Context: an optimization exercise on an open-source flow, tuned for small area and a short achievable clock period. The choices shown serve that exercise and are no tape-out recipe. Where RTL was checked, it was by simulation tests only, not by an equivalence proof against the original. Not every run is shown, and edits may drop behaviour that the tests do not exercise. The RTL of run 1 was laid out without a check of its function.

**Run 1: ports around the boundary**

Scale: 2 px per micron. Pins as bars across the die edge, other pins in gray.
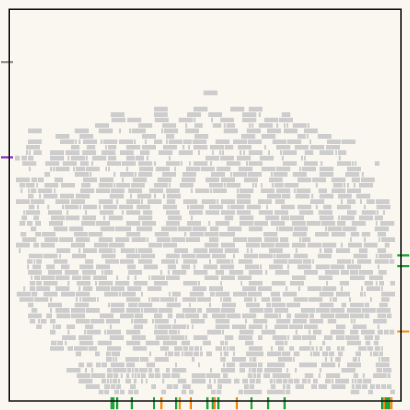
**Run 1: wiring by layer**

Scale: 2 px per micron.
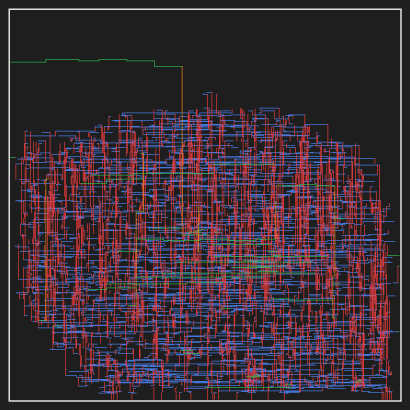
**Run 1: M3 wires**

Scale: 3 px per micron.
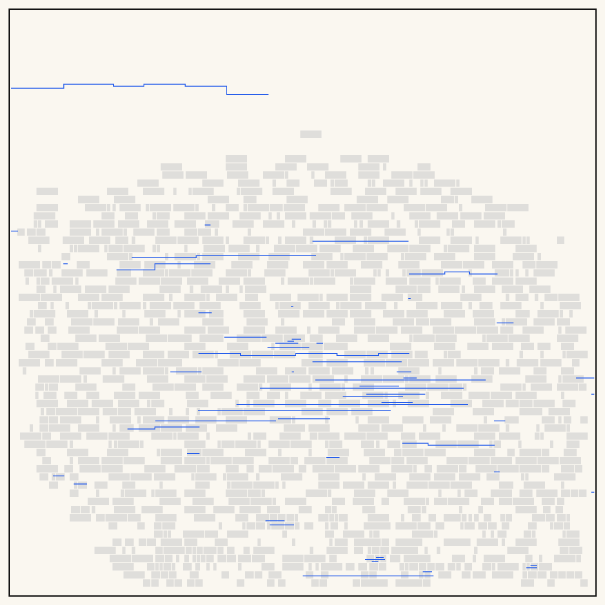
## flow/design.v in outline (module list and top-level ports)
// module Chevychev_highpass: 1377 lines
// module iir_inv: 3 lines
// module iir_fa: 4 lines
// module iir_xor: 3 lines
// module iir_ha: 4 lines
module Chevychev_highpass (
    data_in, data_out, clk, rst
);
  // ...
==> flow/flow/run.sh <==
#!/bin/bash
# The standard layout (standard.sh), with three changes to how it is made:
#  - port buffers are buf_4 instead of the default (a slow delay buffer),
#  - timing repair aims for 7.5 ns of setup slack (the design runs well below
#    the 16 ns clock, so the default repair would never act),
#  - clock tree: clkbuf_8 buffers, sinks clustered by 20 within 60 um, no
#    dummy loads.
# The full make output goes to standard_sh.log; ORFS keeps per-step logs in orfs/logs.
set -euo pipefail
bash standard.sh \
  "BUFFER_PORTS_ARGS=-buffer_cell sky130_fd_sc_hd__buf_4" \
  SETUP_SLACK_MARGIN=7.5 \
  "CTS_ARGS=-sink_clustering_enable -repair_clock_nets -dont_use_dummy_load -sink_clustering_size 20 -sink_clustering_max_diameter 60 -buf_list sky130_fd_sc_hd__clkbuf_8" \
  finish > standard_sh.log 2>&1
==> flow/standard.sh <==
#!/bin/bash
# synth_recipe.tcl (not shown) runs the flow's synth.tcl, then flattens the netlist and writes it again
# the make line also repeats each setting of config.mk as NAME=value (left out here)
make -C /OpenROAD-flow-scripts/flow DESIGN_CONFIG=/design/flow/config.mk WORK_HOME=/design/flow/orfs CLKGATE_MAP_FILE= SYNTH_SCRIPT=/design/flow/synth_recipe.tcl "${@:-finish}"
==> flow/config.mk <==
export PLATFORM = sky130hd
export DESIGN_NAME = Chevychev_highpass
export DESIGN_NICKNAME = Chevychev_highpass
export VERILOG_FILES = /design/flow/design.v
export SDC_FILE = /design/flow/constraint.sdc
export NUM_CORES = 4
export LEC_CHECK = 0
export CAP_MARGIN = 20
export CORE_MARGIN = 2
export CORE_UTILIZATION = 40
export SLEW_MARGIN = 20
export SYNTH_HIERARCHICAL = 1
export SYNTH_MINIMUM_KEEP_SIZE = 0
==> flow/constraint.sdc <==
create_clock -name core_clock -period 16.0 [get_ports {clk}]
set_input_delay 3.2000 -clock core_clock [delete_from_list [all_inputs] [get_ports {clk}]]
set_output_delay 3.2000 -clock core_clock [all_outputs]
set_load 0.01 [all_outputs]
==> flow_metrics.py, run 1 <==
metrics = {
    "floorplan": {
        "design.die.area_sq_um": 38100,
        "core_region_area_sq_um": 35700,
        "design.portCount": 28,
    },
    "placed_design": {
        "dp_slack_ns": 7.44,
        "hpwl_microns": 24800,
    },
    "sta": {
        "period_needed_ns": 8.40,
        "setup_viol_count_final": 0,
        "worst_pin_slew_ns": 0.750,
        "relSlewSlack_pct": 50.0,
        "finalHoldViolCount": 0,
        "max_clk_rate_mhz": 119,
        "final.period_utilization_pct": 52.5,
        "clock_skew_ns": 0.0309,
    },
    "worst_setup_path": {
        "r2r_setup_slack_ns": 7.85,
        "required_ns": 12.80,
        "critical_path.max_fanout": 6,
    },
    "cts": {
        "tritoncts.num_buffers": 17,
        "cts_tree": "built",
        "number_of_sinks_handled_by_clock_tree_synthesis": 174,
        "clkSlewWorstSetupHoldPaths_ns": 0.08,
        "cts.path.max_buffers": 2,
        "cts.root.buffer_cell": "sky130_fd_sc_hd__clkbuf_8",
    },
    "global_routing": {
        "groute.usage.overall_pct": 18.2,
        "globalRoute.totalOverflow": 0,
        "grt_pass1_wl_microns": 51800,
        "initial_antenna_violation_count": 0,
    },
    "run": {
        "cap_violations": 0,
    },
    "drt": {
        "vias_per_cell": 4.77,
        "postRouteAntennaNets": 0,
        "wl_per_cell_microns": 18.9,
    },
    "logic_synthesis": {
        "ys_ff_latch": 174,
        "synth.lib_cells_used.distinct": 33,
        "syn-instance-count": 1098,
        "synthesis.yosys.warnings": 7,
    },
    "run_status": {
        "outcome": "complete, no violations",
    },
}
## Picture notes: 'ports around the boundary'
port	color	pins	direction	edge
rst	purple	1	input	west
data_out	green	18	output	16 south, 2 east
data_in	orange	8	input	7 south, 1 east
all pins by edge	23 south, 3 east, 2 west
Die Wd: 195 microns
die boundary height: 195 microns
number of I/O port buffers: 27

## Picture notes: 'wiring by layer'
layer	color	wire length
met2	red	14800 microns
met4	orange	338 microns
met1	blue	14000 microns
met3	green	969 microns

## Picture notes: 'M3 wires'
longest straight run	76.8 microns
main direction	horizontal
share of all routed wire	3.2%
wire length on this layer	969 microns
nets with wire on the layer	37
Vias: 7612
Global Route met3 Usage: 3.28%
sum of routed wire length over all layers: 30200 microns

run 1: kinds of logic after synthesis:
family          synth area share [%]
fa+ha+maj                       60.5
simple gates                    5.30
flops                           23.8
buf+inv                         3.44
xor+xnor                        4.32
compound gates                  2.53
other cells                   0.0257
run 1: synthesized netlist by cell type, drive strengths merged (3+ instances only):
library cell / instances / area share (%)
fa: 371 / 51
dfxtp: 174 / 24
ha: 113 / 9.7
nand2: 105 / 2.7
nor2: 82 / 2.1
inv: 78 / 2.0
xor2: 72 / 4.3
a21o: 21 / 1.1
buf: 19 / 0.95
clkbuf: 19 / 0.49
a21oi: 11 / 0.38
o21ai: 7 / 0.24
and3: 3 / 0.13
run 1: repair_timing:
item | CTS | global route
pin swaps | 4 | 5
gates cloned | 0 | 0
buffers inserted | 6 | 3
hold endpoints to repair | 0 | 0
gates resized for setup | 8 | 8
setup endpoints to repair | 4 | 8
run 1: through the flow:
stage | hold WS [ns] | instance area [sq um] | util [%]
3_5_place_dp | 0.486 | 15300 | 42.9
6_report | 0.492 | 15800 | 44.1
3_3_place_gp | 0.483 | 15300 | 42.9
5_1_grt | 0.518 | 15800 | 44.1
2_1_floorplan | 0.451 | 14600 | -
4_1_cts | 0.498 | 15700 | 43.8
run 1: per-layer routing:
| metal | wire length [microns] | global-route usage (%) | vias up |
|---|---|---|---|
| met2 | 14800 | 29.0 | 91 |
| met1 | 14000 | 26.2 | 4049 |
| met4 | 338 | 3.70 | 0 |
| met5 | 0 | 0 | - |
| li1 | - | - | 3452 |
| met3 | 968 | 3.28 | 20 |
run 1: final cells by class:
class	instances	area (sq um)
Inverter	78	294
Tap cell	461	577
Clock buffer	17	234
Timing Repair Buffer	54	405
Sequential cell	174	3480
Multi-Input combinational cell	813	10800
Fill cell	3300	20000
run 1: worst max-delay path, stage by stage:
cell and delay [ns]:
sky130_fd_sc_hd__buf_4 0.16, sky130_fd_sc_hd__ha_1 0.33, sky130_fd_sc_hd__ha_4 0.30, sky130_fd_sc_hd__nand4_1 0.12
sky130_fd_sc_hd__nor3_2 0.32, sky130_fd_sc_hd__o211ai_1 0.21, sky130_fd_sc_hd__a21boi_1 0.20, sky130_fd_sc_hd__xor2_1 0.21
sky130_fd_sc_hd__buf_4 0.16
--- run 2: outline of the changes from run 1 ---
flow/design.v: 1391 -> 1079 lines; modules unchanged: 2
  Chevychev_highpass: edited, 1377 -> 1071 lines
  removed: iir_inv, iir_xor
==> flow/run.sh (new file) <==
#!/bin/bash
# synth_recipe.tcl (not shown) runs the flow's synth.tcl, then flattens the netlist and writes it again
# the make line also repeats each setting of config.mk as NAME=value (left out here)
make -C /OpenROAD-flow-scripts/flow DESIGN_CONFIG=/design/flow/config.mk WORK_HOME=/design/flow/orfs CLKGATE_MAP_FILE= SYNTH_SCRIPT=/design/flow/synth_recipe.tcl finish
removed: flow/flow/run.sh
removed: flow/standard.sh
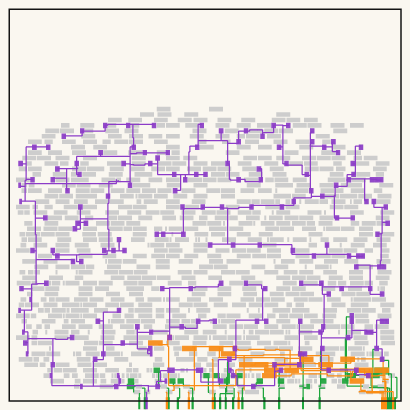
**Above:** run 2 (I/O nets highlighted).
Scale: 2 px per micron.
port	color	bits	direction	end cells	buffers	wire
data_out	green	18	output	18	18	389 microns
rst	purple	1	input	175	2	1940 microns
data_in	orange	8	input	23	8	667 microns

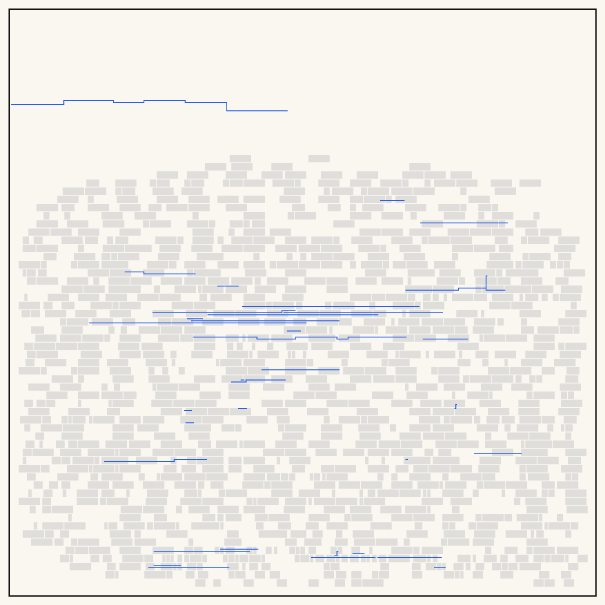
**Above:** run 2 (M3 wires).
Scale: 3 px per micron.
share of all routed wire	2.9%
longest straight run	72.2 microns
nets with wire on the layer	27
wire length on this layer	877 microns
main direction	horizontal
Global Route met3 Usage: 3.07%
sum of routed wire length over all layers: 29900 microns

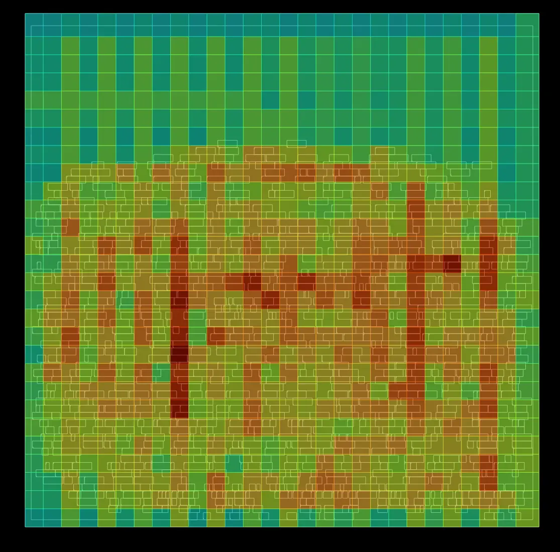
**Above:** run 2 (routing congestion).
GR Layer Usage met2: 29.4%
final core utilization: 45.0%
global routing met1 resource utilization: 25.7%
combined global-route utilization of all metal layers: 18.0%

==> run 2 against run 1 <==
  * Setup slack lost 2.0 ns
  * Hold slack improved by 0.042 ns
  * Non-clock buffer count fell by 16
  * Critical path depth increased by 3
  * Synthesized area is essentially flat
  * Die area about the same
  * Maximum frequency shrank 19%
  * Still clean on timing, DRC and antenna
  * Sequential cell count shrank 4
  * Highest routed layer unchanged
  * Critical path type unchanged
  * Final cell count is 4.5% lower
  * Synthesized cell count fell by 8.6%
==> flow_metrics.py, run 2 <==
metrics = {
    "run_status": {
        "outcome": "complete, no violations",
    },
    "worst_setup_path": {
        "path_common_cell": "sky130_fd_sc_hd__fa_1",
        "path_cells": "clkdlybuf4s50_1 > fa_1 > fa_1 > fa_1 > fa_1 > ha_1 > and4_1 > nand3_1 > o21ai_2 > o21ai_1 > xnor2_1 > clkdlybuf4s50_1",
        "required_ns": 12.80,
        "crit_path_max_incr_delay_ns": 0.55,
    },
    "cts": {
        "cts_tree": "built",
        "post-cts-setup-buffers": 0,
    },
    "logic_synthesis": {
        "synth_simple_gate_area_share_pct": 8.14,
        "area_share_of_fa_ha_maj_cells_after_synthesis_pct": 61.3,
        "synth_top_family_by_area": "adder cells",
        "synthMostInstantiatedCell": "sky130_fd_sc_hd__fa_1",
        "compound_gate_portion_of_the_synthesized_area_pct": 1.70,
        "synth.top_cell.area_share_pct": 54.4,
        "post_synth_mux_area_share_pct": 0.488,
        "netlist_top_cells_area": "sky130_fd_sc_hd__fa_1, sky130_fd_sc_hd__dfxtp_1, sky130_fd_sc_hd__ha_1",
        "top_cell_types_by_occurrence_after_synthesis": "sky130_fd_sc_hd__fa_1, sky130_fd_sc_hd__dfxtp_1, sky130_fd_sc_hd__nor2b_1",
        "synth_area_leader_cell": "sky130_fd_sc_hd__fa_1",
    },
    "drt": {
        "met2_wirelength_microns": 15300,
        "met1Wirelength_microns": 13500,
        "detailroute.wirelength.met3_microns": 876,
    },
    "floorplan": {
        "core_region_area_sq_um": 35700,
        "design.die.area_sq_um": 38100,
        "dieWidth_microns": 195,
    },
    "global_routing": {
        "grt_pass1_wl_microns": 50800,
        "initial_antenna_violation_count": 0,
    },
    "placed_design": {
        "dp_slack_ns": 5.63,
        "number_of_i_o_port_buffers": 27,
    },
    "sta": {
        "finalHoldViolCount": 0,
        "clock_skew_ns": 0.0106,
        "final.period_utilization_pct": 64.8,
        "relSlewSlack_pct": 35.2,
        "period_needed_ns": 10.37,
    },
    "run": {
        "cap_violations": 0,
    },
}
## run 2: cell types whose count changed after synthesis, moves of 7 or more
| cell | before | now |
|---|---|---|
| sky130_fd_sc_hd__fa_1 | 371 | 397 |
| sky130_fd_sc_hd__nor2_1 | 82 | 20 |
| sky130_fd_sc_hd__nor2b_1 | 1 | 117 |
| sky130_fd_sc_hd__a21oi_1 | 11 | 4 |
| sky130_fd_sc_hd__xor2_1 | 72 | 7 |
| sky130_fd_sc_hd__a21o_1 | 21 | 2 |
| sky130_fd_sc_hd__or2_2 | 0 | 42 |
| sky130_fd_sc_hd__xnor2_1 | 0 | 47 |
| sky130_fd_sc_hd__inv_1 | 77 | 50 |
| sky130_fd_sc_hd__buf_4 | 18 | 1 |
| sky130_fd_sc_hd__ha_1 | 113 | 80 |
| sky130_fd_sc_hd__nand2_1 | 105 | 6 |
## run 2: final cells by class
| cell class | count | area (sq um) |
|---|---|---|
| flip-flops and latches | 170 | 3400 |
| fillers | 3228 | 19700 |
| clock inverters | 9 | 114 |
| inverters | 50 | 188 |
| well taps | 461 | 577 |
| repair buffers | 38 | 350 |
| multi-input cells | 774 | 11000 |
| clock buffers | 23 | 478 |
## run 2: through the flow
| step | utilization, % | area [sq um] | hold WS (ns) | std cells |
|---|---|---|---|---|
| after floorplan | - | 14600 | 0.434 | 1014 |
| after global placement | 43.3 | 15500 | 0.526 | 1493 |
| after detailed placement | 43.3 | 15500 | 0.533 | 1493 |
| after CTS | 45.0 | 16100 | 0.547 | 1525 |
| after global routing | 45.0 | 16100 | 0.565 | 1525 |
| final | 45.0 | 16100 | 0.534 | 1525 |
## run 2: critical path: cells and delay by family
family | cells | cell delay (ns)
adder cells (fa/ha/maj) | 5 | 1.92
buffers and inverters | 2 | 1.09
AND/OR/NAND/NOR | 2 | 0.52
AO/OA/AOI/OAI | 2 | 0.30
XOR/XNOR | 1 | 0.14
## run 2: cells by family (layout without fill, tap and decap cells)
family,after synthesis,in the layout
buffers and inverters,70,120
DFF,170,170
adders and majority gates,477,477
AOI/OAI and AO/OA,26,26
and+or+nand+nor,200,200
other,1,11
muxes,6,6
xor gates and xnor gates,54,54
## Run 3: large edit since run 2, in outline
flow/design.v: 1079 -> 1178 lines; modules unchanged: 2
  Chevychev_highpass: edited, 1071 -> 1170 lines
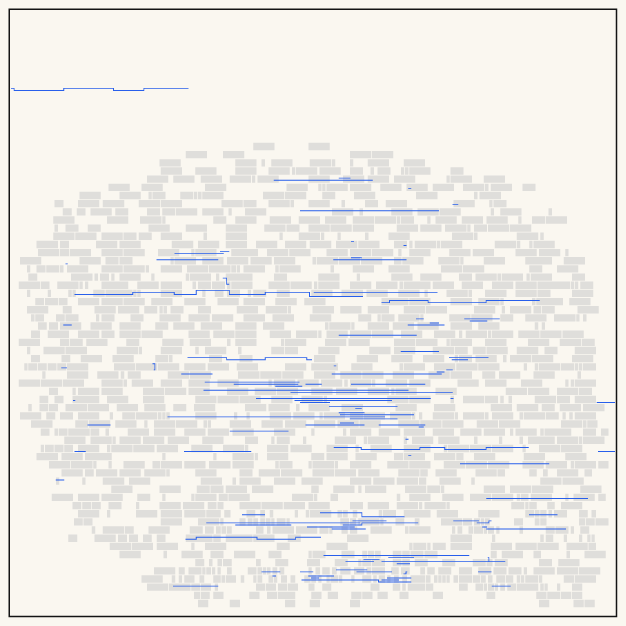
**Above:** run 3 (M3 wires).
Scale: 3 px per micron.
nets with wire on the layer	83
share of all routed wire	5.2%
longest straight run	72.2 microns
wire length on this layer	1810 microns
sum of routed wire length over all layers: 34900 microns
Global Route met3 Usage: 4.31%
Vias: 8489

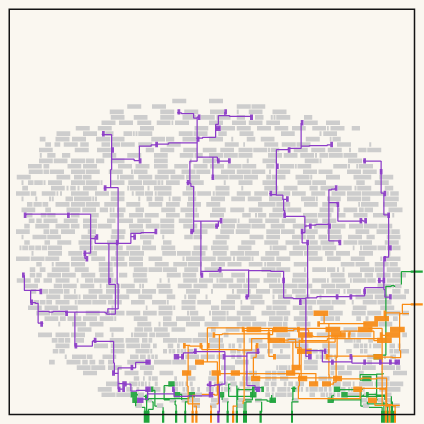
**Above:** run 3 (I/O nets highlighted).
Scale: 2 px per micron.
port	color	bits	direction	end cells	buffers	wire
rst	purple	1	input	94	2	1370 microns
data_out	green	18	output	18	18	427 microns
data_in	orange	8	input	44	8	1050 microns

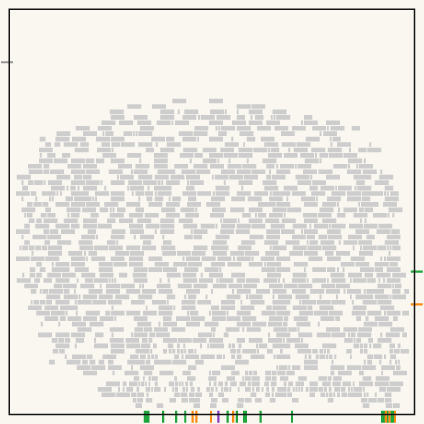
**Above:** run 3 (ports around the boundary).
Scale: 2 px per micron. Pins as bars across the die edge, other pins in gray.
port	color	pins	direction	edge
data_out	green	18	output	17 south, 1 east
rst	purple	1	input	south
data_in	orange	8	input	7 south, 1 east
all pins by edge	25 south, 2 east, 1 west
Die Wd: 202 microns
die boundary height: 202 microns

==> run 3 against run 2 <==
  * Via count is 18% higher
  * Count of clock-buffer cells in the layout is 4 lower
  * Hold slack worse by 0.024 ns
  * Sequential share of layout area is 0.55 points lower
  * Sequential cell count is 7 higher
  * Still clean on timing, DRC and antenna
  * Critical path depth stayed put
  * Synthesized cell count is 15% higher
  * Final area is 6.9% higher
  * Core utilization is 0.51 points lower
  * Global-route usage is 1.0 points higher
==> flow_metrics.py, run 3 <==
metrics = {
    "run": {
        "cap_violations": 0,
    },
    "logic_synthesis": {
        "synth_area_leader_cell": "sky130_fd_sc_hd__fa_1",
        "synthesis.yosys.warnings": 7,
        "top_cell_types_by_occurrence_after_synthesis": "sky130_fd_sc_hd__fa_1, sky130_fd_sc_hd__dfxtp_1, sky130_fd_sc_hd__ha_1",
        "synth.top_cell.area_share_pct": 52.9,
        "ys_ff_latch": 177,
        "synth.lib_cells_used.distinct": 47,
        "syn-instance-count": 1156,
    },
    "cts": {
        "tritoncts.num_buffers": 17,
        "post-cts-setup-buffers": 0,
        "cts.path.max_buffers": 2,
    },
    "drt": {
        "wl_per_cell_microns": 20.1,
        "postRouteAntennaNets": 0,
    },
    "worst_setup_path": {
        "cp_num_buf_inv": 3,
        "path_cells": "clkdlybuf4s50_1 > ha_1 > ha_1 > inv_1 > fa_1 > nand2b_1 > a21oi_1 > o21ba_4 > a41oi_2 > a31oi_2 > xor2_1 > clkdlybuf4s50_1",
        "cp.depth": 12,
        "timing.critical_path.max_delay_family": "buffers and inverters",
    },
    "sta": {
        "period_needed_ns": 9.88,
        "max_clk_rate_mhz": 101,
        "worst_pin_slew_ns": 0.977,
        "final.period_utilization_pct": 61.7,
        "clock_skew_ns": 0.0133,
    },
    "global_routing": {
        "grt_pass1_wl_microns": 56700,
        "groute.usage.overall_pct": 19.0,
        "globalRoute.totalOverflow": 0,
        "initial_antenna_violation_count": 0,
    },
    "floorplan": {
        "design.portCount": 28,
        "design.die.area_sq_um": 40800,
        "core_region_area_sq_um": 38600,
    },
    "run_status": {
        "outcome": "complete, no violations",
    },
    "cells_and_area": {
        "final_core_utilization_pct": 44.5,
    },
}
## run 3: through the flow
step | instance area [sq um] | std cells | hold WS (ns) | setup slack [ns]
final | 17200 | 1732 | 0.510 | 6.12
after global routing | 17200 | 1732 | 0.529 | 5.89
after CTS | 17200 | 1732 | 0.513 | 6.12
after detailed placement | 16600 | 1700 | 0.503 | 6.13
after global placement | 16600 | 1700 | 0.495 | 6.16
after floorplan | 15700 | 1162 | 0.478 | 7.50
## run 3: layout make-up
| cell class | instances | area (sq um) | share of cell area [%] |
|---|---|---|---|
| multi-input combinational | 900 | 11800 | 68.8 |
| tap | 518 | 648 | 3.77 |
| clock inverter | 13 | 126 | 0.735 |
| timing repair buffer | 40 | 365 | 2.13 |
| sequential | 177 | 3540 | 20.6 |
| clock buffer | 19 | 443 | 2.58 |
| inverter | 65 | 244 | 1.42 |
## run 3: worst register-to-register path: cells and delay by family, from the launching register on
| kind | cells | cell delay, ns |
|---|---|---|
| adder cells (fa/ha/maj) | 17 | 6.60 |
| AND/OR/NAND/NOR | 1 | 0.07 |
| XOR/XNOR | 4 | 0.72 |
| buffers and inverters | 1 | 0.42 |
| flip-flops | 1 | 0.76 |
## run 3: cells by family (layout without fill, tap and decap cells)
logic type / after synthesis / count (layout) / synth area share (%)
other cells: 1 / 7 / 0.0239
xor+xnor: 64 / 64 / 3.58
simple gates: 227 / 227 / 6.05
compound gates: 63 / 63 / 2.81
buf+inv: 85 / 137 / 2.08
fa+ha+maj: 536 / 536 / 62.6
flops: 177 / 177 / 22.6
mux: 3 / 3 / 0.192
## run 3: per-layer routing
layer / share of wire [%] / wire, microns / global-route usage [%] / vias to the layer above
met1: 45 / 15600 / 27.1 / 4507
met5: 0 / 0 / 0 / -
li1: - / - / - / 3760
met4: 1.7 / 587 / 4.36 / 0
met3: 5.2 / 1810 / 4.31 / 24
met2: 48 / 16800 / 29.6 / 198
## Run 4: large edit since run 3, in outline
flow/design.v: 1178 -> 1370 lines; modules unchanged: 2
  Chevychev_highpass: edited, 1170 -> 1362 lines
==> flow/flow/run.sh (new file) <==
#!/bin/bash
# The standard layout (standard.sh), with three changes to how it is made:
#  - port buffers are buf_4 instead of the default (a slow delay buffer),
#  - timing repair aims for 7 ns of setup slack (the design runs well below
#    the 16 ns clock, so the default repair would never act),
#  - clock tree: clkbuf_8 buffers, sinks clustered by 20 within 60 um, no
#    dummy loads.
# The full make output goes to standard_sh.log; ORFS keeps per-step logs in orfs/logs.
set -euo pipefail
bash standard.sh \
  "BUFFER_PORTS_ARGS=-buffer_cell sky130_fd_sc_hd__buf_4" \
  SETUP_SLACK_MARGIN=7.5 \
  "CTS_ARGS=-sink_clustering_enable -repair_clock_nets -dont_use_dummy_load -sink_clustering_size 20 -sink_clustering_max_diameter 60 -buf_list sky130_fd_sc_hd__clkbuf_8" \
  finish > standard_sh.log 2>&1
==> flow/standard.sh (new file) <==
#!/bin/bash
# synth_recipe.tcl (not shown) runs the flow's synth.tcl, then flattens the netlist and writes it again
# the make line also repeats each setting of config.mk as NAME=value (left out here)
make -C /OpenROAD-flow-scripts/flow DESIGN_CONFIG=/design/flow/config.mk WORK_HOME=/design/flow/orfs CLKGATE_MAP_FILE= SYNTH_SCRIPT=/design/flow/synth_recipe.tcl "${@:-finish}"
removed: flow/run.sh
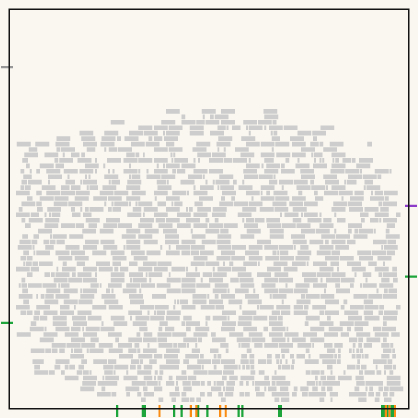
**Above:** run 4 (ports around the boundary).
Scale: 2 px per micron. Pins as bars across the die edge, other pins in gray.
port	color	pins	direction	edge
rst	purple	1	input	east
data_in	orange	8	input	south
data_out	green	18	output	16 south, 1 east, 1 west
die boundary height: 199 microns
Die Wd: 199 microns

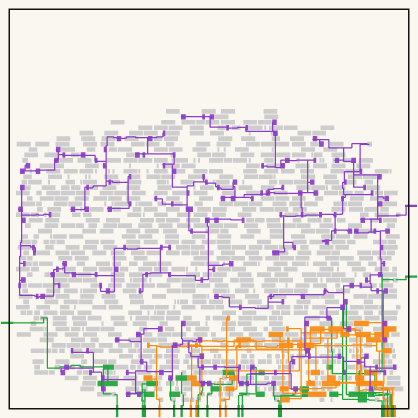
**Above:** run 4 (I/O nets highlighted).
Scale: 2 px per micron.
port	color	bits	direction	end cells	buffers	wire
data_out	green	18	output	18	18	714 microns
rst	purple	1	input	177	2	1890 microns
data_in	orange	8	input	45	9	1080 microns

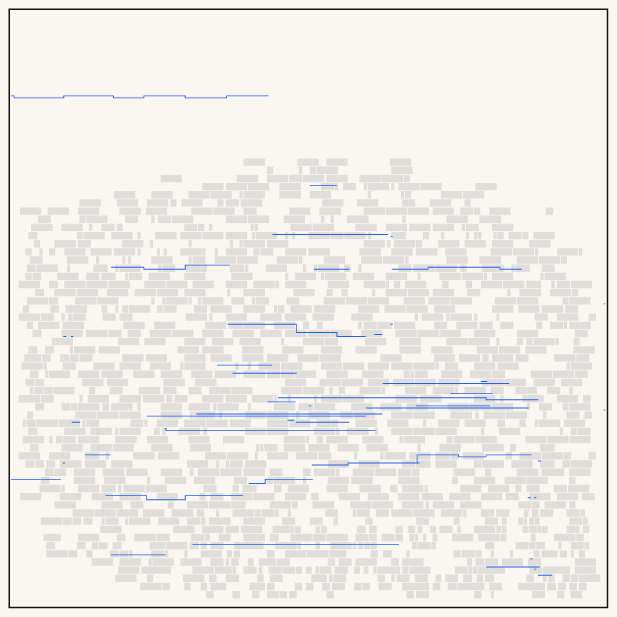
**Above:** run 4 (M3 wires).
Scale: 3 px per micron.
longest straight run	72.7 microns
main direction	horizontal
sum of routed wire length over all layers: 30900 microns
Vias: 7817
Global Route met3 Usage: 3.53%

==> run 4 against run 3 <==
  * Still clean
  * Wire length shrank 11%
  * Clock skew grew 0.0038 ns
  * Hold slack lost 0.0085 ns
  * Final area shrank 4.5%
  * Sequential cell count is the same
  * Count of clock-buffer cells in the layout shrank 2
  * Core utilization shrank 0.78 points
  * Final cell count shrank 4.4%
  * Synthesized cell count shrank 3.5%
  * Sequential share of layout area grew 0.98 points
  * Highest routed layer unchanged
==> flow_metrics.py, run 4 <==
metrics = {
    "sta": {
        "final.period_utilization_pct": 52.8,
        "clock_skew_ns": 0.0171,
        "period_needed_ns": 8.45,
        "setup_viol_count_final": 0,
        "max_clk_rate_mhz": 118,
        "relSlewSlack_pct": 31.2,
    },
    "global_routing": {
        "globalRoute.totalOverflow": 0,
        "grt_pass1_wl_microns": 52100,
    },
    "run": {
        "cap_violations": 0,
    },
    "worst_setup_path": {
        "critical_path.max_fanout": 6,
        "required_ns": 12.80,
    },
    "logic_synthesis": {
        "synthesis.yosys.warnings": 7,
        "synth.top_cell.area_share_pct": 49.8,
        "netlist_top_cells_area": "sky130_fd_sc_hd__fa_1, sky130_fd_sc_hd__dfxtp_1, sky130_fd_sc_hd__ha_1",
        "synthMostInstantiatedCell": "sky130_fd_sc_hd__fa_1",
        "synth_area_leader_cell": "sky130_fd_sc_hd__fa_1",
        "synth.lib_cells_used.distinct": 32,
        "syn-instance-count": 1115,
    },
    "placed_design": {
        "hpwl_microns": 25600,
        "number_of_i_o_port_buffers": 27,
        "detailed_place.area_sq_um": 16000,
    },
    "cts": {
        "clkSlewWorstSetupHoldPaths_ns": 0.08,
        "number_of_sinks_handled_by_clock_tree_synthesis": 177,
        "tritoncts.num_buffers": 17,
        "cts.root.buffer_cell": "sky130_fd_sc_hd__clkbuf_8",
        "cts.path.max_buffers": 2,
        "cts_tree": "built",
    },
    "floorplan": {
        "core_region_area_sq_um": 37600,
        "design.portCount": 28,
        "design.die.area_sq_um": 39600,
    },
    "drt": {
        "wl_per_cell_microns": 18.7,
        "vias_per_cell": 4.72,
        "postRouteAntennaNets": 0,
    },
    "cells_and_area": {
        "fillers": 3546,
        "stdcell_area_sq_um": 16400,
    },
    "run_status": {
        "outcome": "complete, no violations",
    },
}
run 4: kinds of logic (layout without fill, tap and decap cells):
family	after synthesis	in the layout	share of synthesized area, %
adders and majority gates	522	522	61.6
and+or+nand+nor	206	206	6.81
DFF	177	177	23.3
buffers and inverters	111	134	3.19
AOI/OAI and AO/OA	49	49	2.11
xor gates and xnor gates	49	49	2.92
other	1	7	0.0247
run 4: per-layer routing:
metal,share of wire [%],GRT usage [%]
met4,1.1,3.76
met5,0,0
met2,50,29.5
met3,3.5,3.53
met1,45,24.9
run 4: final cells by class:
class	count	area, sq um	area share [%]
tap	511	639	3.89
timing repair buffer	43	343	2.09
inverter	74	278	1.69
clock buffer	17	234	1.42
multi-input combinational	833	11400	69.3
sequential	177	3540	21.6
run 4: what timing repair did:
action / CTS / global route
setup endpoints to repair: 7 / 5
pin swaps: 11 / 13
buffers inserted: 1 / 1
gates resized for setup: 17 / 21
endpoints found under the hold margin: 0 / 0
run 4: worst max-delay path, cell delays in order:
cell and delay [ns]:
sky130_fd_sc_hd__buf_6 0.12, sky130_fd_sc_hd__ha_4 0.22, sky130_fd_sc_hd__ha_4 0.15, sky130_fd_sc_hd__o211ai_1 0.24
sky130_fd_sc_hd__a21oi_2 0.09, sky130_fd_sc_hd__or2_4 0.28, sky130_fd_sc_hd__a31oi_4 0.25, sky130_fd_sc_hd__o31ai_2 0.10
sky130_fd_sc_hd__ha_2 0.20, sky130_fd_sc_hd__nor2_4 0.12, sky130_fd_sc_hd__xnor2_2 0.12, sky130_fd_sc_hd__buf_4 0.14
run 4: metrics by stage:
stage	setup slack (ns)	hold WS (ns)	util [%]	cells
after floorplan	7.63	0.454	-	1121
after global placement	7.05	0.492	42.5	1636
after detailed placement	6.99	0.497	42.5	1636
after CTS	7.51	0.506	43.4	1654
after global routing	7.44	0.523	43.7	1655
final	7.55	0.502	43.7	1655
--- run 5 (diff from run 4) ---
--- a/flow/flow/run.sh
+++ b/flow/flow/run.sh
@@ -9,6 +9,6 @@
 set -euo pipefail
 bash standard.sh \
   "BUFFER_PORTS_ARGS=-buffer_cell sky130_fd_sc_hd__buf_4" \
-  SETUP_SLACK_MARGIN=7.5 \
+  SETUP_SLACK_MARGIN=8 \
   "CTS_ARGS=-sink_clustering_enable -repair_clock_nets -dont_use_dummy_load -sink_clustering_size 20 -sink_clustering_max_diameter 60 -buf_list sky130_fd_sc_hd__clkbuf_8" \
   finish > standard_sh.log 2>&1
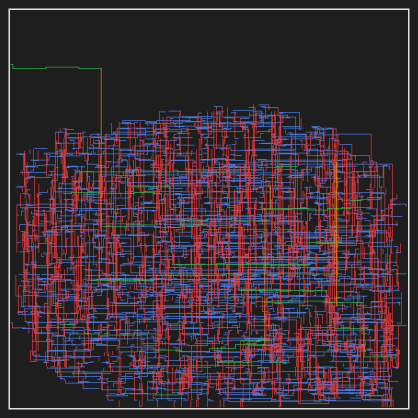
**Above:** run 5 (wiring by layer).
Scale: 2 px per micron.
layer	color	wire length
met4	orange	292 microns
met3	green	1170 microns
met1	blue	14100 microns
met2	red	15700 microns
sum of routed wire length over all layers: 31200 microns
Vias: 7846
Avg WL per Cell: 18.6 microns
combined global-route utilization of all metal layers: 18.1%

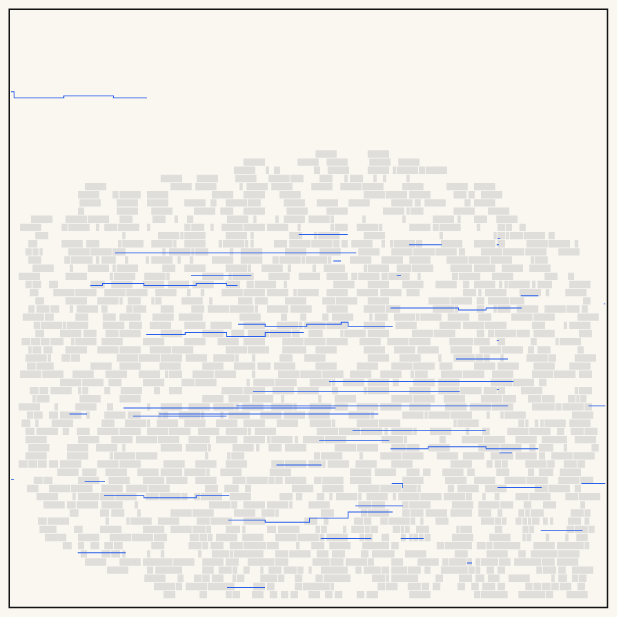
**Above:** run 5 (M3 wires).
Scale: 3 px per micron.
nets with wire on the layer	29
wire length on this layer	1170 microns
share of all routed wire	3.7%
main direction	horizontal
longest straight run	90.2 microns
Global Route met3 Usage: 4.00%

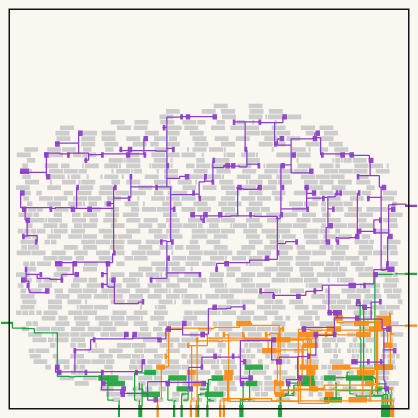
**Above:** run 5 (I/O nets highlighted).
Scale: 2 px per micron.
port	color	bits	direction	end cells	buffers	wire
rst	purple	1	input	177	2	1930 microns
data_in	orange	8	input	45	10	1180 microns
data_out	green	18	output	18	18	622 microns

==> run 5 against run 4 <==
  * Register-to-register slack better by 0.54 ns
  * Hold slack better by 0.0029 ns
  * Critical endpoint is now data_out[11]
  * Count of clock-buffer cells in the layout unchanged
  * Sequential share of layout area down 0.53 points
  * Still clean on timing, DRC and antenna
  * Sequential cell count unchanged
  * Critical path type unchanged
  * Synthesized cell count is the same
  * Maximum frequency fell by 0.60%
  * Die area unchanged
==> flow_metrics.py, run 5 <==
metrics = {
    "sta": {
        "period_needed_ns": 8.50,
        "max_clk_rate_mhz": 118,
        "setup_viol_count_final": 0,
        "fin_ws_ns": 7.50,
        "relSlewSlack_pct": 27.7,
        "clock_skew_ns": 0.0223,
        "worst_pin_slew_ns": 1.08,
    },
    "cts": {
        "clkSlewWorstSetupHoldPaths_ns": 0.08,
        "number_of_sinks_handled_by_clock_tree_synthesis": 177,
        "cts_tree": "built",
        "cts.path.max_buffers": 2,
        "tritoncts.num_buffers": 17,
    },
    "cells_and_area": {
        "area_of_the_multi_input_gates_sq_um": 11600,
        "seqCellArea_sq_um": 3550,
        "fillers": 3451,
        "final_core_utilization_pct": 44.9,
    },
    "floorplan": {
        "design.portCount": 28,
        "dieWidth_microns": 199,
        "core_region_area_sq_um": 37600,
    },
    "global_routing": {
        "initial_antenna_violation_count": 0,
    },
    "worst_setup_path": {
        "critical_path.max_fanout": 2,
        "path_cells": "buf_12 > ha_4 > ha_4 > o211ai_1 > a21oi_1 > or2_4 > buf_6 > a21o_1 > a21o_1 > ha_4 > nor2_4 > xnor2_2 > buf_4",
        "required_ns": 12.80,
        "cell_with_the_largest_stage_delay_on_the_worst_path": "sky130_fd_sc_hd__o211ai_1",
    },
    "run_status": {
        "outcome": "complete, no violations",
    },
    "logic_synthesis": {
        "synth.lib_cells_used.distinct": 32,
        "synth.top_cell.area_share_pct": 49.8,
        "top_cell_types_by_occurrence_after_synthesis": "sky130_fd_sc_hd__fa_1, sky130_fd_sc_hd__dfxtp_1, sky130_fd_sc_hd__ha_1",
        "synthMostInstantiatedCell": "sky130_fd_sc_hd__fa_1",
        "netlist_top_cells_area": "sky130_fd_sc_hd__fa_1, sky130_fd_sc_hd__dfxtp_1, sky130_fd_sc_hd__ha_1",
    },
    "placed_design": {
        "number_of_i_o_port_buffers": 27,
        "dp_slack_ns": 7.38,
    },
    "run": {
        "cap_violations": 0,
    },
    "drt": {
        "postRouteAntennaNets": 0,
        "vias_per_cell": 4.67,
    },
}
[run 5: stage by stage]
stage                     hold slack (ns)  instance area [sq um]  instances
final                               0.505                  16900       1680
after global routing                0.544                  16900       1680
after CTS                           0.507                  16600       1664
after detailed placement            0.495                  16100       1637
after global placement              0.498                  16100       1637
after floorplan                     0.454                  15300       1121
[run 5: what timing repair did]
item,in CTS,in global routing
pin swaps,24,22
gates resized for setup,42,25
hold buffers,0,0
buffers inserted,10,16
gates cloned,0,0
setup endpoints to repair,17,16
[run 5: worst max-delay path: cells and delay by family]
kind | cells | cell delay [ns]
AO/OA/AOI/OAI | 4 | 0.69
XOR/XNOR | 1 | 0.13
adder cells (fa/ha/maj) | 3 | 0.55
buffers and inverters | 3 | 0.37
AND/OR/NAND/NOR | 2 | 0.35
[run 5: cells by family (layout without fill, tap and decap cells)]
family | after synthesis | after routing | synth area share, %
compound gates | 49 | 49 | 2.11
other cells | 1 | 7 | 0.0247
buf+inv | 111 | 159 | 3.19
simple gates | 206 | 206 | 6.81
flops | 177 | 177 | 23.3
fa+ha+maj | 522 | 522 | 61.6
xor+xnor | 49 | 49 | 2.92
[run 5: area by class of cell]
class                   instances  area share, %
flip-flops and latches        177           21.1
inverters                      74           1.67
clock buffers                  17           1.39
repair buffers                 68           3.40
well taps                     511           3.79
multi-input cells             833           68.7
[run 5: layer usage]
layer	vias to the layer above	GRT usage, %	share of wire (%)
met1	4178	25.1	45
li1	3569	-	-
met2	83	29.6	50
met5	-	0	0
met4	0	2.82	0.93
met3	16	4.00	3.7
--- run 6 (diff from run 5) ---
--- a/flow/flow/run.sh
+++ b/flow/flow/run.sh
@@ -9,6 +9,6 @@
 set -euo pipefail
 bash standard.sh \
   "BUFFER_PORTS_ARGS=-buffer_cell sky130_fd_sc_hd__buf_4" \
-  SETUP_SLACK_MARGIN=8 \
+  SETUP_SLACK_MARGIN=7.5 \
   "CTS_ARGS=-sink_clustering_enable -repair_clock_nets -dont_use_dummy_load -sink_clustering_size 20 -sink_clustering_max_diameter 60 -buf_list sky130_fd_sc_hd__clkbuf_8" \
   finish > standard_sh.log 2>&1
--- a/flow/config.mk
+++ b/flow/config.mk
@@ -7,7 +7,7 @@
 export LEC_CHECK = 0
 export CAP_MARGIN = 20
 export CORE_MARGIN = 2
-export CORE_UTILIZATION = 40
+export CORE_UTILIZATION = 60
 export SLEW_MARGIN = 20
 export SYNTH_HIERARCHICAL = 1
 export SYNTH_MINIMUM_KEEP_SIZE = 0
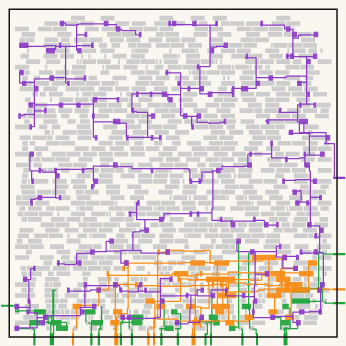
**Above:** run 6 (I/O nets highlighted).
Scale: 2 px per micron.
port	color	bits	direction	end cells	buffers	wire
rst	purple	1	input	177	2	1860 microns
data_in	orange	8	input	45	9	925 microns
data_out	green	18	output	18	18	456 microns
I/O Pins: 28

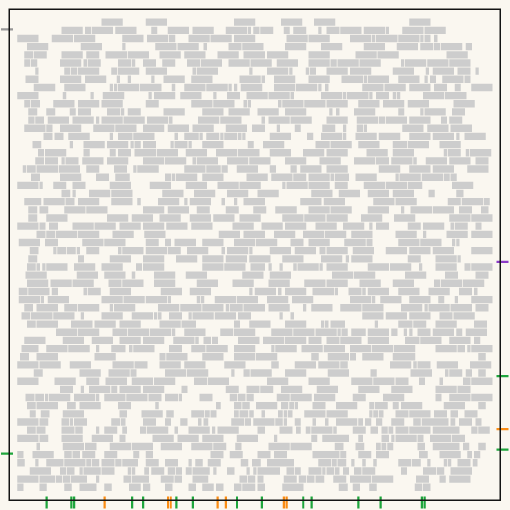
**Above:** run 6 (ports around the boundary).
Scale: 3 px per micron. Pins as bars across the die edge, other pins in gray.
port	color	pins	direction	edge
data_in	orange	8	input	7 south, 1 east
data_out	green	18	output	15 south, 2 east, 1 west
rst	purple	1	input	east
all pins by edge	22 south, 4 east, 2 west

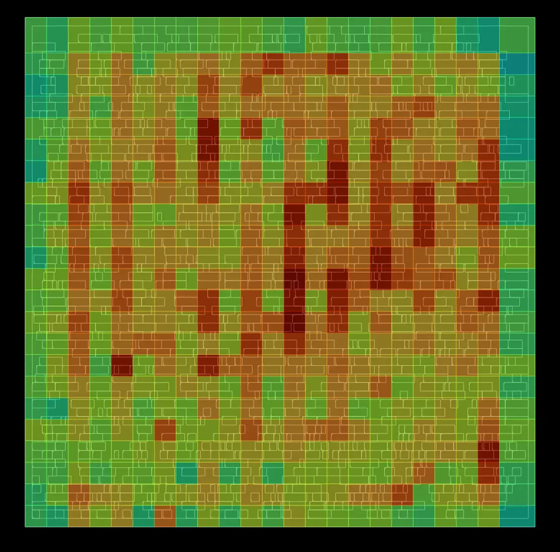
**Above:** run 6 (routing congestion).
most utilized layer in the global route result: met2
Global Route met3 Usage: 4.55%

==> run 6 against run 5 <==
  * Wire length shrank 1.2%
  * Clock skew grew 0.021 ns
  * Synthesized cell count is the same
  * Final cell count shrank 12%
  * Critical endpoint is now data_out[15]
==> flow_metrics.py, run 6 <==
metrics = {
    "run_status": {
        "outcome": "complete, no violations",
    },
    "run": {
        "cap_violations": 0,
    },
    "sta": {
        "final.period_utilization_pct": 52.9,
        "fin_ws_ns": 7.54,
        "period_needed_ns": 8.46,
    },
    "floorplan": {
        "dieWidth_microns": 163,
        "dieHeight_microns": 163,
    },
    "logic_synthesis": {
        "synthesis.yosys.warnings": 7,
        "synth.lib_cells_used.distinct": 32,
        "synth_area_leader_cell": "sky130_fd_sc_hd__fa_1",
        "syn-instance-count": 1115,
        "netlist_top_cells_area": "sky130_fd_sc_hd__fa_1, sky130_fd_sc_hd__dfxtp_1, sky130_fd_sc_hd__ha_1",
    },
    "global_routing": {
        "globalRoute.totalOverflow": 0,
        "groute.usage.overall_pct": 26.9,
        "grt_pass1_wl_microns": 51900,
        "met2_usage_pct": 45.1,
    },
    "drt": {
        "met2_wirelength_microns": 16200,
        "wl_per_cell_microns": 20.9,
        "detailroute.wirelength.met3_microns": 1080,
    },
    "cts": {
        "cts-hold-fix-buffers": 0,
        "tritoncts.num_buffers": 17,
    },
    "cells_and_area": {
        "final_core_utilization_pct": 64.7,
        "stdcell_area_sq_um": 16200,
        "area_of_the_multi_input_gates_sq_um": 11400,
        "stdcell_count": 1479,
    },
    "worst_setup_path": {
        "cell_with_the_largest_stage_delay_on_the_worst_path": "sky130_fd_sc_hd__or2_4",
        "critical_path.max_fanout": 4,
        "path_common_cell": "sky130_fd_sc_hd__ha_4",
        "path_cells": "buf_12 > ha_4 > ha_4 > o211ai_1 > a21oi_2 > or2_4 > a31oi_4 > o31ai_2 > ha_2 > nor2_4 > xnor2_2 > buf_4",
        "cp_num_buf_inv": 2,
    },
}
[run 6: cell counts after synthesis]
No cell type changed its count.
[run 6: cell families (layout without fill, tap and decap cells)]
| logic type | after synthesis | count (layout) | synth area share (%) |
|---|---|---|---|
| adders and majority gates | 522 | 522 | 61.6 |
| and+or+nand+nor | 206 | 206 | 6.81 |
| DFF | 177 | 177 | 23.3 |
| buffers and inverters | 111 | 139 | 3.19 |
| AOI/OAI and AO/OA | 49 | 49 | 2.11 |
| xor gates and xnor gates | 49 | 49 | 2.92 |
| other | 1 | 7 | 0.0247 |
[run 6: cell type report]
class | count | share of cell area, %
Tap cell | 330 | 2.55
Sequential cell | 177 | 21.9
Timing Repair Buffer | 48 | 2.32
Clock buffer | 17 | 1.44
Inverter | 74 | 1.71
Multi-Input combinational cell | 833 | 70.1
[run 6: worst reg2reg max path, cell delays in order, from the launching register on]
cell and delay, ns:
sky130_fd_sc_hd__dfxtp_1 0.33, sky130_fd_sc_hd__buf_4 0.26, sky130_fd_sc_hd__ha_1 0.22, sky130_fd_sc_hd__fa_1 0.66, sky130_fd_sc_hd__fa_1 0.48, sky130_fd_sc_hd__fa_1 0.39
sky130_fd_sc_hd__fa_1 0.42, sky130_fd_sc_hd__fa_1 0.40, sky130_fd_sc_hd__fa_1 0.38, sky130_fd_sc_hd__fa_1 0.41, sky130_fd_sc_hd__fa_1 0.41, sky130_fd_sc_hd__fa_1 0.40
sky130_fd_sc_hd__fa_1 0.40, sky130_fd_sc_hd__fa_1 0.39, sky130_fd_sc_hd__fa_1 0.38, sky130_fd_sc_hd__fa_1 0.39, sky130_fd_sc_hd__fa_1 0.39, sky130_fd_sc_hd__fa_1 0.50
sky130_fd_sc_hd__ha_1 0.16, sky130_fd_sc_hd__xor2_1 0.19, sky130_fd_sc_hd__xnor2_1 0.15, sky130_fd_sc_hd__xnor2_1 0.17, sky130_fd_sc_hd__xnor2_1 0.15, sky130_fd_sc_hd__nor2_1 0.05
[run 6: timing repair]
action / 4_1_cts / 5_1_grt
pin swaps: 8 / 18
setup endpoints to repair: 6 / 5
buffers inserted: 5 / 2
gates resized for setup: 11 / 21
--- run 7 (diff from run 6) ---
--- a/flow/config.mk
+++ b/flow/config.mk
@@ -7,7 +7,8 @@
 export LEC_CHECK = 0
 export CAP_MARGIN = 20
 export CORE_MARGIN = 2
-export CORE_UTILIZATION = 60
+export CORE_UTILIZATION = 70
+export PLACE_DENSITY = 0.75
 export SLEW_MARGIN = 20
 export SYNTH_HIERARCHICAL = 1
 export SYNTH_MINIMUM_KEEP_SIZE = 0
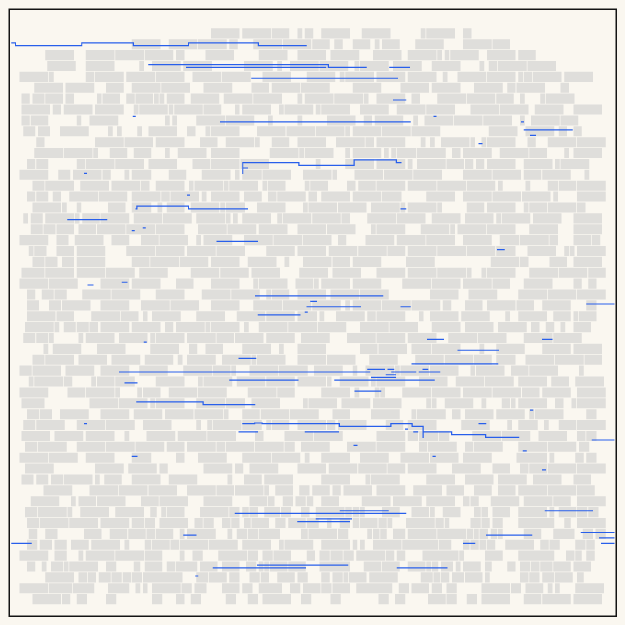
**Above:** run 7 (M3 wires).
Scale: 4 px per micron.
main direction	horizontal
wire length on this layer	934 microns
longest straight run	62.5 microns
Vias: 7983
sum of routed wire length over all layers: 29900 microns

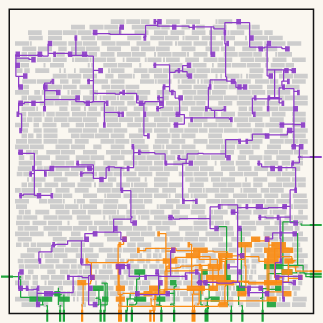
**Above:** run 7 (I/O nets highlighted).
Scale: 2 px per micron.
port	color	bits	direction	end cells	buffers	wire
data_in	orange	8	input	45	10	931 microns
rst	purple	1	input	177	2	1750 microns
data_out	green	18	output	18	18	488 microns

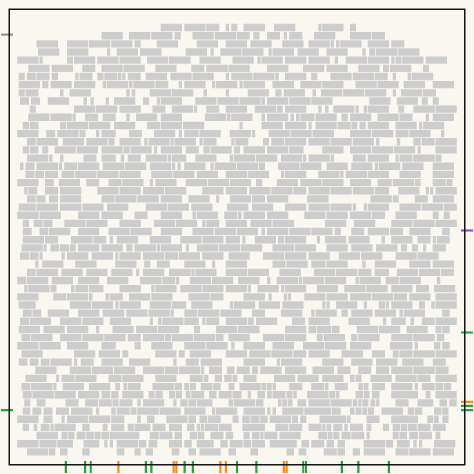
**Above:** run 7 (ports around the boundary).
Scale: 3 px per micron. Pins as bars across the die edge, other pins in gray.
port	color	pins	direction	edge
data_out	green	18	output	14 south, 3 east, 1 west
rst	purple	1	input	east
data_in	orange	8	input	7 south, 1 east
die boundary height: 151 microns
Die Wd: 151 microns

==> run 7 against run 6 <==
  * Synthesized area is the same
  * Hold slack is essentially flat
  * Non-clock buffer count grew 2
==> flow_metrics.py, run 7 <==
metrics = {
    "sta": {
        "relSlewSlack_pct": 32.8,
        "finalHoldViolCount": 0,
        "clock_skew_ns": 0.0360,
        "final.period_utilization_pct": 53.0,
        "fin_ws_ns": 7.52,
    },
    "logic_synthesis": {
        "syn-instance-count": 1115,
        "top_cell_types_by_occurrence_after_synthesis": "sky130_fd_sc_hd__fa_1, sky130_fd_sc_hd__dfxtp_1, sky130_fd_sc_hd__ha_1",
        "synth.lib_cells_used.distinct": 32,
        "synthesis.yosys.warnings": 7,
        "synth_area_leader_cell": "sky130_fd_sc_hd__fa_1",
        "synth.top_cell.area_share_pct": 49.8,
        "synthMostInstantiatedCell": "sky130_fd_sc_hd__fa_1",
    },
    "drt": {
        "wl_per_cell_microns": 21.0,
        "vias_per_cell": 5.60,
    },
    "cts": {
        "cts.root.buffer_cell": "sky130_fd_sc_hd__clkbuf_8",
        "cts-hold-fix-buffers": 0,
        "tritoncts.num_buffers": 17,
        "number_of_sinks_handled_by_clock_tree_synthesis": 177,
    },
    "worst_setup_path": {
        "r2r_setup_slack_ns": 7.86,
        "required_ns": 12.80,
    },
    "placed_design": {
        "placed_cells_incl_taps": 1399,
        "detailed_place.area_sq_um": 15700,
        "number_of_i_o_port_buffers": 27,
        "dp_slack_ns": 7.24,
    },
    "run": {
        "cap_violations": 0,
    },
    "run_status": {
        "outcome": "complete, no violations",
    },
    "cells_and_area": {
        "fillers": 1353,
        "stdcell_count": 1426,
        "stdcell_area_sq_um": 16100,
    },
    "floorplan": {
        "core_region_area_sq_um": 21200,
        "design.die.area_sq_um": 22900,
        "design.portCount": 28,
    },
    "global_routing": {
        "grt_pass1_wl_microns": 49700,
        "groute.usage.overall_pct": 30.2,
        "globalRoute.totalOverflow": 0,
        "initial_antenna_violation_count": 0,
    },
}
## run 7: worst max-delay path, cell delays in order
cell,delay (ns)
sky130_fd_sc_hd__buf_12,0.11
sky130_fd_sc_hd__ha_4,0.21
sky130_fd_sc_hd__ha_4,0.15
sky130_fd_sc_hd__o211ai_1,0.26
sky130_fd_sc_hd__a21oi_2,0.09
sky130_fd_sc_hd__or2_4,0.28
sky130_fd_sc_hd__a31oi_4,0.24
sky130_fd_sc_hd__nor2_1,0.08
sky130_fd_sc_hd__ha_2,0.19
sky130_fd_sc_hd__nor2_2,0.12
sky130_fd_sc_hd__xnor2_1,0.16
sky130_fd_sc_hd__buf_4,0.16
## run 7: layout make-up
class | instances | area (sq um) | share of cell area (%)
well taps | 275 | 344 | 2.13
flip-flops and latches | 177 | 3540 | 22.0
repair buffers | 50 | 400 | 2.48
inverters | 74 | 278 | 1.72
clock buffers | 17 | 234 | 1.45
multi-input cells | 833 | 11300 | 70.3
## run 7: per-layer routing
| metal | vias to the layer above | GRT usage [%] | wire [microns] |
|---|---|---|---|
| met2 | 124 | 50.9 | 15700 |
| met5 | - | 0 | 0 |
| met4 | 0 | 9.91 | 1000 |
| li1 | 3538 | - | - |
| met1 | 4272 | 40.4 | 12300 |
| met3 | 49 | 5.24 | 934 |
## run 7: cells by family after synthesis
logic type	after synthesis	share of synthesized area, %
buffers and inverters	111	3.19
other	1	0.0247
AOI/OAI and AO/OA	49	2.11
DFF	177	23.3
xor gates and xnor gates	49	2.92
and+or+nand+nor	206	6.81
adders and majority gates	522	61.6
## run 7: what timing repair did
action | 4_1_cts | 5_1_grt
endpoints found under the setup margin | 6 | 5
buffers inserted | 6 | 4
pin swaps | 13 | 16
resized for setup | 11 | 21
## run 7: through the flow
stage | util (%) | hold WS, ns
global route | 76.3 | 0.521
CTS | 75.7 | 0.499
floorplan | - | 0.454
global placement | 74.0 | 0.479
finish | 76.3 | 0.497
detailed placement | 74.0 | 0.481
--- run 8 (diff from run 7) ---
--- a/flow/flow/run.sh
+++ b/flow/flow/run.sh
@@ -9,6 +9,6 @@
 set -euo pipefail
 bash standard.sh \
   "BUFFER_PORTS_ARGS=-buffer_cell sky130_fd_sc_hd__buf_4" \
-  SETUP_SLACK_MARGIN=7.5 \
+  SETUP_SLACK_MARGIN=7 \
   "CTS_ARGS=-sink_clustering_enable -repair_clock_nets -dont_use_dummy_load -sink_clustering_size 20 -sink_clustering_max_diameter 60 -buf_list sky130_fd_sc_hd__clkbuf_8" \
   finish > standard_sh.log 2>&1
--- a/flow/config.mk
+++ b/flow/config.mk
@@ -7,8 +7,7 @@
 export LEC_CHECK = 0
 export CAP_MARGIN = 20
 export CORE_MARGIN = 2
-export CORE_UTILIZATION = 70
-export PLACE_DENSITY = 0.75
+export CORE_UTILIZATION = 40
 export SLEW_MARGIN = 20
 export SYNTH_HIERARCHICAL = 1
 export SYNTH_MINIMUM_KEEP_SIZE = 0
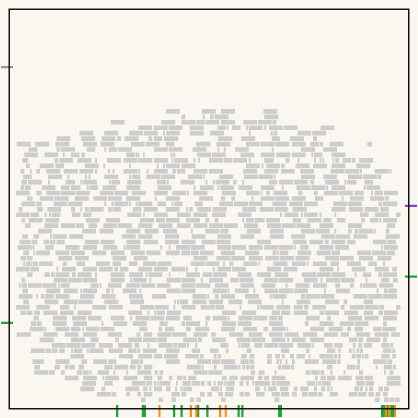
**Above:** run 8 (ports around the boundary).
Scale: 2 px per micron. Pins as bars across the die edge, other pins in gray.
port	color	pins	direction	edge
data_in	orange	8	input	south
data_out	green	18	output	16 south, 1 east, 1 west
rst	purple	1	input	east
all pins by edge	24 south, 2 west, 2 east
Die Wd: 199 microns
die boundary height: 199 microns

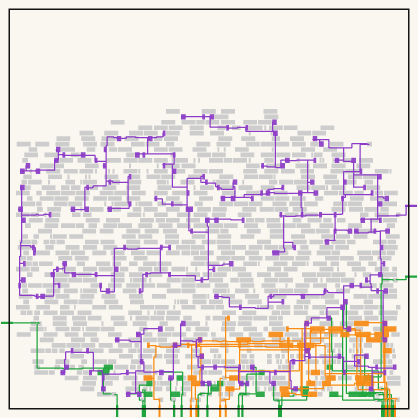
**Above:** run 8 (I/O nets highlighted).
Scale: 2 px per micron.
port	color	bits	direction	end cells	buffers	wire
data_out	green	18	output	18	18	695 microns
data_in	orange	8	input	45	8	1060 microns
rst	purple	1	input	177	2	1880 microns

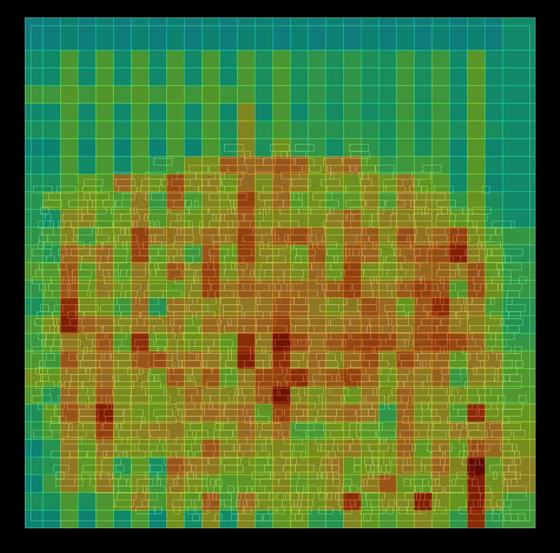
**Above:** run 8 (routing congestion).
Global Route met3 Usage: 3.53%
global routing met1 resource utilization: 24.9%

==> run 8 against run 7 <==
  * Final cell count is 16% higher
  * Hold slack better by 0.0060 ns
  * Setup slack worse by 0.35 ns
  * Via count is 2.4% lower
  * Synthesized area stayed put
  * Count of clock-buffer cells in the layout stayed put
  * First-iteration DRC count is 13% higher
  * Sequential share of layout area is 0.10 points lower
==> flow_metrics.py, run 8 <==
metrics = {
    "run_status": {
        "outcome": "complete, no violations",
    },
    "sta": {
        "finalHoldViolCount": 0,
        "final.period_utilization_pct": 55.2,
        "clock_skew_ns": 0.0168,
        "relSlewSlack_pct": 31.5,
        "worst_pin_slew_ns": 1.03,
        "max_clk_rate_mhz": 113,
        "setup_viol_count_final": 0,
        "period_needed_ns": 8.83,
    },
    "cts": {
        "post-cts-setup-buffers": 0,
        "cts.root.buffer_cell": "sky130_fd_sc_hd__clkbuf_8",
        "tritoncts.num_buffers": 17,
        "cts_tree": "built",
        "cts_max_level": 4,
        "clkSlewWorstSetupHoldPaths_ns": 0.08,
        "cts.path.max_buffers": 2,
        "number_of_sinks_handled_by_clock_tree_synthesis": 177,
    },
    "floorplan": {
        "core_region_area_sq_um": 37600,
        "design.portCount": 28,
    },
    "logic_synthesis": {
        "ys_ff_latch": 177,
        "netlist_top_cells_area": "sky130_fd_sc_hd__fa_1, sky130_fd_sc_hd__dfxtp_1, sky130_fd_sc_hd__ha_1",
        "syn-instance-count": 1115,
        "synth_area_leader_cell": "sky130_fd_sc_hd__fa_1",
        "synth.lib_cells_used.distinct": 32,
        "synthesis.yosys.warnings": 7,
        "synthMostInstantiatedCell": "sky130_fd_sc_hd__fa_1",
        "top_cell_types_by_occurrence_after_synthesis": "sky130_fd_sc_hd__fa_1, sky130_fd_sc_hd__dfxtp_1, sky130_fd_sc_hd__ha_1",
    },
    "placed_design": {
        "hpwl_microns": 25600,
        "number_of_i_o_port_buffers": 27,
        "detailed_place.area_sq_um": 16000,
    },
    "worst_setup_path": {
        "critical_path.max_fanout": 6,
        "required_ns": 12.80,
        "r2r_setup_slack_ns": 7.66,
    },
    "global_routing": {
        "globalRoute.totalOverflow": 0,
        "groute.usage.overall_pct": 17.9,
        "grt_pass1_wl_microns": 52000,
    },
    "cells_and_area": {
        "area_of_the_multi_input_gates_sq_um": 11200,
        "stdcell_area_sq_um": 16200,
        "stdcell_count": 1653,
        "fillers": 3558,
    },
    "drt": {
        "vias_per_cell": 4.72,
        "detailroute.via_count": 7795,
        "wl_per_cell_microns": 18.5,
    },
    "run": {
        "cap_violations": 0,
    },
}
==> run 8: cell counts after synthesis <==
No cell type changed its count.
==> run 8: cell families (layout without fill, tap and decap cells) <==
logic type                 after synthesis  count (layout)  share of synthesized area, %
adders and majority gates              522             522                          61.6
DFF                                    177             177                          23.3
xor gates and xnor gates                49              49                          2.92
buffers and inverters                  111             132                          3.19
AOI/OAI and AO/OA                       49              49                          2.11
and+or+nand+nor                        206             206                          6.81
other                                    1               7                        0.0247
==> run 8: final cells by class <==
| class | count | area share [%] |
|---|---|---|
| inverter | 74 | 1.71 |
| multi-input combinational | 833 | 69.1 |
| timing repair buffer | 41 | 1.90 |
| sequential | 177 | 21.9 |
| clock buffer | 17 | 1.44 |
| tap | 511 | 3.94 |
==> run 8: repair_timing <==
action                                  4_1_cts  5_1_grt
endpoints found under the setup margin        1        1
cloned                                        0        0
pin swaps                                     0        0
hold endpoints to repair                      0        0
hold buffers                                  0        0
resized for setup                             1        1
==> run 8: per-layer routing <==
metal  global-route usage (%)  vias up  share of wire, %
met5                        0        -                 0
met4                     3.79        0               1.2
met3                     3.53       21               3.8
met2                     29.4       92                50
met1                     24.9     4161                45
li1                         -     3521                 -
==> run 8: worst max-delay path, stage by stage <==
cell and delay, ns:
sky130_fd_sc_hd__buf_4 0.15, sky130_fd_sc_hd__ha_1 0.28, sky130_fd_sc_hd__ha_1 0.38, sky130_fd_sc_hd__nand4_1 0.11, sky130_fd_sc_hd__a21oi_1 0.14, sky130_fd_sc_hd__or2_4 0.17, sky130_fd_sc_hd__a31oi_4 0.12, sky130_fd_sc_hd__o41ai_2 0.42
sky130_fd_sc_hd__ha_1 0.27, sky130_fd_sc_hd__xor2_2 0.22, sky130_fd_sc_hd__buf_4 0.16
==> run 8: metrics by stage <==
step / util [%] / setup slack, ns / hold WS [ns]
floorplan: - / 7.63 / 0.454
global placement: 42.5 / 7.05 / 0.492
detailed placement: 42.5 / 6.99 / 0.497
CTS: 43.1 / 7.08 / 0.506
global route: 43.1 / 7.02 / 0.523
finish: 43.1 / 7.17 / 0.503
--- run 9 (diff from run 8) ---
--- a/flow/flow/run.sh
+++ b/flow/flow/run.sh
@@ -9,6 +9,6 @@
 set -euo pipefail
 bash standard.sh \
   "BUFFER_PORTS_ARGS=-buffer_cell sky130_fd_sc_hd__buf_4" \
-  SETUP_SLACK_MARGIN=7 \
-  "CTS_ARGS=-sink_clustering_enable -repair_clock_nets -dont_use_dummy_load -sink_clustering_size 20 -sink_clustering_max_diameter 60 -buf_list sky130_fd_sc_hd__clkbuf_8" \
+  SETUP_SLACK_MARGIN=7.5 \
+  "CTS_ARGS=-sink_clustering_enable -repair_clock_nets -dont_use_dummy_load -sink_clustering_size 30 -sink_clustering_max_diameter 100 -buf_list sky130_fd_sc_hd__clkbuf_8" \
   finish > standard_sh.log 2>&1
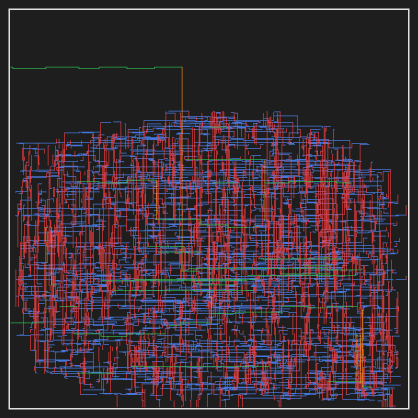
**Above:** run 9 (wiring by layer).
Scale: 2 px per micron.
layer	color	wire length
met1	blue	13900 microns
met3	green	1070 microns
met2	red	15600 microns
met4	orange	354 microns

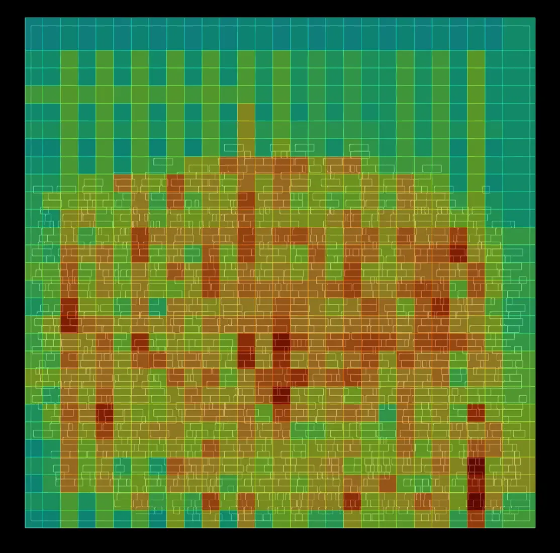
**Above:** run 9 (routing congestion).
Avg WL per Cell: 18.7 microns
final core utilization: 43.7%

==> run 9 against run 8 <==
  * Hold slack worse by 0.0011 ns
  * Clock skew about the same
  * Core utilization rose by 0.55 points
  * Synthesized area is the same
  * Count of clock-buffer cells in the layout unchanged
  * Setup slack better by 0.38 ns
  * Final area is 1.3% higher
  * Wire length grew 0.78%
  * Sequential cell count unchanged
  * Largest cell class unchanged
==> flow_metrics.py, run 9 <==
metrics = {
    "cts": {
        "cts_max_level": 4,
        "clkSlewWorstSetupHoldPaths_ns": 0.08,
        "cts.root.buffer_cell": "sky130_fd_sc_hd__clkbuf_8",
        "tritoncts.num_buffers": 17,
        "number_of_sinks_handled_by_clock_tree_synthesis": 177,
    },
    "sta": {
        "relSlewSlack_pct": 31.2,
        "max_clk_rate_mhz": 118,
        "worst_pin_slew_ns": 1.03,
        "finalHoldViolCount": 0,
    },
    "logic_synthesis": {
        "netlist_top_cells_area": "sky130_fd_sc_hd__fa_1, sky130_fd_sc_hd__dfxtp_1, sky130_fd_sc_hd__ha_1",
        "top_cell_types_by_occurrence_after_synthesis": "sky130_fd_sc_hd__fa_1, sky130_fd_sc_hd__dfxtp_1, sky130_fd_sc_hd__ha_1",
        "synthMostInstantiatedCell": "sky130_fd_sc_hd__fa_1",
        "synth_area_leader_cell": "sky130_fd_sc_hd__fa_1",
        "syn-instance-count": 1115,
    },
    "cells_and_area": {
        "stdcell_area_sq_um": 16400,
    },
    "worst_setup_path": {
        "crit_path_max_incr_delay_ns": 0.28,
        "path_common_cell": "sky130_fd_sc_hd__ha_4",
        "path_cells": "buf_6 > ha_4 > ha_4 > o211ai_1 > a21oi_2 > or2_4 > a31oi_4 > o31ai_2 > ha_2 > nor2_4 > xnor2_2 > buf_4",
    },
    "global_routing": {
        "grt_pass1_wl_microns": 52100,
    },
    "floorplan": {
        "dieWidth_microns": 199,
    },
    "run_status": {
        "outcome": "complete, no violations",
    },
    "drt": {
        "detailroute.via_count": 7817,
        "postRouteAntennaNets": 0,
        "vias_per_cell": 4.72,
    },
    "placed_design": {
        "dp_slack_ns": 6.99,
    },
}
run 9: cell count changes in the layout (fill, tap and decap cells not counted), moves of 2 or more:
cell / before / now
sky130_fd_sc_hd__xnor2_2: 1 / 4
sky130_fd_sc_hd__ha_4: 0 / 5
sky130_fd_sc_hd__xnor2_1: 38 / 35
sky130_fd_sc_hd__a21oi_1: 17 / 13
sky130_fd_sc_hd__buf_6: 0 / 2
sky130_fd_sc_hd__ha_2: 0 / 5
sky130_fd_sc_hd__ha_1: 144 / 134
sky130_fd_sc_hd__a21oi_2: 0 / 4
sky130_fd_sc_hd__nor2_1: 93 / 89
sky130_fd_sc_hd__nor2_4: 0 / 3
run 9: cells by family after synthesis:
family          share of synthesized area [%]
simple gates                             6.81
flops                                    23.3
other cells                            0.0247
xor+xnor                                 2.92
compound gates                           2.11
fa+ha+maj                                61.6
buf+inv                                  3.19
run 9: final cells by class:
type / instances / area [sq um] / area share (%)
repair buffers: 43 / 343 / 2.09
flip-flops and latches: 177 / 3540 / 21.6
inverters: 74 / 278 / 1.69
multi-input cells: 833 / 11400 / 69.3
clock buffers: 17 / 234 / 1.42
well taps: 511 / 639 / 3.89
run 9: critical path, delay by kind of cell:
family / cells / cell delay, ns
XOR/XNOR: 1 / 0.12
adder cells (fa/ha/maj): 3 / 0.57
AO/OA/AOI/OAI: 4 / 0.68
AND/OR/NAND/NOR: 2 / 0.40
buffers and inverters: 2 / 0.26
run 9: layer usage:
metal  GRT usage, %  wire length, microns  up-vias
met5              0                     0        -
met4           3.76                   353        0
met3           3.53                  1070       21
met2           29.5                 15600       75
met1           24.9                 13900     4197
li1               -                     -     3524
run 9: repair_timing:
action | 4_1_cts | 5_1_grt
endpoints found under the setup margin | 7 | 5
hold buffers | 0 | 0
pin swaps | 11 | 13
buffers inserted | 1 | 1
gates resized for setup | 17 | 21
run 9: per-stage QoR:
step / instances / utilization (%)
final: 1655 / 43.7
after global routing: 1655 / 43.7
after CTS: 1654 / 43.4
after global placement: 1636 / 42.5
after floorplan: 1121 / -
after detailed placement: 1636 / 42.5
--- run 10: outline of the changes from run 9 ---
flow/design.v: 1370 -> 1320 lines; modules unchanged: 2
  Chevychev_highpass: edited, 1362 -> 1312 lines
--- a/flow/flow/run.sh
+++ b/flow/flow/run.sh
@@ -11,4 +11,4 @@
   "BUFFER_PORTS_ARGS=-buffer_cell sky130_fd_sc_hd__buf_4" \
   SETUP_SLACK_MARGIN=7.5 \
-  "CTS_ARGS=-sink_clustering_enable -repair_clock_nets -dont_use_dummy_load -sink_clustering_size 30 -sink_clustering_max_diameter 100 -buf_list sky130_fd_sc_hd__clkbuf_8" \
+  "CTS_ARGS=-sink_clustering_enable -repair_clock_nets -dont_use_dummy_load -sink_clustering_size 20 -sink_clustering_max_diameter 60 -buf_list sky130_fd_sc_hd__clkbuf_8" \
   finish > standard_sh.log 2>&1
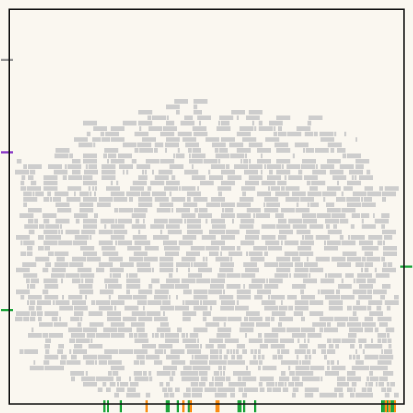
**Above:** run 10 (ports around the boundary).
Scale: 2 px per micron. Pins as bars across the die edge, other pins in gray.
port	color	pins	direction	edge
data_out	green	18	output	16 south, 1 east, 1 west
rst	purple	1	input	west
data_in	orange	8	input	south
Die Wd: 197 microns
die boundary height: 197 microns

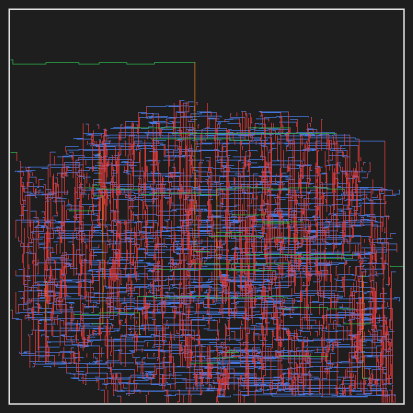
**Above:** run 10 (wiring by layer).
Scale: 2 px per micron.
layer	color	wire length
met1	blue	13600 microns
met2	red	15000 microns
met3	green	995 microns
met4	orange	310 microns

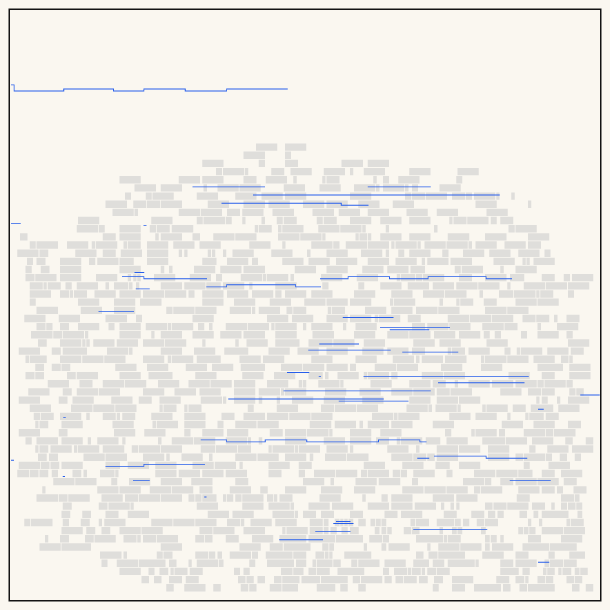
**Above:** run 10 (M3 wires).
Scale: 3 px per micron.
longest straight run	81.9 microns
main direction	horizontal
nets with wire on the layer	28
wire length on this layer	995 microns

==> run 10 against run 9 <==
  * Synthesized area decreased by 2.3%
  * Critical path depth down 1
  * Still clean on timing, DRC and antenna
  * Clock skew grew 0.020 ns
==> flow_metrics.py, run 10 <==
metrics = {
    "drt": {
        "vias_per_cell": 4.79,
        "wl_microns": 29900,
        "postRouteAntennaNets": 0,
        "detailroute.via_count": 7585,
    },
    "sta": {
        "relSlewSlack_pct": 46.2,
        "fin_ws_ns": 7.55,
        "setup_viol_count_final": 0,
        "final.period_utilization_pct": 52.8,
        "worst_pin_slew_ns": 0.806,
    },
    "worst_setup_path": {
        "required_ns": 12.80,
        "path_common_cell": "sky130_fd_sc_hd__ha_1",
        "timing.critical_path.max_delay_family": "adder cells",
        "cp_num_buf_inv": 2,
        "path_cells": "buf_8 > ha_1 > ha_1 > nand2_2 > o21ai_2 > o21a_1 > a31o_4 > a31o_1 > ha_4 > xor2_4 > buf_6",
        "critical_path.max_fanout": 6,
        "r2r_setup_slack_ns": 7.67,
    },
    "logic_synthesis": {
        "netlist_top_cells_area": "sky130_fd_sc_hd__fa_1, sky130_fd_sc_hd__dfxtp_1, sky130_fd_sc_hd__ha_1",
        "synth_area_leader_cell": "sky130_fd_sc_hd__fa_1",
        "synth.top_cell.area_share_pct": 50.0,
        "synthMostInstantiatedCell": "sky130_fd_sc_hd__fa_1",
        "syn-instance-count": 1090,
        "top_cell_types_by_occurrence_after_synthesis": "sky130_fd_sc_hd__fa_1, sky130_fd_sc_hd__dfxtp_1, sky130_fd_sc_hd__ha_1",
    },
    "floorplan": {
        "design.portCount": 28,
        "design.die.area_sq_um": 38700,
    },
    "global_routing": {
        "initial_antenna_violation_count": 0,
        "globalRoute.busiestLayer": "met2",
        "grt_util_met3_pct": 3.46,
        "met2_usage_pct": 28.4,
        "groute.usage.overall_pct": 17.5,
        "grt_pass1_wl_microns": 50200,
    },
    "placed_design": {
        "detailed_place.area_sq_um": 15500,
        "placed_cells_incl_taps": 1564,
        "hpwl_microns": 25000,
    },
    "cts": {
        "number_of_sinks_handled_by_clock_tree_synthesis": 177,
        "cts.root.buffer_cell": "sky130_fd_sc_hd__clkbuf_8",
        "clkSlewWorstSetupHoldPaths_ns": 0.08,
        "cts_tree": "built",
        "tritoncts.num_buffers": 17,
    },
    "cells_and_area": {
        "stdcell_count": 1585,
        "stdcell_area_sq_um": 16200,
    },
    "run": {
        "cap_violations": 0,
    },
    "run_status": {
        "outcome": "complete, no violations",
    },
}
[run 10: routing by layer]
| layer | routed length, microns | vias up |
|---|---|---|
| li1 | - | 3430 |
| met2 | 15000 | 76 |
| met4 | 310 | 0 |
| met3 | 994 | 16 |
| met5 | 0 | - |
| met1 | 13600 | 4063 |
[run 10: final cells by class]
type / instances / area [sq um]
Clock buffer: 17 / 234
Inverter: 70 / 263
Multi-Input combinational cell: 811 / 11200
Sequential cell: 177 / 3550
Fill cell: 3332 / 20400
Timing Repair Buffer: 42 / 338
Tap cell: 468 / 586
[run 10: kinds of logic (layout without fill, tap and decap cells)]
family | Yosys count | count (layout) | share of synthesized area [%]
xor gates and xnor gates | 47 | 47 | 2.82
other | 1 | 6 | 0.0253
buffers and inverters | 107 | 129 | 3.19
DFF | 177 | 177 | 23.9
adders and majority gates | 499 | 499 | 60.8
AOI/OAI and AO/OA | 51 | 51 | 2.19
and+or+nand+nor | 208 | 208 | 7.10
[run 10: per-stage QoR]
step	util (%)	hold slack [ns]
4_1_cts	43.6	0.501
3_3_place_gp	42.4	0.489
5_1_grt	44.2	0.519
2_1_floorplan	-	0.454
6_report	44.2	0.495
3_5_place_dp	42.4	0.489
[run 10: what timing repair did]
action | 4_1_cts | 5_1_grt
gates resized for setup | 27 | 37
endpoints found under the setup margin | 8 | 7
pin swaps | 9 | 16
gates cloned | 0 | 0
setup buffers | 3 | 1
[run 10: worst min-delay path, delay by kind of cell, from the launching register on]
kind          cells  cell delay, ns
simple gates      1            0.04
flops             1            0.31
fa+ha+maj         1            0.12
--- run 11 (diff from run 10) ---
--- a/flow/flow/run.sh
+++ b/flow/flow/run.sh
@@ -9,6 +9,6 @@
 set -euo pipefail
 bash standard.sh \
   "BUFFER_PORTS_ARGS=-buffer_cell sky130_fd_sc_hd__buf_4" \
-  SETUP_SLACK_MARGIN=7.5 \
+  SETUP_SLACK_MARGIN=7.75 \
   "CTS_ARGS=-sink_clustering_enable -repair_clock_nets -dont_use_dummy_load -sink_clustering_size 20 -sink_clustering_max_diameter 60 -buf_list sky130_fd_sc_hd__clkbuf_8" \
   finish > standard_sh.log 2>&1
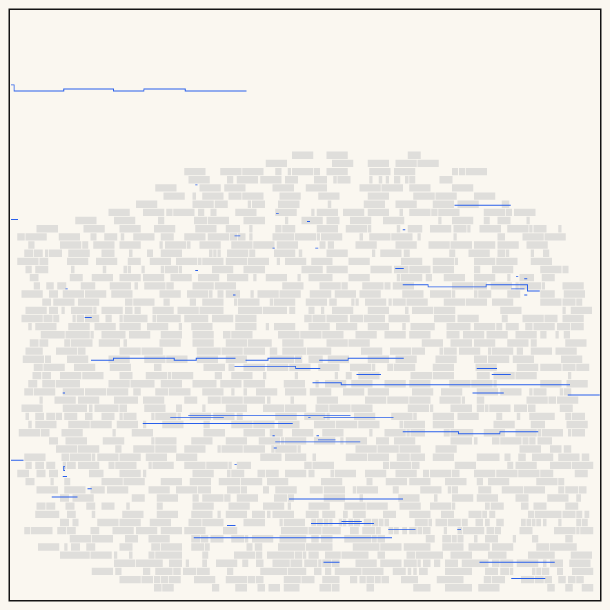
**Above:** run 11 (M3 wires).
Scale: 3 px per micron.
nets with wire on the layer	34
main direction	horizontal
wire length on this layer	846 microns
longest straight run	76.1 microns
share of all routed wire	2.7%
sum of routed wire length over all layers: 30900 microns
Global Route met3 Usage: 2.60%
Vias: 7790

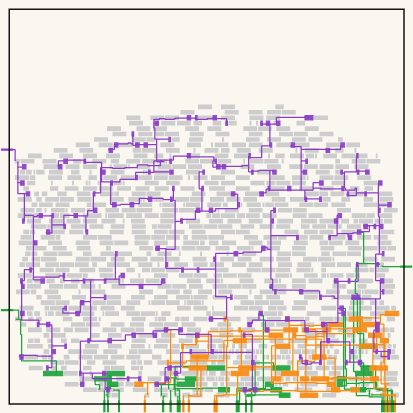
**Above:** run 11 (I/O nets highlighted).
Scale: 2 px per micron.
port	color	bits	direction	end cells	buffers	wire
data_in	orange	8	input	45	9	1120 microns
rst	purple	1	input	177	3	1960 microns
data_out	green	18	output	18	18	780 microns

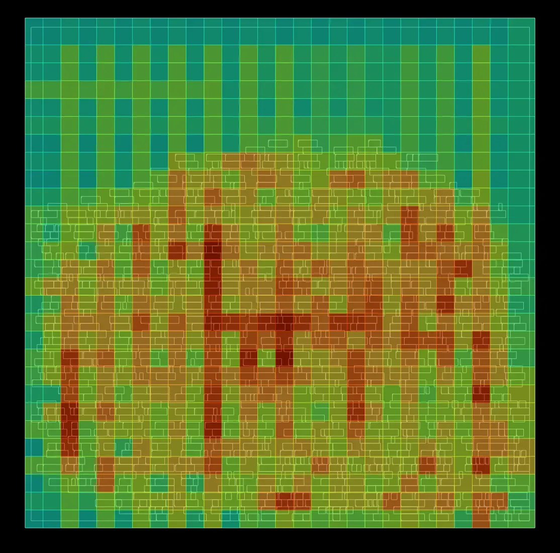
**Above:** run 11 (routing congestion).
final core utilization: 45.3%
Avg WL per Cell: 19.1 microns
combined global-route utilization of all metal layers: 18.1%
global routing met1 resource utilization: 25.3%

==> run 11 against run 10 <==
  * Synthesized cell count stayed put
  * Register-to-register slack better by 0.31 ns
  * Core utilization is 1.1 points higher
  * Hold slack better by 0.0038 ns
==> flow_metrics.py, run 11 <==
metrics = {
    "placed_design": {
        "hpwl_microns": 25200,
        "detailed_place.area_sq_um": 15600,
        "placed_cells_incl_taps": 1568,
        "number_of_i_o_port_buffers": 27,
    },
    "floorplan": {
        "dieHeight_microns": 197,
        "core_region_area_sq_um": 36600,
        "dieWidth_microns": 197,
    },
    "drt": {
        "vias_per_cell": 4.82,
    },
    "logic_synthesis": {
        "ys_ff_latch": 177,
        "syn-instance-count": 1090,
        "top_cell_types_by_occurrence_after_synthesis": "sky130_fd_sc_hd__fa_1, sky130_fd_sc_hd__dfxtp_1, sky130_fd_sc_hd__ha_1",
        "synthMostInstantiatedCell": "sky130_fd_sc_hd__fa_1",
        "synthesis.yosys.warnings": 7,
        "synth.top_cell.area_share_pct": 50.0,
    },
    "worst_setup_path": {
        "timing.critical_path.max_delay_family": "adder cells",
        "cp.depth": 11,
        "path_cells": "buf_4 > ha_4 > ha_4 > o21ai_2 > a211oi_2 > buf_4 > a31o_4 > a31o_1 > ha_4 > xor2_4 > buf_6",
        "crit_path_max_incr_delay_ns": 0.29,
        "cp_num_buf_inv": 3,
    },
    "sta": {
        "max_clk_rate_mhz": 119,
        "final.period_utilization_pct": 52.7,
    },
    "run_status": {
        "outcome": "complete, no violations",
    },
    "cts": {
        "cts.path.max_buffers": 2,
        "cts_max_level": 4,
        "cts-hold-fix-buffers": 0,
    },
    "cells_and_area": {
        "stdcell_count": 1616,
    },
}
[run 11: cell families after synthesis]
| logic type | Yosys count | share of synthesized area (%) |
|---|---|---|
| xor gates and xnor gates | 47 | 2.82 |
| AOI/OAI and AO/OA | 51 | 2.19 |
| DFF | 177 | 23.9 |
| other | 1 | 0.0253 |
| and+or+nand+nor | 208 | 7.10 |
| adders and majority gates | 499 | 60.8 |
| buffers and inverters | 107 | 3.19 |
[run 11: metrics by stage]
step | utilization (%)
after detailed placement | 42.7
after global placement | 42.7
after floorplan | -
after CTS | 44.7
final | 45.3
after global routing | 45.3
[run 11: worst register-to-register path, stage by stage (launching register included)]
cell and delay (ns):
sky130_fd_sc_hd__dfxtp_4 0.37, sky130_fd_sc_hd__ha_1 0.21, sky130_fd_sc_hd__fa_2 0.35, sky130_fd_sc_hd__fa_2 0.40, sky130_fd_sc_hd__fa_2 0.38, sky130_fd_sc_hd__fa_2 0.36, sky130_fd_sc_hd__fa_2 0.35, sky130_fd_sc_hd__fa_2 0.39
sky130_fd_sc_hd__fa_2 0.41, sky130_fd_sc_hd__fa_2 0.41, sky130_fd_sc_hd__fa_2 0.37, sky130_fd_sc_hd__fa_2 0.38, sky130_fd_sc_hd__fa_2 0.39, sky130_fd_sc_hd__fa_2 0.35, sky130_fd_sc_hd__fa_2 0.39, sky130_fd_sc_hd__fa_2 0.54
sky130_fd_sc_hd__fa_2 0.59, sky130_fd_sc_hd__inv_2 0.04, sky130_fd_sc_hd__fa_1 0.45, sky130_fd_sc_hd__ha_1 0.21, sky130_fd_sc_hd__xor2_1 0.17, sky130_fd_sc_hd__xnor2_1 0.20, sky130_fd_sc_hd__xnor2_1 0.14, sky130_fd_sc_hd__nand2b_1 0.07
[run 11: layer usage]
metal	share of wire [%]	up-vias	GRT usage, %
met3	2.7	34	2.60
met2	50	85	29.2
met1	45	4173	25.3
met4	2.3	0	5.76
met5	0	-	0
li1	-	3498	-
[run 11: layout make-up]
| class | instances | area [sq um] | area share, % |
|---|---|---|---|
| multi-input combinational | 811 | 11300 | 68.4 |
| sequential | 177 | 3550 | 21.4 |
| timing repair buffer | 73 | 598 | 3.61 |
| tap | 468 | 586 | 3.53 |
| inverter | 70 | 267 | 1.61 |
| clock buffer | 17 | 234 | 1.41 |
--- run 12 (diff from run 11) ---
==> flow/flow/run.sh (replaced) <==
#!/bin/bash
# The standard layout (standard.sh), with three changes to how it is made:
#  - port buffers are buf_4 instead of the default (a slow delay buffer),
#  - timing repair aims for 7.5 ns of setup slack (the design runs well below
#    the 16 ns clock, so the default repair would never act),
#  - clock tree: clkbuf_8 buffers, sinks clustered by 20 within 60 um, no
#    dummy loads.
# The full make output goes to standard_sh.log; ORFS keeps per-step logs in orfs/logs.
set -euo pipefail
bash standard.sh \
  "BUFFER_PORTS_ARGS=-buffer_cell sky130_fd_sc_hd__buf_4" \
  SETUP_SLACK_MARGIN=7.5 \
  "CTS_ARGS=-sink_clustering_enable -repair_clock_nets -dont_use_dummy_load -sink_clustering_size 20 -sink_clustering_max_diameter 60 -buf_list sky130_fd_sc_hd__clkbuf_8" \
  finish > standard_sh.log 2>&1
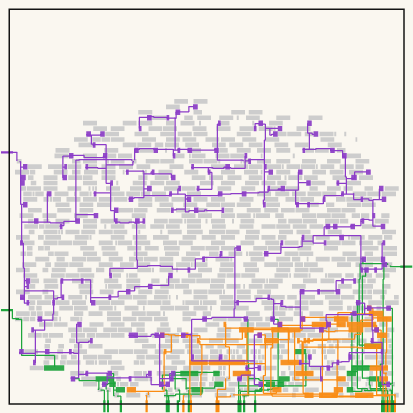
**Above:** run 12 (I/O nets highlighted).
Scale: 2 px per micron.
port	color	bits	direction	end cells	buffers	wire
data_in	orange	8	input	45	8	1130 microns
data_out	green	18	output	18	18	866 microns
rst	purple	1	input	177	3	2020 microns

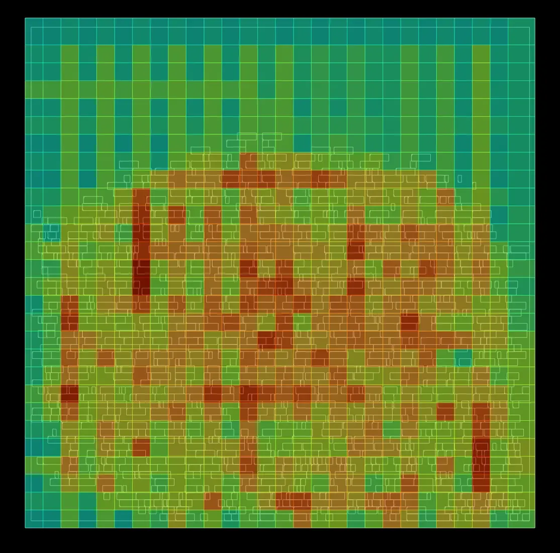
**Above:** run 12 (routing congestion).
GR Layer Usage met2: 28.4%
Global Route met3 Usage: 3.46%

==> run 12 against run 11 <==
  * Hold slack lost 0.0038 ns
  * Setup slack lost 0.0098 ns
  * First-iteration DRC count shrank 5.3%
  * Wire length shrank 3.3%
  * Register-to-register slack lost 0.31 ns
  * Count of clock-buffer cells in the layout is the same
  * Critical path depth is the same
  * Synthesized area is the same
  * Critical endpoint unchanged
  * Still clean on timing, DRC and antenna
==> flow_metrics.py, run 12 <==
metrics = {
    "run_status": {
        "outcome": "complete, no violations",
    },
    "logic_synthesis": {
        "synth_simple_gate_area_share_pct": 7.10,
        "synthesis.yosys.warnings": 7,
        "top_cell_types_by_occurrence_after_synthesis": "sky130_fd_sc_hd__fa_1, sky130_fd_sc_hd__dfxtp_1, sky130_fd_sc_hd__ha_1",
        "synth.top_cell.area_share_pct": 50.0,
        "synth_top_family_by_area": "adder cells",
        "synth_xor_area_share_pct": 2.82,
        "synth.lib_cells_used.distinct": 30,
        "netlist_top_cells_area": "sky130_fd_sc_hd__fa_1, sky130_fd_sc_hd__dfxtp_1, sky130_fd_sc_hd__ha_1",
        "synth_area_leader_cell": "sky130_fd_sc_hd__fa_1",
        "synthMostInstantiatedCell": "sky130_fd_sc_hd__fa_1",
        "ys_ff_latch": 177,
        "compound_gate_portion_of_the_synthesized_area_pct": 2.19,
        "post_synth_mux_area_share_pct": 0,
    },
    "cts": {
        "tritoncts.num_buffers": 17,
        "clkSlewWorstSetupHoldPaths_ns": 0.08,
        "cts.path.max_buffers": 2,
        "cts_max_level": 4,
        "cts_tree": "built",
        "number_of_sinks_handled_by_clock_tree_synthesis": 177,
        "cts.root.buffer_cell": "sky130_fd_sc_hd__clkbuf_8",
    },
    "placed_design": {
        "placed_cells_incl_taps": 1564,
        "hpwl_microns": 25000,
        "number_of_i_o_port_buffers": 27,
        "detailed_place.area_sq_um": 15500,
    },
    "global_routing": {
        "grt_pass1_wl_microns": 50200,
        "globalRoute.totalOverflow": 0,
        "initial_antenna_violation_count": 0,
    },
    "floorplan": {
        "design.die.area_sq_um": 38700,
        "dieWidth_microns": 197,
        "dieHeight_microns": 197,
    },
    "drt": {
        "detailroute.via_count": 7585,
        "postRouteAntennaNets": 0,
        "vias_per_cell": 4.79,
        "wl_per_cell_microns": 18.9,
        "wl_microns": 29900,
    },
    "worst_setup_path": {
        "required_ns": 12.80,
        "r2r_setup_slack_ns": 7.67,
        "critical_path.max_fanout": 6,
    },
    "sta": {
        "relSlewSlack_pct": 46.2,
        "period_needed_ns": 8.45,
        "finalHoldViolCount": 0,
        "fin_ws_ns": 7.55,
        "max_clk_rate_mhz": 118,
        "clock_skew_ns": 0.0370,
        "worst_pin_slew_ns": 0.806,
    },
    "run": {
        "cap_violations": 0,
    },
    "cells_and_area": {
        "stdcell_area_sq_um": 16200,
    },
}
[run 12: cell counts after synthesis]
No cell type changed its count.
[run 12: timing repair]
item	4_1_cts	5_1_grt
hold buffers	0	0
gates resized for setup	27	37
setup endpoints to repair	8	7
setup buffers	3	1
pin swaps	9	16
[run 12: routing by layer]
metal  wire (microns)  vias to the layer above  global-route usage (%)  share of wire (%)
met5                0                        -                       0                  0
li1                 -                     3430                       -                  -
met1            13600                     4063                    24.9                 45
met4              310                        0                    3.31                1.0
met3              994                       16                    3.46                3.3
met2            15000                       76                    28.4                 50
[run 12: kinds of logic after synthesis]
kind of cell / after synthesis
simple gates: 208
other cells: 1
buf+inv: 107
flops: 177
fa+ha+maj: 499
xor+xnor: 47
compound gates: 51
[run 12: critical path: stages]
cell	delay, ns
sky130_fd_sc_hd__buf_8	0.12
sky130_fd_sc_hd__ha_1	0.28
sky130_fd_sc_hd__ha_1	0.31
sky130_fd_sc_hd__nand2_2	0.10
sky130_fd_sc_hd__o21ai_2	0.09
sky130_fd_sc_hd__o21a_1	0.18
sky130_fd_sc_hd__a31o_4	0.22
sky130_fd_sc_hd__a31o_1	0.23
sky130_fd_sc_hd__ha_4	0.19
sky130_fd_sc_hd__xor2_4	0.19
sky130_fd_sc_hd__buf_6	0.13
[run 12: metrics by stage]
step | utilization [%] | hold slack (ns)
global placement | 42.4 | 0.489
CTS | 43.6 | 0.501
detailed placement | 42.4 | 0.489
floorplan | - | 0.454
finish | 44.2 | 0.495
global route | 44.2 | 0.519
[run 12: final cells by class]
type                       instances  area (sq um)
tap                              468           586
clock buffer                      17           234
fill                            3332         20400
multi-input combinational        811         11200
inverter                          70           263
timing repair buffer              42           338
sequential                       177          3550
--- run 13 (diff from run 12) ---
==> flow/flow/run.sh (replaced) <==
#!/bin/bash
# The standard layout (standard.sh), with three changes to how it is made:
#  - port buffers are buf_2 instead of the default (a slow delay buffer),
#  - timing repair aims for 7 ns of setup slack (the design runs well below
#    the 16 ns clock, so the default repair would never act),
#  - clock tree: clkbuf_8 buffers, sinks clustered by 20 within 60 um, no
#    dummy loads.
# The full make output goes to standard_sh.log; ORFS keeps per-step logs in orfs/logs.
set -euo pipefail
bash standard.sh \
  "BUFFER_PORTS_ARGS=-buffer_cell sky130_fd_sc_hd__buf_2" \
  SETUP_SLACK_MARGIN=7.5 \
  "CTS_ARGS=-sink_clustering_enable -repair_clock_nets -dont_use_dummy_load -sink_clustering_size 20 -sink_clustering_max_diameter 60 -buf_list sky130_fd_sc_hd__clkbuf_8" \
  finish > standard_sh.log 2>&1
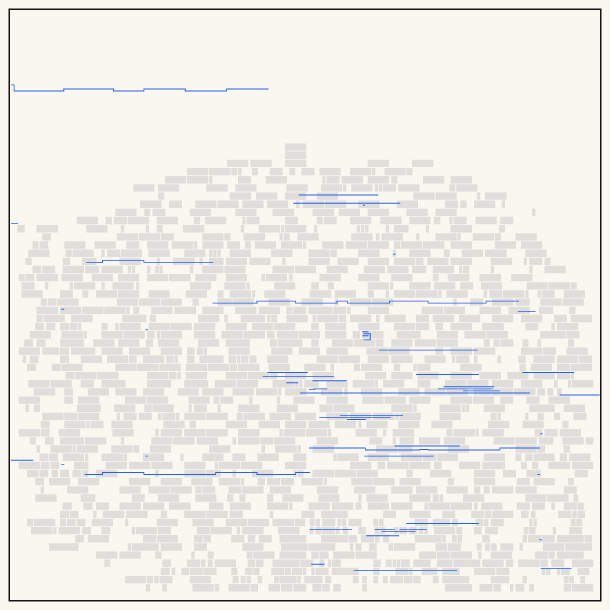
**Above:** run 13 (M3 wires).
Scale: 3 px per micron.
nets with wire on the layer	35
longest straight run	76.4 microns
main direction	horizontal
share of all routed wire	3.2%
sum of routed wire length over all layers: 30400 microns
Global Route met3 Usage: 3.71%
Vias: 7667

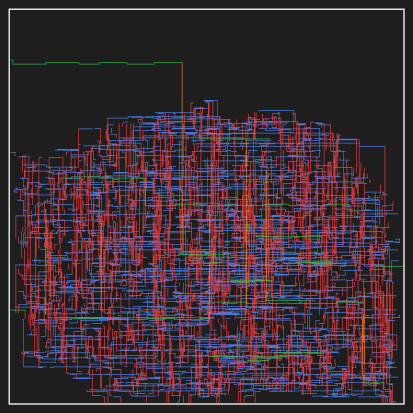
**Above:** run 13 (wiring by layer).
Scale: 2 px per micron.
layer	color	wire length
met4	orange	475 microns
met2	red	15300 microns
met1	blue	13700 microns
met3	green	967 microns
combined global-route utilization of all metal layers: 17.8%
Avg WL per Cell: 18.8 microns

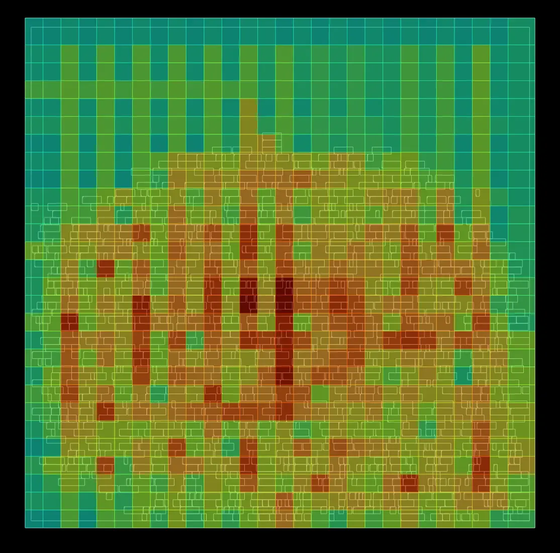
**Above:** run 13 (routing congestion).
final core utilization: 44.7%
GR Layer Usage met2: 29.4%

==> run 13 against run 12 <==
  * Via count is 1.1% higher
  * Core utilization is 0.51 points higher
  * Final area is 1.1% higher
  * Register-to-register slack worse by 0.03 ns
  * Wire length is 1.7% higher
  * Critical path depth is 1 higher
  * Critical endpoint is now data_out[13]
  * Synthesized cell count stayed put
==> flow_metrics.py, run 13 <==
metrics = {
    "logic_synthesis": {
        "synth.lib_cells_used.distinct": 30,
        "syn-instance-count": 1090,
        "synthMostInstantiatedCell": "sky130_fd_sc_hd__fa_1",
    },
    "worst_setup_path": {
        "path_common_cell": "sky130_fd_sc_hd__ha_4",
        "r2r_setup_slack_ns": 7.64,
        "cp_num_buf_inv": 2,
        "timing.critical_path.max_delay_family": "compound AO/OA/AOI/OAI gates",
        "crit_path_max_incr_delay_ns": 0.27,
        "critical_path.max_fanout": 4,
    },
    "run_status": {
        "outcome": "complete, no violations",
    },
    "sta": {
        "worst_pin_slew_ns": 0.968,
        "setup_viol_count_final": 0,
        "relSlewSlack_pct": 35.5,
        "hold_slack_ns": 0.470,
        "max_clk_rate_mhz": 118,
    },
    "placed_design": {
        "hpwl_microns": 25200,
    },
    "floorplan": {
        "core_region_area_sq_um": 36600,
        "dieHeight_microns": 197,
        "dieWidth_microns": 197,
    },
    "run": {
        "cap_violations": 0,
    },
    "global_routing": {
        "grt_pass1_wl_microns": 50800,
        "globalRoute.totalOverflow": 0,
        "initial_antenna_violation_count": 0,
    },
    "cts": {
        "number_of_sinks_handled_by_clock_tree_synthesis": 177,
        "cts_tree": "built",
        "cts_max_level": 4,
        "clkSlewWorstSetupHoldPaths_ns": 0.08,
        "cts.path.max_buffers": 2,
        "tritoncts.num_buffers": 17,
    },
    "cells_and_area": {
        "fillers": 3363,
    },
}
run 13: cell types whose count changed in the layout (fill, tap and decap cells not counted), sizes merged:
cell / before / now
buf: 42 / 72
run 13: timing repair:
item,in CTS,in global routing
gates resized for setup,38,40
endpoints found under the setup margin,10,7
hold buffers,0,0
pin swaps,11,29
setup buffers,6,28
run 13: kinds of logic (layout without fill, tap and decap cells):
kind of cell,count (synthesis),in the layout,synth area share [%]
xor+xnor,47,47,2.82
flops,177,177,23.9
simple gates,208,208,7.10
buf+inv,107,159,3.19
other cells,1,6,0.0253
compound gates,51,51,2.19
fa+ha+maj,499,499,60.8
run 13: worst min-delay path: stages (launching register included):
cell                      delay [ns]
sky130_fd_sc_hd__dfxtp_1        0.31
sky130_fd_sc_hd__ha_1           0.11
sky130_fd_sc_hd__nor2_1         0.04
run 13: area by class of cell:
type / instances / area, sq um / area share (%)
well taps: 468 / 586 / 3.58
multi-input cells: 811 / 11200 / 68.5
inverters: 70 / 263 / 1.61
flip-flops and latches: 177 / 3550 / 21.7
clock buffers: 17 / 234 / 1.43
repair buffers: 72 / 523 / 3.20
run 13: through the flow:
stage,std cells,worst slack (ns)
after CTS,1587,7.48
final,1615,7.50
after floorplan,1095,7.65
after global routing,1615,7.35
after global placement,1564,7.16
after detailed placement,1564,7.14
run 13: layer usage:
metal	wire length, microns	track usage (%)
met4	475	3.98
met1	13700	24.3
met2	15300	29.4
met3	967	3.71
met5	0	0
--- run 14 (diff from run 13) ---
--- a/flow/design.v
+++ b/flow/design.v
@@ -170,7 +170,8 @@
     iir_fa us_146 (.a(c_115), .b(s_118), .c(n_61), .s(s_146), .co(c_147));
     wire s_148, c_149;
     iir_fa us_148 (.a(YN[16]), .b(R3[16]), .c(n_17), .s(s_148), .co(c_149));
-    wire s_150 = YN[17] ^ R3[17];
+    wire s_150;
+    iir_xor us_150 (.a(YN[17]), .b(R3[17]), .s(s_150));
     wire s_151, c_152;
     iir_ha us_151 (.a(YN[1]), .b(R3[1]), .s(s_151), .co(c_152));
     wire s_153, c_154;
@@ -203,8 +204,10 @@
     iir_fa us_179 (.a(c_117), .b(s_146), .c(c_145), .s(s_179), .co(c_180));
     wire s_181, c_182;
     iir_fa us_181 (.a(c_119), .b(s_148), .c(c_147), .s(s_181), .co(c_182));
-    wire s_183 = n_18 ^ s_150;
-    wire s_184 = s_183 ^ c_149;
+    wire s_183;
+    iir_xor us_183 (.a(n_18), .b(s_150), .s(s_183));
+    wire s_184;
+    iir_xor us_184 (.a(s_183), .b(c_149), .s(s_184));
     wire s_185, c_186;
     iir_ha us_185 (.a(YN[0]), .b(R3[0]), .s(s_185), .co(c_186));
     wire s_187, c_188;
@@ -239,7 +242,8 @@
     iir_ha us_215 (.a(c_178), .b(s_179), .s(s_215), .co(c_216));
     wire s_217, c_218;
     iir_ha us_217 (.a(c_180), .b(s_181), .s(s_217), .co(c_218));
-    wire s_219 = c_182 ^ s_184;
+    wire s_219;
+    iir_xor us_219 (.a(c_182), .b(s_184), .s(s_219));
     wire p_220 = c_188 | (s_187 & c_186);
     wire p_221 = s_187 & s_185;
     wire p_222 = c_192 | (s_191 & c_190);
@@ -294,23 +298,40 @@
     wire p_271 = s_213 & p_257;
     wire p_272 = c_218 | (s_217 & p_248);
     wire p_273 = s_217 & p_249;
-    wire s_274 = s_187 ^ c_186;
-    wire s_275 = s_189 ^ p_220;
-    wire s_276 = s_191 ^ p_258;
-    wire s_277 = s_193 ^ p_236;
-    wire s_278 = s_195 ^ p_260;
-    wire s_279 = s_197 ^ p_252;
-    wire s_280 = s_199 ^ p_262;
-    wire s_281 = s_201 ^ p_244;
-    wire s_282 = s_203 ^ p_264;
-    wire s_283 = s_205 ^ p_254;
-    wire s_284 = s_207 ^ p_266;
-    wire s_285 = s_209 ^ p_250;
-    wire s_286 = s_211 ^ p_268;
-    wire s_287 = s_213 ^ p_256;
-    wire s_288 = s_215 ^ p_270;
-    wire s_289 = s_217 ^ p_248;
-    wire s_290 = s_219 ^ p_272;
+    wire s_274;
+    iir_xor us_274 (.a(s_187), .b(c_186), .s(s_274));
+    wire s_275;
+    iir_xor us_275 (.a(s_189), .b(p_220), .s(s_275));
+    wire s_276;
+    iir_xor us_276 (.a(s_191), .b(p_258), .s(s_276));
+    wire s_277;
+    iir_xor us_277 (.a(s_193), .b(p_236), .s(s_277));
+    wire s_278;
+    iir_xor us_278 (.a(s_195), .b(p_260), .s(s_278));
+    wire s_279;
+    iir_xor us_279 (.a(s_197), .b(p_252), .s(s_279));
+    wire s_280;
+    iir_xor us_280 (.a(s_199), .b(p_262), .s(s_280));
+    wire s_281;
+    iir_xor us_281 (.a(s_201), .b(p_244), .s(s_281));
+    wire s_282;
+    iir_xor us_282 (.a(s_203), .b(p_264), .s(s_282));
+    wire s_283;
+    iir_xor us_283 (.a(s_205), .b(p_254), .s(s_283));
+    wire s_284;
+    iir_xor us_284 (.a(s_207), .b(p_266), .s(s_284));
+    wire s_285;
+    iir_xor us_285 (.a(s_209), .b(p_250), .s(s_285));
+    wire s_286;
+    iir_xor us_286 (.a(s_211), .b(p_268), .s(s_286));
+    wire s_287;
+    iir_xor us_287 (.a(s_213), .b(p_256), .s(s_287));
+    wire s_288;
+    iir_xor us_288 (.a(s_215), .b(p_270), .s(s_288));
+    wire s_289;
+    iir_xor us_289 (.a(s_217), .b(p_248), .s(s_289));
+    wire s_290;
+    iir_xor us_290 (.a(s_219), .b(p_272), .s(s_290));
     wire [17:0] VS = {s_290,s_289,s_288,s_287,s_286,s_285,s_284,s_283,s_282,s_281,s_280,s_279,s_278,s_277,s_276,s_275,s_274,s_185};
     wire s_291, c_292;
     iir_ha us_291 (.a(n_2), .b(n_1), .s(s_291), .co(c_292));
@@ -442,11 +463,16 @@
     iir_fa us_417 (.a(c_410), .b(s_415), .c(c_412), .s(s_417), .co(c_418));
     wire s_419, c_420;
     iir_ha us_419 (.a(s_417), .b(c_414), .s(s_419), .co(c_420));
-    wire s_421 = YN[13] ^ YN[16];
-    wire s_422 = R4[17] ^ s_421;
-    wire s_423 = c_416 ^ s_422;
-    wire s_424 = s_423 ^ c_418;
-    wire s_425 = s_424 ^ c_420;
+    wire s_421;
+    iir_xor us_421 (.a(YN[13]), .b(YN[16]), .s(s_421));
+    wire s_422;
+    iir_xor us_422 (.a(R4[17]), .b(s_421), .s(s_422));
+    wire s_423;
+    iir_xor us_423 (.a(c_416), .b(s_422), .s(s_423));
+    wire s_424;
+    iir_xor us_424 (.a(s_423), .b(c_418), .s(s_424));
+    wire s_425;
+    iir_xor us_425 (.a(s_424), .b(c_420), .s(s_425));
     wire [17:0] V3 = {s_425,s_419,s_413,s_407,s_401,s_393,s_385,s_377,s_369,s_361,s_353,s_345,s_337,s_329,s_321,s_315,s_311,s_307};
     wire [0:0] V3c = {c_362};
     wire s_426, c_427;
@@ -479,8 +505,10 @@
     iir_fa us_452 (.a(YN[15]), .b(YN[13]), .c(c_451), .s(s_452), .co(c_453));
     wire s_454, c_455;
     iir_fa us_454 (.a(YN[16]), .b(YN[14]), .c(c_453), .s(s_454), .co(c_455));
-    wire s_456 = YN[17] ^ YN[15];
-    wire s_457 = s_456 ^ c_455;
+    wire s_456;
+    iir_xor us_456 (.a(YN[17]), .b(YN[15]), .s(s_456));
+    wire s_457;
+    iir_xor us_457 (.a(s_456), .b(c_455), .s(s_457));
     wire s_458, c_459;
     iir_ha us_458 (.a(YN[0]), .b(s_430), .s(s_458), .co(c_459));
     wire s_460, c_461;
@@ -507,8 +535,10 @@
     iir_fa us_480 (.a(s_444), .b(s_452), .c(c_479), .s(s_480), .co(c_481));
     wire s_482, c_483;
     iir_fa us_482 (.a(s_446), .b(s_454), .c(c_481), .s(s_482), .co(c_483));
-    wire s_484 = s_448 ^ s_457;
-    wire s_485 = c_483 ^ s_484;
+    wire s_484;
+    iir_xor us_484 (.a(s_448), .b(s_457), .s(s_484));
+    wire s_485;
+    iir_xor us_485 (.a(c_483), .b(s_484), .s(s_485));
     wire n_486 = ~YN[0];
     wire n_487 = ~YN[1];
     wire n_488 = ~s_426;
@@ -641,11 +671,16 @@
     iir_fa us_614 (.a(c_609), .b(s_612), .c(n_501), .s(s_614), .co(c_615));
     wire s_616, c_617;
     iir_ha us_616 (.a(c_611), .b(s_614), .s(s_616), .co(c_617));
-    wire s_618 = R5[17] ^ n_519;
-    wire s_619 = c_613 ^ s_618;
-    wire s_620 = s_619 ^ n_502;
-    wire s_621 = c_615 ^ s_620;
-    wire s_622 = c_617 ^ s_621;
+    wire s_618;
+    iir_xor us_618 (.a(R5[17]), .b(n_519), .s(s_618));
+    wire s_619;
+    iir_xor us_619 (.a(c_613), .b(s_618), .s(s_619));
+    wire s_620;
+    iir_xor us_620 (.a(s_619), .b(n_502), .s(s_620));
+    wire s_621;
+    iir_xor us_621 (.a(c_615), .b(s_620), .s(s_621));
+    wire s_622;
+    iir_xor us_622 (.a(c_617), .b(s_621), .s(s_622));
     wire [17:0] V4 = {s_622,s_616,s_610,s_604,s_598,s_592,s_586,s_580,s_574,s_568,s_562,s_556,s_550,s_544,s_538,s_532,s_526,s_522};
     wire [0:0] V4c = {c_569};
     wire s_623, c_624;
@@ -710,10 +745,14 @@
     iir_fa us_681 (.a(YN[13]), .b(R6[16]), .c(c_678), .s(s_681), .co(c_682));
     wire s_683, c_684;
     iir_fa us_683 (.a(s_681), .b(s_482), .c(c_680), .s(s_683), .co(c_684));
-    wire s_685 = YN[14] ^ R6[17];
-    wire s_686 = s_685 ^ c_682;
-    wire s_687 = s_686 ^ s_485;
-    wire s_688 = c_684 ^ s_687;
+    wire s_685;
+    iir_xor us_685 (.a(YN[14]), .b(R6[17]), .s(s_685));
+    wire s_686;
+    iir_xor us_686 (.a(s_685), .b(c_682), .s(s_686));
+    wire s_687;
+    iir_xor us_687 (.a(s_686), .b(s_485), .s(s_687));
+    wire s_688;
+    iir_xor us_688 (.a(c_684), .b(s_687), .s(s_688));
     wire [17:0] V5 = {s_688,s_683,s_679,s_675,s_671,s_667,s_663,s_659,s_655,s_651,s_647,s_643,s_639,s_635,s_631,s_627,s_625,s_623};
     wire [0:0] V5c = {c_652};
     wire n_689 = ~n_1;
@@ -858,13 +897,20 @@
     iir_fa us_827 (.a(s_825), .b(c_818), .c(s_454), .s(s_827), .co(c_828));
     wire s_829, c_830;
     iir_fa us_829 (.a(c_820), .b(c_822), .c(s_827), .s(s_829), .co(c_830));
-    wire s_831 = YN[14] ^ R7[17];
-    wire s_832 = n_19 ^ s_831;
-    wire s_833 = s_832 ^ c_824;
-    wire s_834 = s_833 ^ c_826;
-    wire s_835 = s_834 ^ s_457;
-    wire s_836 = c_828 ^ s_835;
-    wire s_837 = s_836 ^ c_830;
+    wire s_831;
+    iir_xor us_831 (.a(YN[14]), .b(R7[17]), .s(s_831));
+    wire s_832;
+    iir_xor us_832 (.a(n_19), .b(s_831), .s(s_832));
+    wire s_833;
+    iir_xor us_833 (.a(s_832), .b(c_824), .s(s_833));
+    wire s_834;
+    iir_xor us_834 (.a(s_833), .b(c_826), .s(s_834));
+    wire s_835;
+    iir_xor us_835 (.a(s_834), .b(s_457), .s(s_835));
+    wire s_836;
+    iir_xor us_836 (.a(c_828), .b(s_835), .s(s_836));
+    wire s_837;
+    iir_xor us_837 (.a(s_836), .b(c_830), .s(s_837));
     wire [17:0] V6 = {s_837,s_829,s_821,s_811,s_801,s_791,s_781,s_771,s_761,s_751,s_741,s_731,s_723,s_717,s_711,s_705,s_701,s_699};
     wire [0:0] V6c = {c_752};
     wire s_838, c_839;
@@ -977,11 +1023,16 @@
     iir_fa us_944 (.a(s_942), .b(s_450), .c(c_939), .s(s_944), .co(c_945));
     wire s_946, c_947;
     iir_ha us_946 (.a(s_944), .b(c_941), .s(s_946), .co(c_947));
-    wire s_948 = R8[17] ^ s_448;
-    wire s_949 = c_943 ^ s_948;
-    wire s_950 = s_949 ^ s_452;
-    wire s_951 = c_945 ^ s_950;
-    wire s_952 = c_947 ^ s_951;
+    wire s_948;
+    iir_xor us_948 (.a(R8[17]), .b(s_448), .s(s_948));
+    wire s_949;
+    iir_xor us_949 (.a(c_943), .b(s_948), .s(s_949));
+    wire s_950;
+    iir_xor us_950 (.a(s_949), .b(s_452), .s(s_950));
+    wire s_951;
+    iir_xor us_951 (.a(c_945), .b(s_950), .s(s_951));
+    wire s_952;
+    iir_xor us_952 (.a(c_947), .b(s_951), .s(s_952));
     wire [17:0] V7 = {s_952,s_946,s_940,s_934,s_926,s_918,s_910,s_902,s_894,s_886,s_878,s_870,s_862,s_854,s_848,s_844,s_840,s_838};
     wire [0:0] V7c = {c_887};
     wire s_953, c_954;
@@ -1082,9 +1133,12 @@
     iir_fa us_1047 (.a(R9[16]), .b(n_502), .c(c_1044), .s(s_1047), .co(c_1048));
     wire s_1049, c_1050;
     iir_ha us_1049 (.a(c_1046), .b(s_1047), .s(s_1049), .co(c_1050));
-    wire s_1051 = R9[17] ^ n_503;
-    wire s_1052 = c_1048 ^ s_1051;
-    wire s_1053 = c_1050 ^ s_1052;
+    wire s_1051;
+    iir_xor us_1051 (.a(R9[17]), .b(n_503), .s(s_1051));
+    wire s_1052;
+    iir_xor us_1052 (.a(c_1048), .b(s_1051), .s(s_1052));
+    wire s_1053;
+    iir_xor us_1053 (.a(c_1050), .b(s_1052), .s(s_1053));
     wire [17:0] V8 = {s_1053,s_1049,s_1045,s_1041,s_1035,s_1029,s_1023,s_1017,s_1009,s_1001,s_993,s_985,s_979,s_973,s_967,s_961,s_957,s_953};
     wire [0:0] V8c = {c_1002};
     wire s_1054, c_1055;
@@ -1147,7 +1201,8 @@
     iir_fa us_1110 (.a(s_480), .b(c_1107), .c(c_1109), .s(s_1110), .co(c_1111));
     wire s_1112, c_1113;
     iir_ha us_1112 (.a(s_482), .b(c_1111), .s(s_1112), .co(c_1113));
-    wire s_1114 = s_485 ^ c_1113;
+    wire s_1114;
+    iir_xor us_1114 (.a(s_485), .b(c_1113), .s(s_1114));
     wire [17:0] V9 = {s_1114,s_1112,s_1110,s_1108,s_1104,s_1100,s_1096,s_1092,s_1088,s_1084,s_1078,s_1072,s_1068,s_1064,s_1060,s_1056,s_1054,YN[0]};
     wire [0:0] V9c = {c_1085};
     wire s_1115, c_1116;
@@ -1252,23 +1307,40 @@
     wire p_1214 = s_1159 & p_1200;
     wire p_1215 = RS[16] & p_1191;
     wire p_1216 = RS[16] & p_1192;
-    wire s_1217 = s_1133 ^ c_1132;
-    wire s_1218 = s_1135 ^ p_1163;
-    wire s_1219 = s_1137 ^ p_1201;
-    wire s_1220 = s_1139 ^ p_1179;
-    wire s_1221 = s_1141 ^ p_1203;
-    wire s_1222 = s_1143 ^ p_1195;
-    wire s_1223 = s_1145 ^ p_1205;
-    wire s_1224 = s_1147 ^ p_1187;
-    wire s_1225 = s_1149 ^ p_1207;
-    wire s_1226 = s_1151 ^ p_1197;
-    wire s_1227 = s_1153 ^ p_1209;
-    wire s_1228 = s_1155 ^ p_1193;
-    wire s_1229 = s_1157 ^ p_1211;
-    wire s_1230 = s_1159 ^ p_1199;
-    wire s_1231 = s_1161 ^ p_1213;
-    wire s_1232 = RS[16] ^ p_1191;
-    wire s_1233 = RS[17] ^ p_1215;
+    wire s_1217;
+    iir_xor us_1217 (.a(s_1133), .b(c_1132), .s(s_1217));
+    wire s_1218;
+    iir_xor us_1218 (.a(s_1135), .b(p_1163), .s(s_1218));
+    wire s_1219;
+    iir_xor us_1219 (.a(s_1137), .b(p_1201), .s(s_1219));
+    wire s_1220;
+    iir_xor us_1220 (.a(s_1139), .b(p_1179), .s(s_1220));
+    wire s_1221;
+    iir_xor us_1221 (.a(s_1141), .b(p_1203), .s(s_1221));
+    wire s_1222;
+    iir_xor us_1222 (.a(s_1143), .b(p_1195), .s(s_1222));
+    wire s_1223;
+    iir_xor us_1223 (.a(s_1145), .b(p_1205), .s(s_1223));
+    wire s_1224;
+    iir_xor us_1224 (.a(s_1147), .b(p_1187), .s(s_1224));
+    wire s_1225;
+    iir_xor us_1225 (.a(s_1149), .b(p_1207), .s(s_1225));
+    wire s_1226;
+    iir_xor us_1226 (.a(s_1151), .b(p_1197), .s(s_1226));
+    wire s_1227;
+    iir_xor us_1227 (.a(s_1153), .b(p_1209), .s(s_1227));
+    wire s_1228;
+    iir_xor us_1228 (.a(s_1155), .b(p_1193), .s(s_1228));
+    wire s_1229;
+    iir_xor us_1229 (.a(s_1157), .b(p_1211), .s(s_1229));
+    wire s_1230;
+    iir_xor us_1230 (.a(s_1159), .b(p_1199), .s(s_1230));
+    wire s_1231;
+    iir_xor us_1231 (.a(s_1161), .b(p_1213), .s(s_1231));
+    wire s_1232;
+    iir_xor us_1232 (.a(RS[16]), .b(p_1191), .s(s_1232));
+    wire s_1233;
+    iir_xor us_1233 (.a(RS[17]), .b(p_1215), .s(s_1233));
     assign data_out = {s_1233,s_1232,s_1231,s_1230,s_1229,s_1228,s_1227,s_1226,s_1225,s_1224,s_1223,s_1222,s_1221,s_1220,s_1219,s_1218,s_1217,s_1131};
     always @(posedge clk) begin
         if (rst) begin
@@ -1314,6 +1386,9 @@
     assign s  = a ^ b ^ c;
     assign co = (a & b) | (a & c) | (b & c);
 endmodule
+module iir_xor (input a, input b, output s);
+    assign s = a ^ b;
+endmodule
 module iir_ha (input a, input b, output s, output co);
     assign s  = a ^ b;
     assign co = a & b;
==> flow/flow/run.sh (replaced) <==
#!/bin/bash
# The standard layout (standard.sh), with three changes to how it is made:
#  - port buffers are buf_4 instead of the default (a slow delay buffer),
#  - timing repair aims for 7.75 ns of setup slack (the design runs well below
#    the 16 ns clock, so the default repair would never act),
#  - clock tree: clkbuf_8 buffers, sinks clustered by 20 within 60 um, no
#    dummy loads.
# The full make output goes to standard_sh.log; ORFS keeps per-step logs in orfs/logs.
set -euo pipefail
bash standard.sh \
  "BUFFER_PORTS_ARGS=-buffer_cell sky130_fd_sc_hd__buf_4" \
  SETUP_SLACK_MARGIN=7.75 \
  "CTS_ARGS=-sink_clustering_enable -repair_clock_nets -dont_use_dummy_load -sink_clustering_size 20 -sink_clustering_max_diameter 60 -buf_list sky130_fd_sc_hd__clkbuf_8" \
  finish > standard_sh.log 2>&1
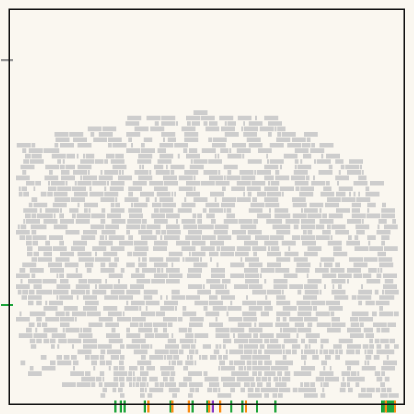
**Above:** run 14 (ports around the boundary).
Scale: 2 px per micron. Pins as bars across the die edge, other pins in gray.
port	color	pins	direction	edge
data_in	orange	8	input	south
rst	purple	1	input	south
data_out	green	18	output	17 south, 1 west
all pins by edge	26 south, 2 west
die boundary height: 197 microns
Die Wd: 197 microns

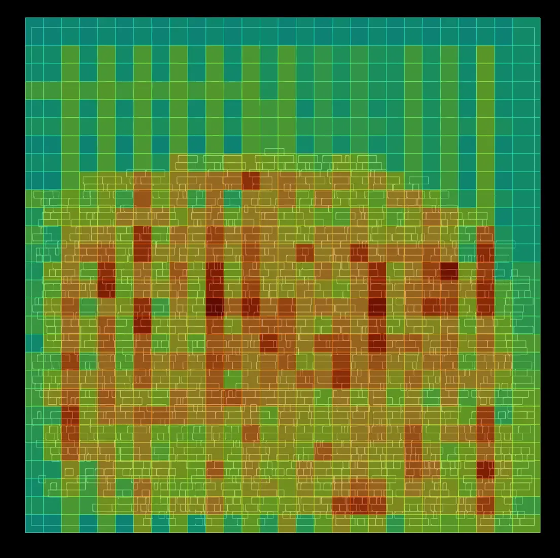
**Above:** run 14 (routing congestion).
final core utilization: 45.3%
global routing met1 resource utilization: 23.9%
GR Layer Usage met2: 28.3%
Avg WL per Cell: 18.3 microns

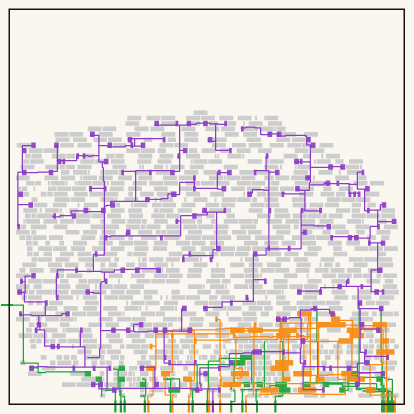
**Above:** run 14 (I/O nets highlighted).
Scale: 2 px per micron.
port	color	bits	direction	end cells	buffers	wire
data_out	green	18	output	18	18	760 microns
rst	purple	1	input	177	2	1960 microns
data_in	orange	8	input	45	10	1070 microns

==> run 14 against run 13 <==
  * Wire length decreased by 0.79%
  * Die area increased by 0.14%
  * Count of clock-buffer cells in the layout unchanged
  * Global-route usage is 0.25 points lower
  * Still clean
  * Largest cell class unchanged
  * Maximum frequency is 0.66% higher
  * Highest routed layer unchanged
==> flow_metrics.py, run 14 <==
metrics = {
    "logic_synthesis": {
        "syn-instance-count": 1099,
        "synth.top_cell.area_share_pct": 49.9,
    },
    "worst_setup_path": {
        "cp_num_buf_inv": 3,
        "r2r_setup_slack_ns": 8.03,
        "critical_path.max_fanout": 4,
        "cp.depth": 11,
    },
    "sta": {
        "fin_ws_ns": 7.56,
        "hold_slack_ns": 0.497,
        "clock_skew_ns": 0.0357,
    },
    "drt": {
        "vias_per_cell": 4.70,
        "wl_microns": 30200,
        "detailroute.via_count": 7740,
    },
    "cells_and_area": {
        "area_of_the_multi_input_gates_sq_um": 11200,
        "stdcell_count": 1646,
    },
    "cts": {
        "cts.path.max_buffers": 2,
        "tritoncts.num_buffers": 17,
    },
    "run": {
        "cap_violations": 0,
    },
    "run_status": {
        "outcome": "complete, no violations",
    },
    "global_routing": {
        "groute.usage.overall_pct": 17.5,
        "initial_antenna_violation_count": 0,
    },
    "floorplan": {
        "design.portCount": 28,
    },
}
==> run 14: cell types whose count changed in the layout (fill, tap and decap cells not counted), moves of 7 or more <==
cell | before | now
sky130_fd_sc_hd__o21ai_0 | 10 | 1
sky130_fd_sc_hd__buf_4 | 49 | 88
sky130_fd_sc_hd__a21o_1 | 8 | 21
sky130_fd_sc_hd__xor2_1 | 8 | 67
sky130_fd_sc_hd__ha_1 | 110 | 95
sky130_fd_sc_hd__buf_2 | 18 | 0
sky130_fd_sc_hd__xnor2_1 | 35 | 0
sky130_fd_sc_hd__or3_1 | 7 | 0
==> run 14: per-layer routing <==
layer	share of wire, %	track usage (%)	vias up
met5	0	0	-
met4	1.7	5.07	0
met3	3.8	3.71	30
met2	49	28.3	75
met1	45	23.9	4107
li1	-	-	3528
==> run 14: cell type report <==
cell class | instances | area share, %
Multi-Input combinational cell | 813 | 67.3
Tap cell | 468 | 3.53
Inverter | 77 | 1.74
Sequential cell | 177 | 21.4
Clock buffer | 17 | 1.41
Timing Repair Buffer | 94 | 4.60
==> run 14: logic make-up (layout without fill, tap and decap cells) <==
group,count (synthesis),after routing,share of synthesized area [%]
AO/OA/AOI/OAI,52,52,2.48
XOR/XNOR,72,72,4.24
adder cells (fa/ha/maj),481,481,59.2
buffers and inverters,114,188,3.35
flip-flops,177,177,23.8
other,1,6,0.0252
AND/OR/NAND/NOR,202,202,6.87
==> run 14: worst min-delay path: stages (launching register included) <==
cell	delay [ns]
sky130_fd_sc_hd__dfxtp_1	0.31
sky130_fd_sc_hd__ha_1	0.11
sky130_fd_sc_hd__nor2_1	0.04
==> run 14: timing repair <==
action | CTS | global route
resized for setup | 33 | 36
hold endpoints to repair | 0 | 0
endpoints found under the setup margin | 12 | 13
pin swaps | 17 | 37
buffers inserted | 15 | 42

[re-timing with driven ports]
In the flow no input, the clock included, has a driving cell. The finished layouts below were timed again as built, in two steps.
Step 1 assumes that a clkbuf_16 drives the clock port and a buf_2 every other input.
Step 2 adds t to the input delays and takes it off the output delays; t is the mean of the earliest and latest rising clock arrival at the registers after step 1. Input paths then give back, and output paths get back, about the clock's delay inside the block.
a / b / c = ideal / step 1 / step 2; a / b = the first two.
| run | t (ns) | setup WS [ns] | worst hold slack (ns) | worst setup path at the end | latest minus earliest clock arrival (ns) |
|---|---|---|---|---|---|
| run 1 | 0.522 | 7.601 / 7.580 / 7.580 | 0.492 / 0.492 / 0.492 | input to output | 0.031 / 0.031 |
| run 2 | 0.480 | 5.628 / 5.608 / 5.608 | 0.534 / 0.534 / 0.534 | input to output | 0.011 / 0.011 |
| run 3 | 0.505 | 6.121 / 6.100 / 6.100 | 0.510 / 0.510 / 0.510 | input to output | 0.014 / 0.014 |
| run 4 | 0.534 | 7.551 / 7.520 / 7.520 | 0.502 / 0.502 / 0.502 | input to output | 0.017 / 0.017 |
| run 5 | 0.532 | 7.500 / 7.451 / 7.451 | 0.505 / 0.505 / 0.505 | input to output | 0.022 / 0.023 |
| run 6 | 0.498 | 7.543 / 7.498 / 7.498 | 0.497 / 0.497 / 0.497 | input to output | 0.043 / 0.044 |
| run 7 | 0.518 | 7.523 / 7.476 / 7.476 | 0.497 / 0.497 / 0.497 | input to output | 0.036 / 0.036 |
| run 8 | 0.530 | 7.169 / 7.148 / 7.148 | 0.503 / 0.503 / 0.503 | input to output | 0.017 / 0.017 |
| run 9 | 0.534 | 7.551 / 7.520 / 7.520 | 0.502 / 0.502 / 0.502 | input to output | 0.017 / 0.017 |
| run 10 | 0.524 | 7.554 / 7.511 / 7.511 | 0.495 / 0.495 / 0.495 | input to output | 0.038 / 0.037 |
| run 11 | 0.538 | 7.564 / 7.537 / 7.537 | 0.499 / 0.499 / 0.499 | input to output | 0.029 / 0.030 |
| run 12 | 0.524 | 7.554 / 7.511 / 7.511 | 0.495 / 0.495 / 0.495 | input to output | 0.038 / 0.037 |
| run 13 | 0.530 | 7.501 / 7.456 / 7.456 | 0.470 / 0.470 / 0.470 | input to output | 0.037 / 0.037 |
| run 14 | 0.535 | 7.557 / 7.508 / 7.508 | 0.497 / 0.497 / 0.497 | input to output | 0.037 / 0.036 |
After both steps setup and hold are still met in every run listed.
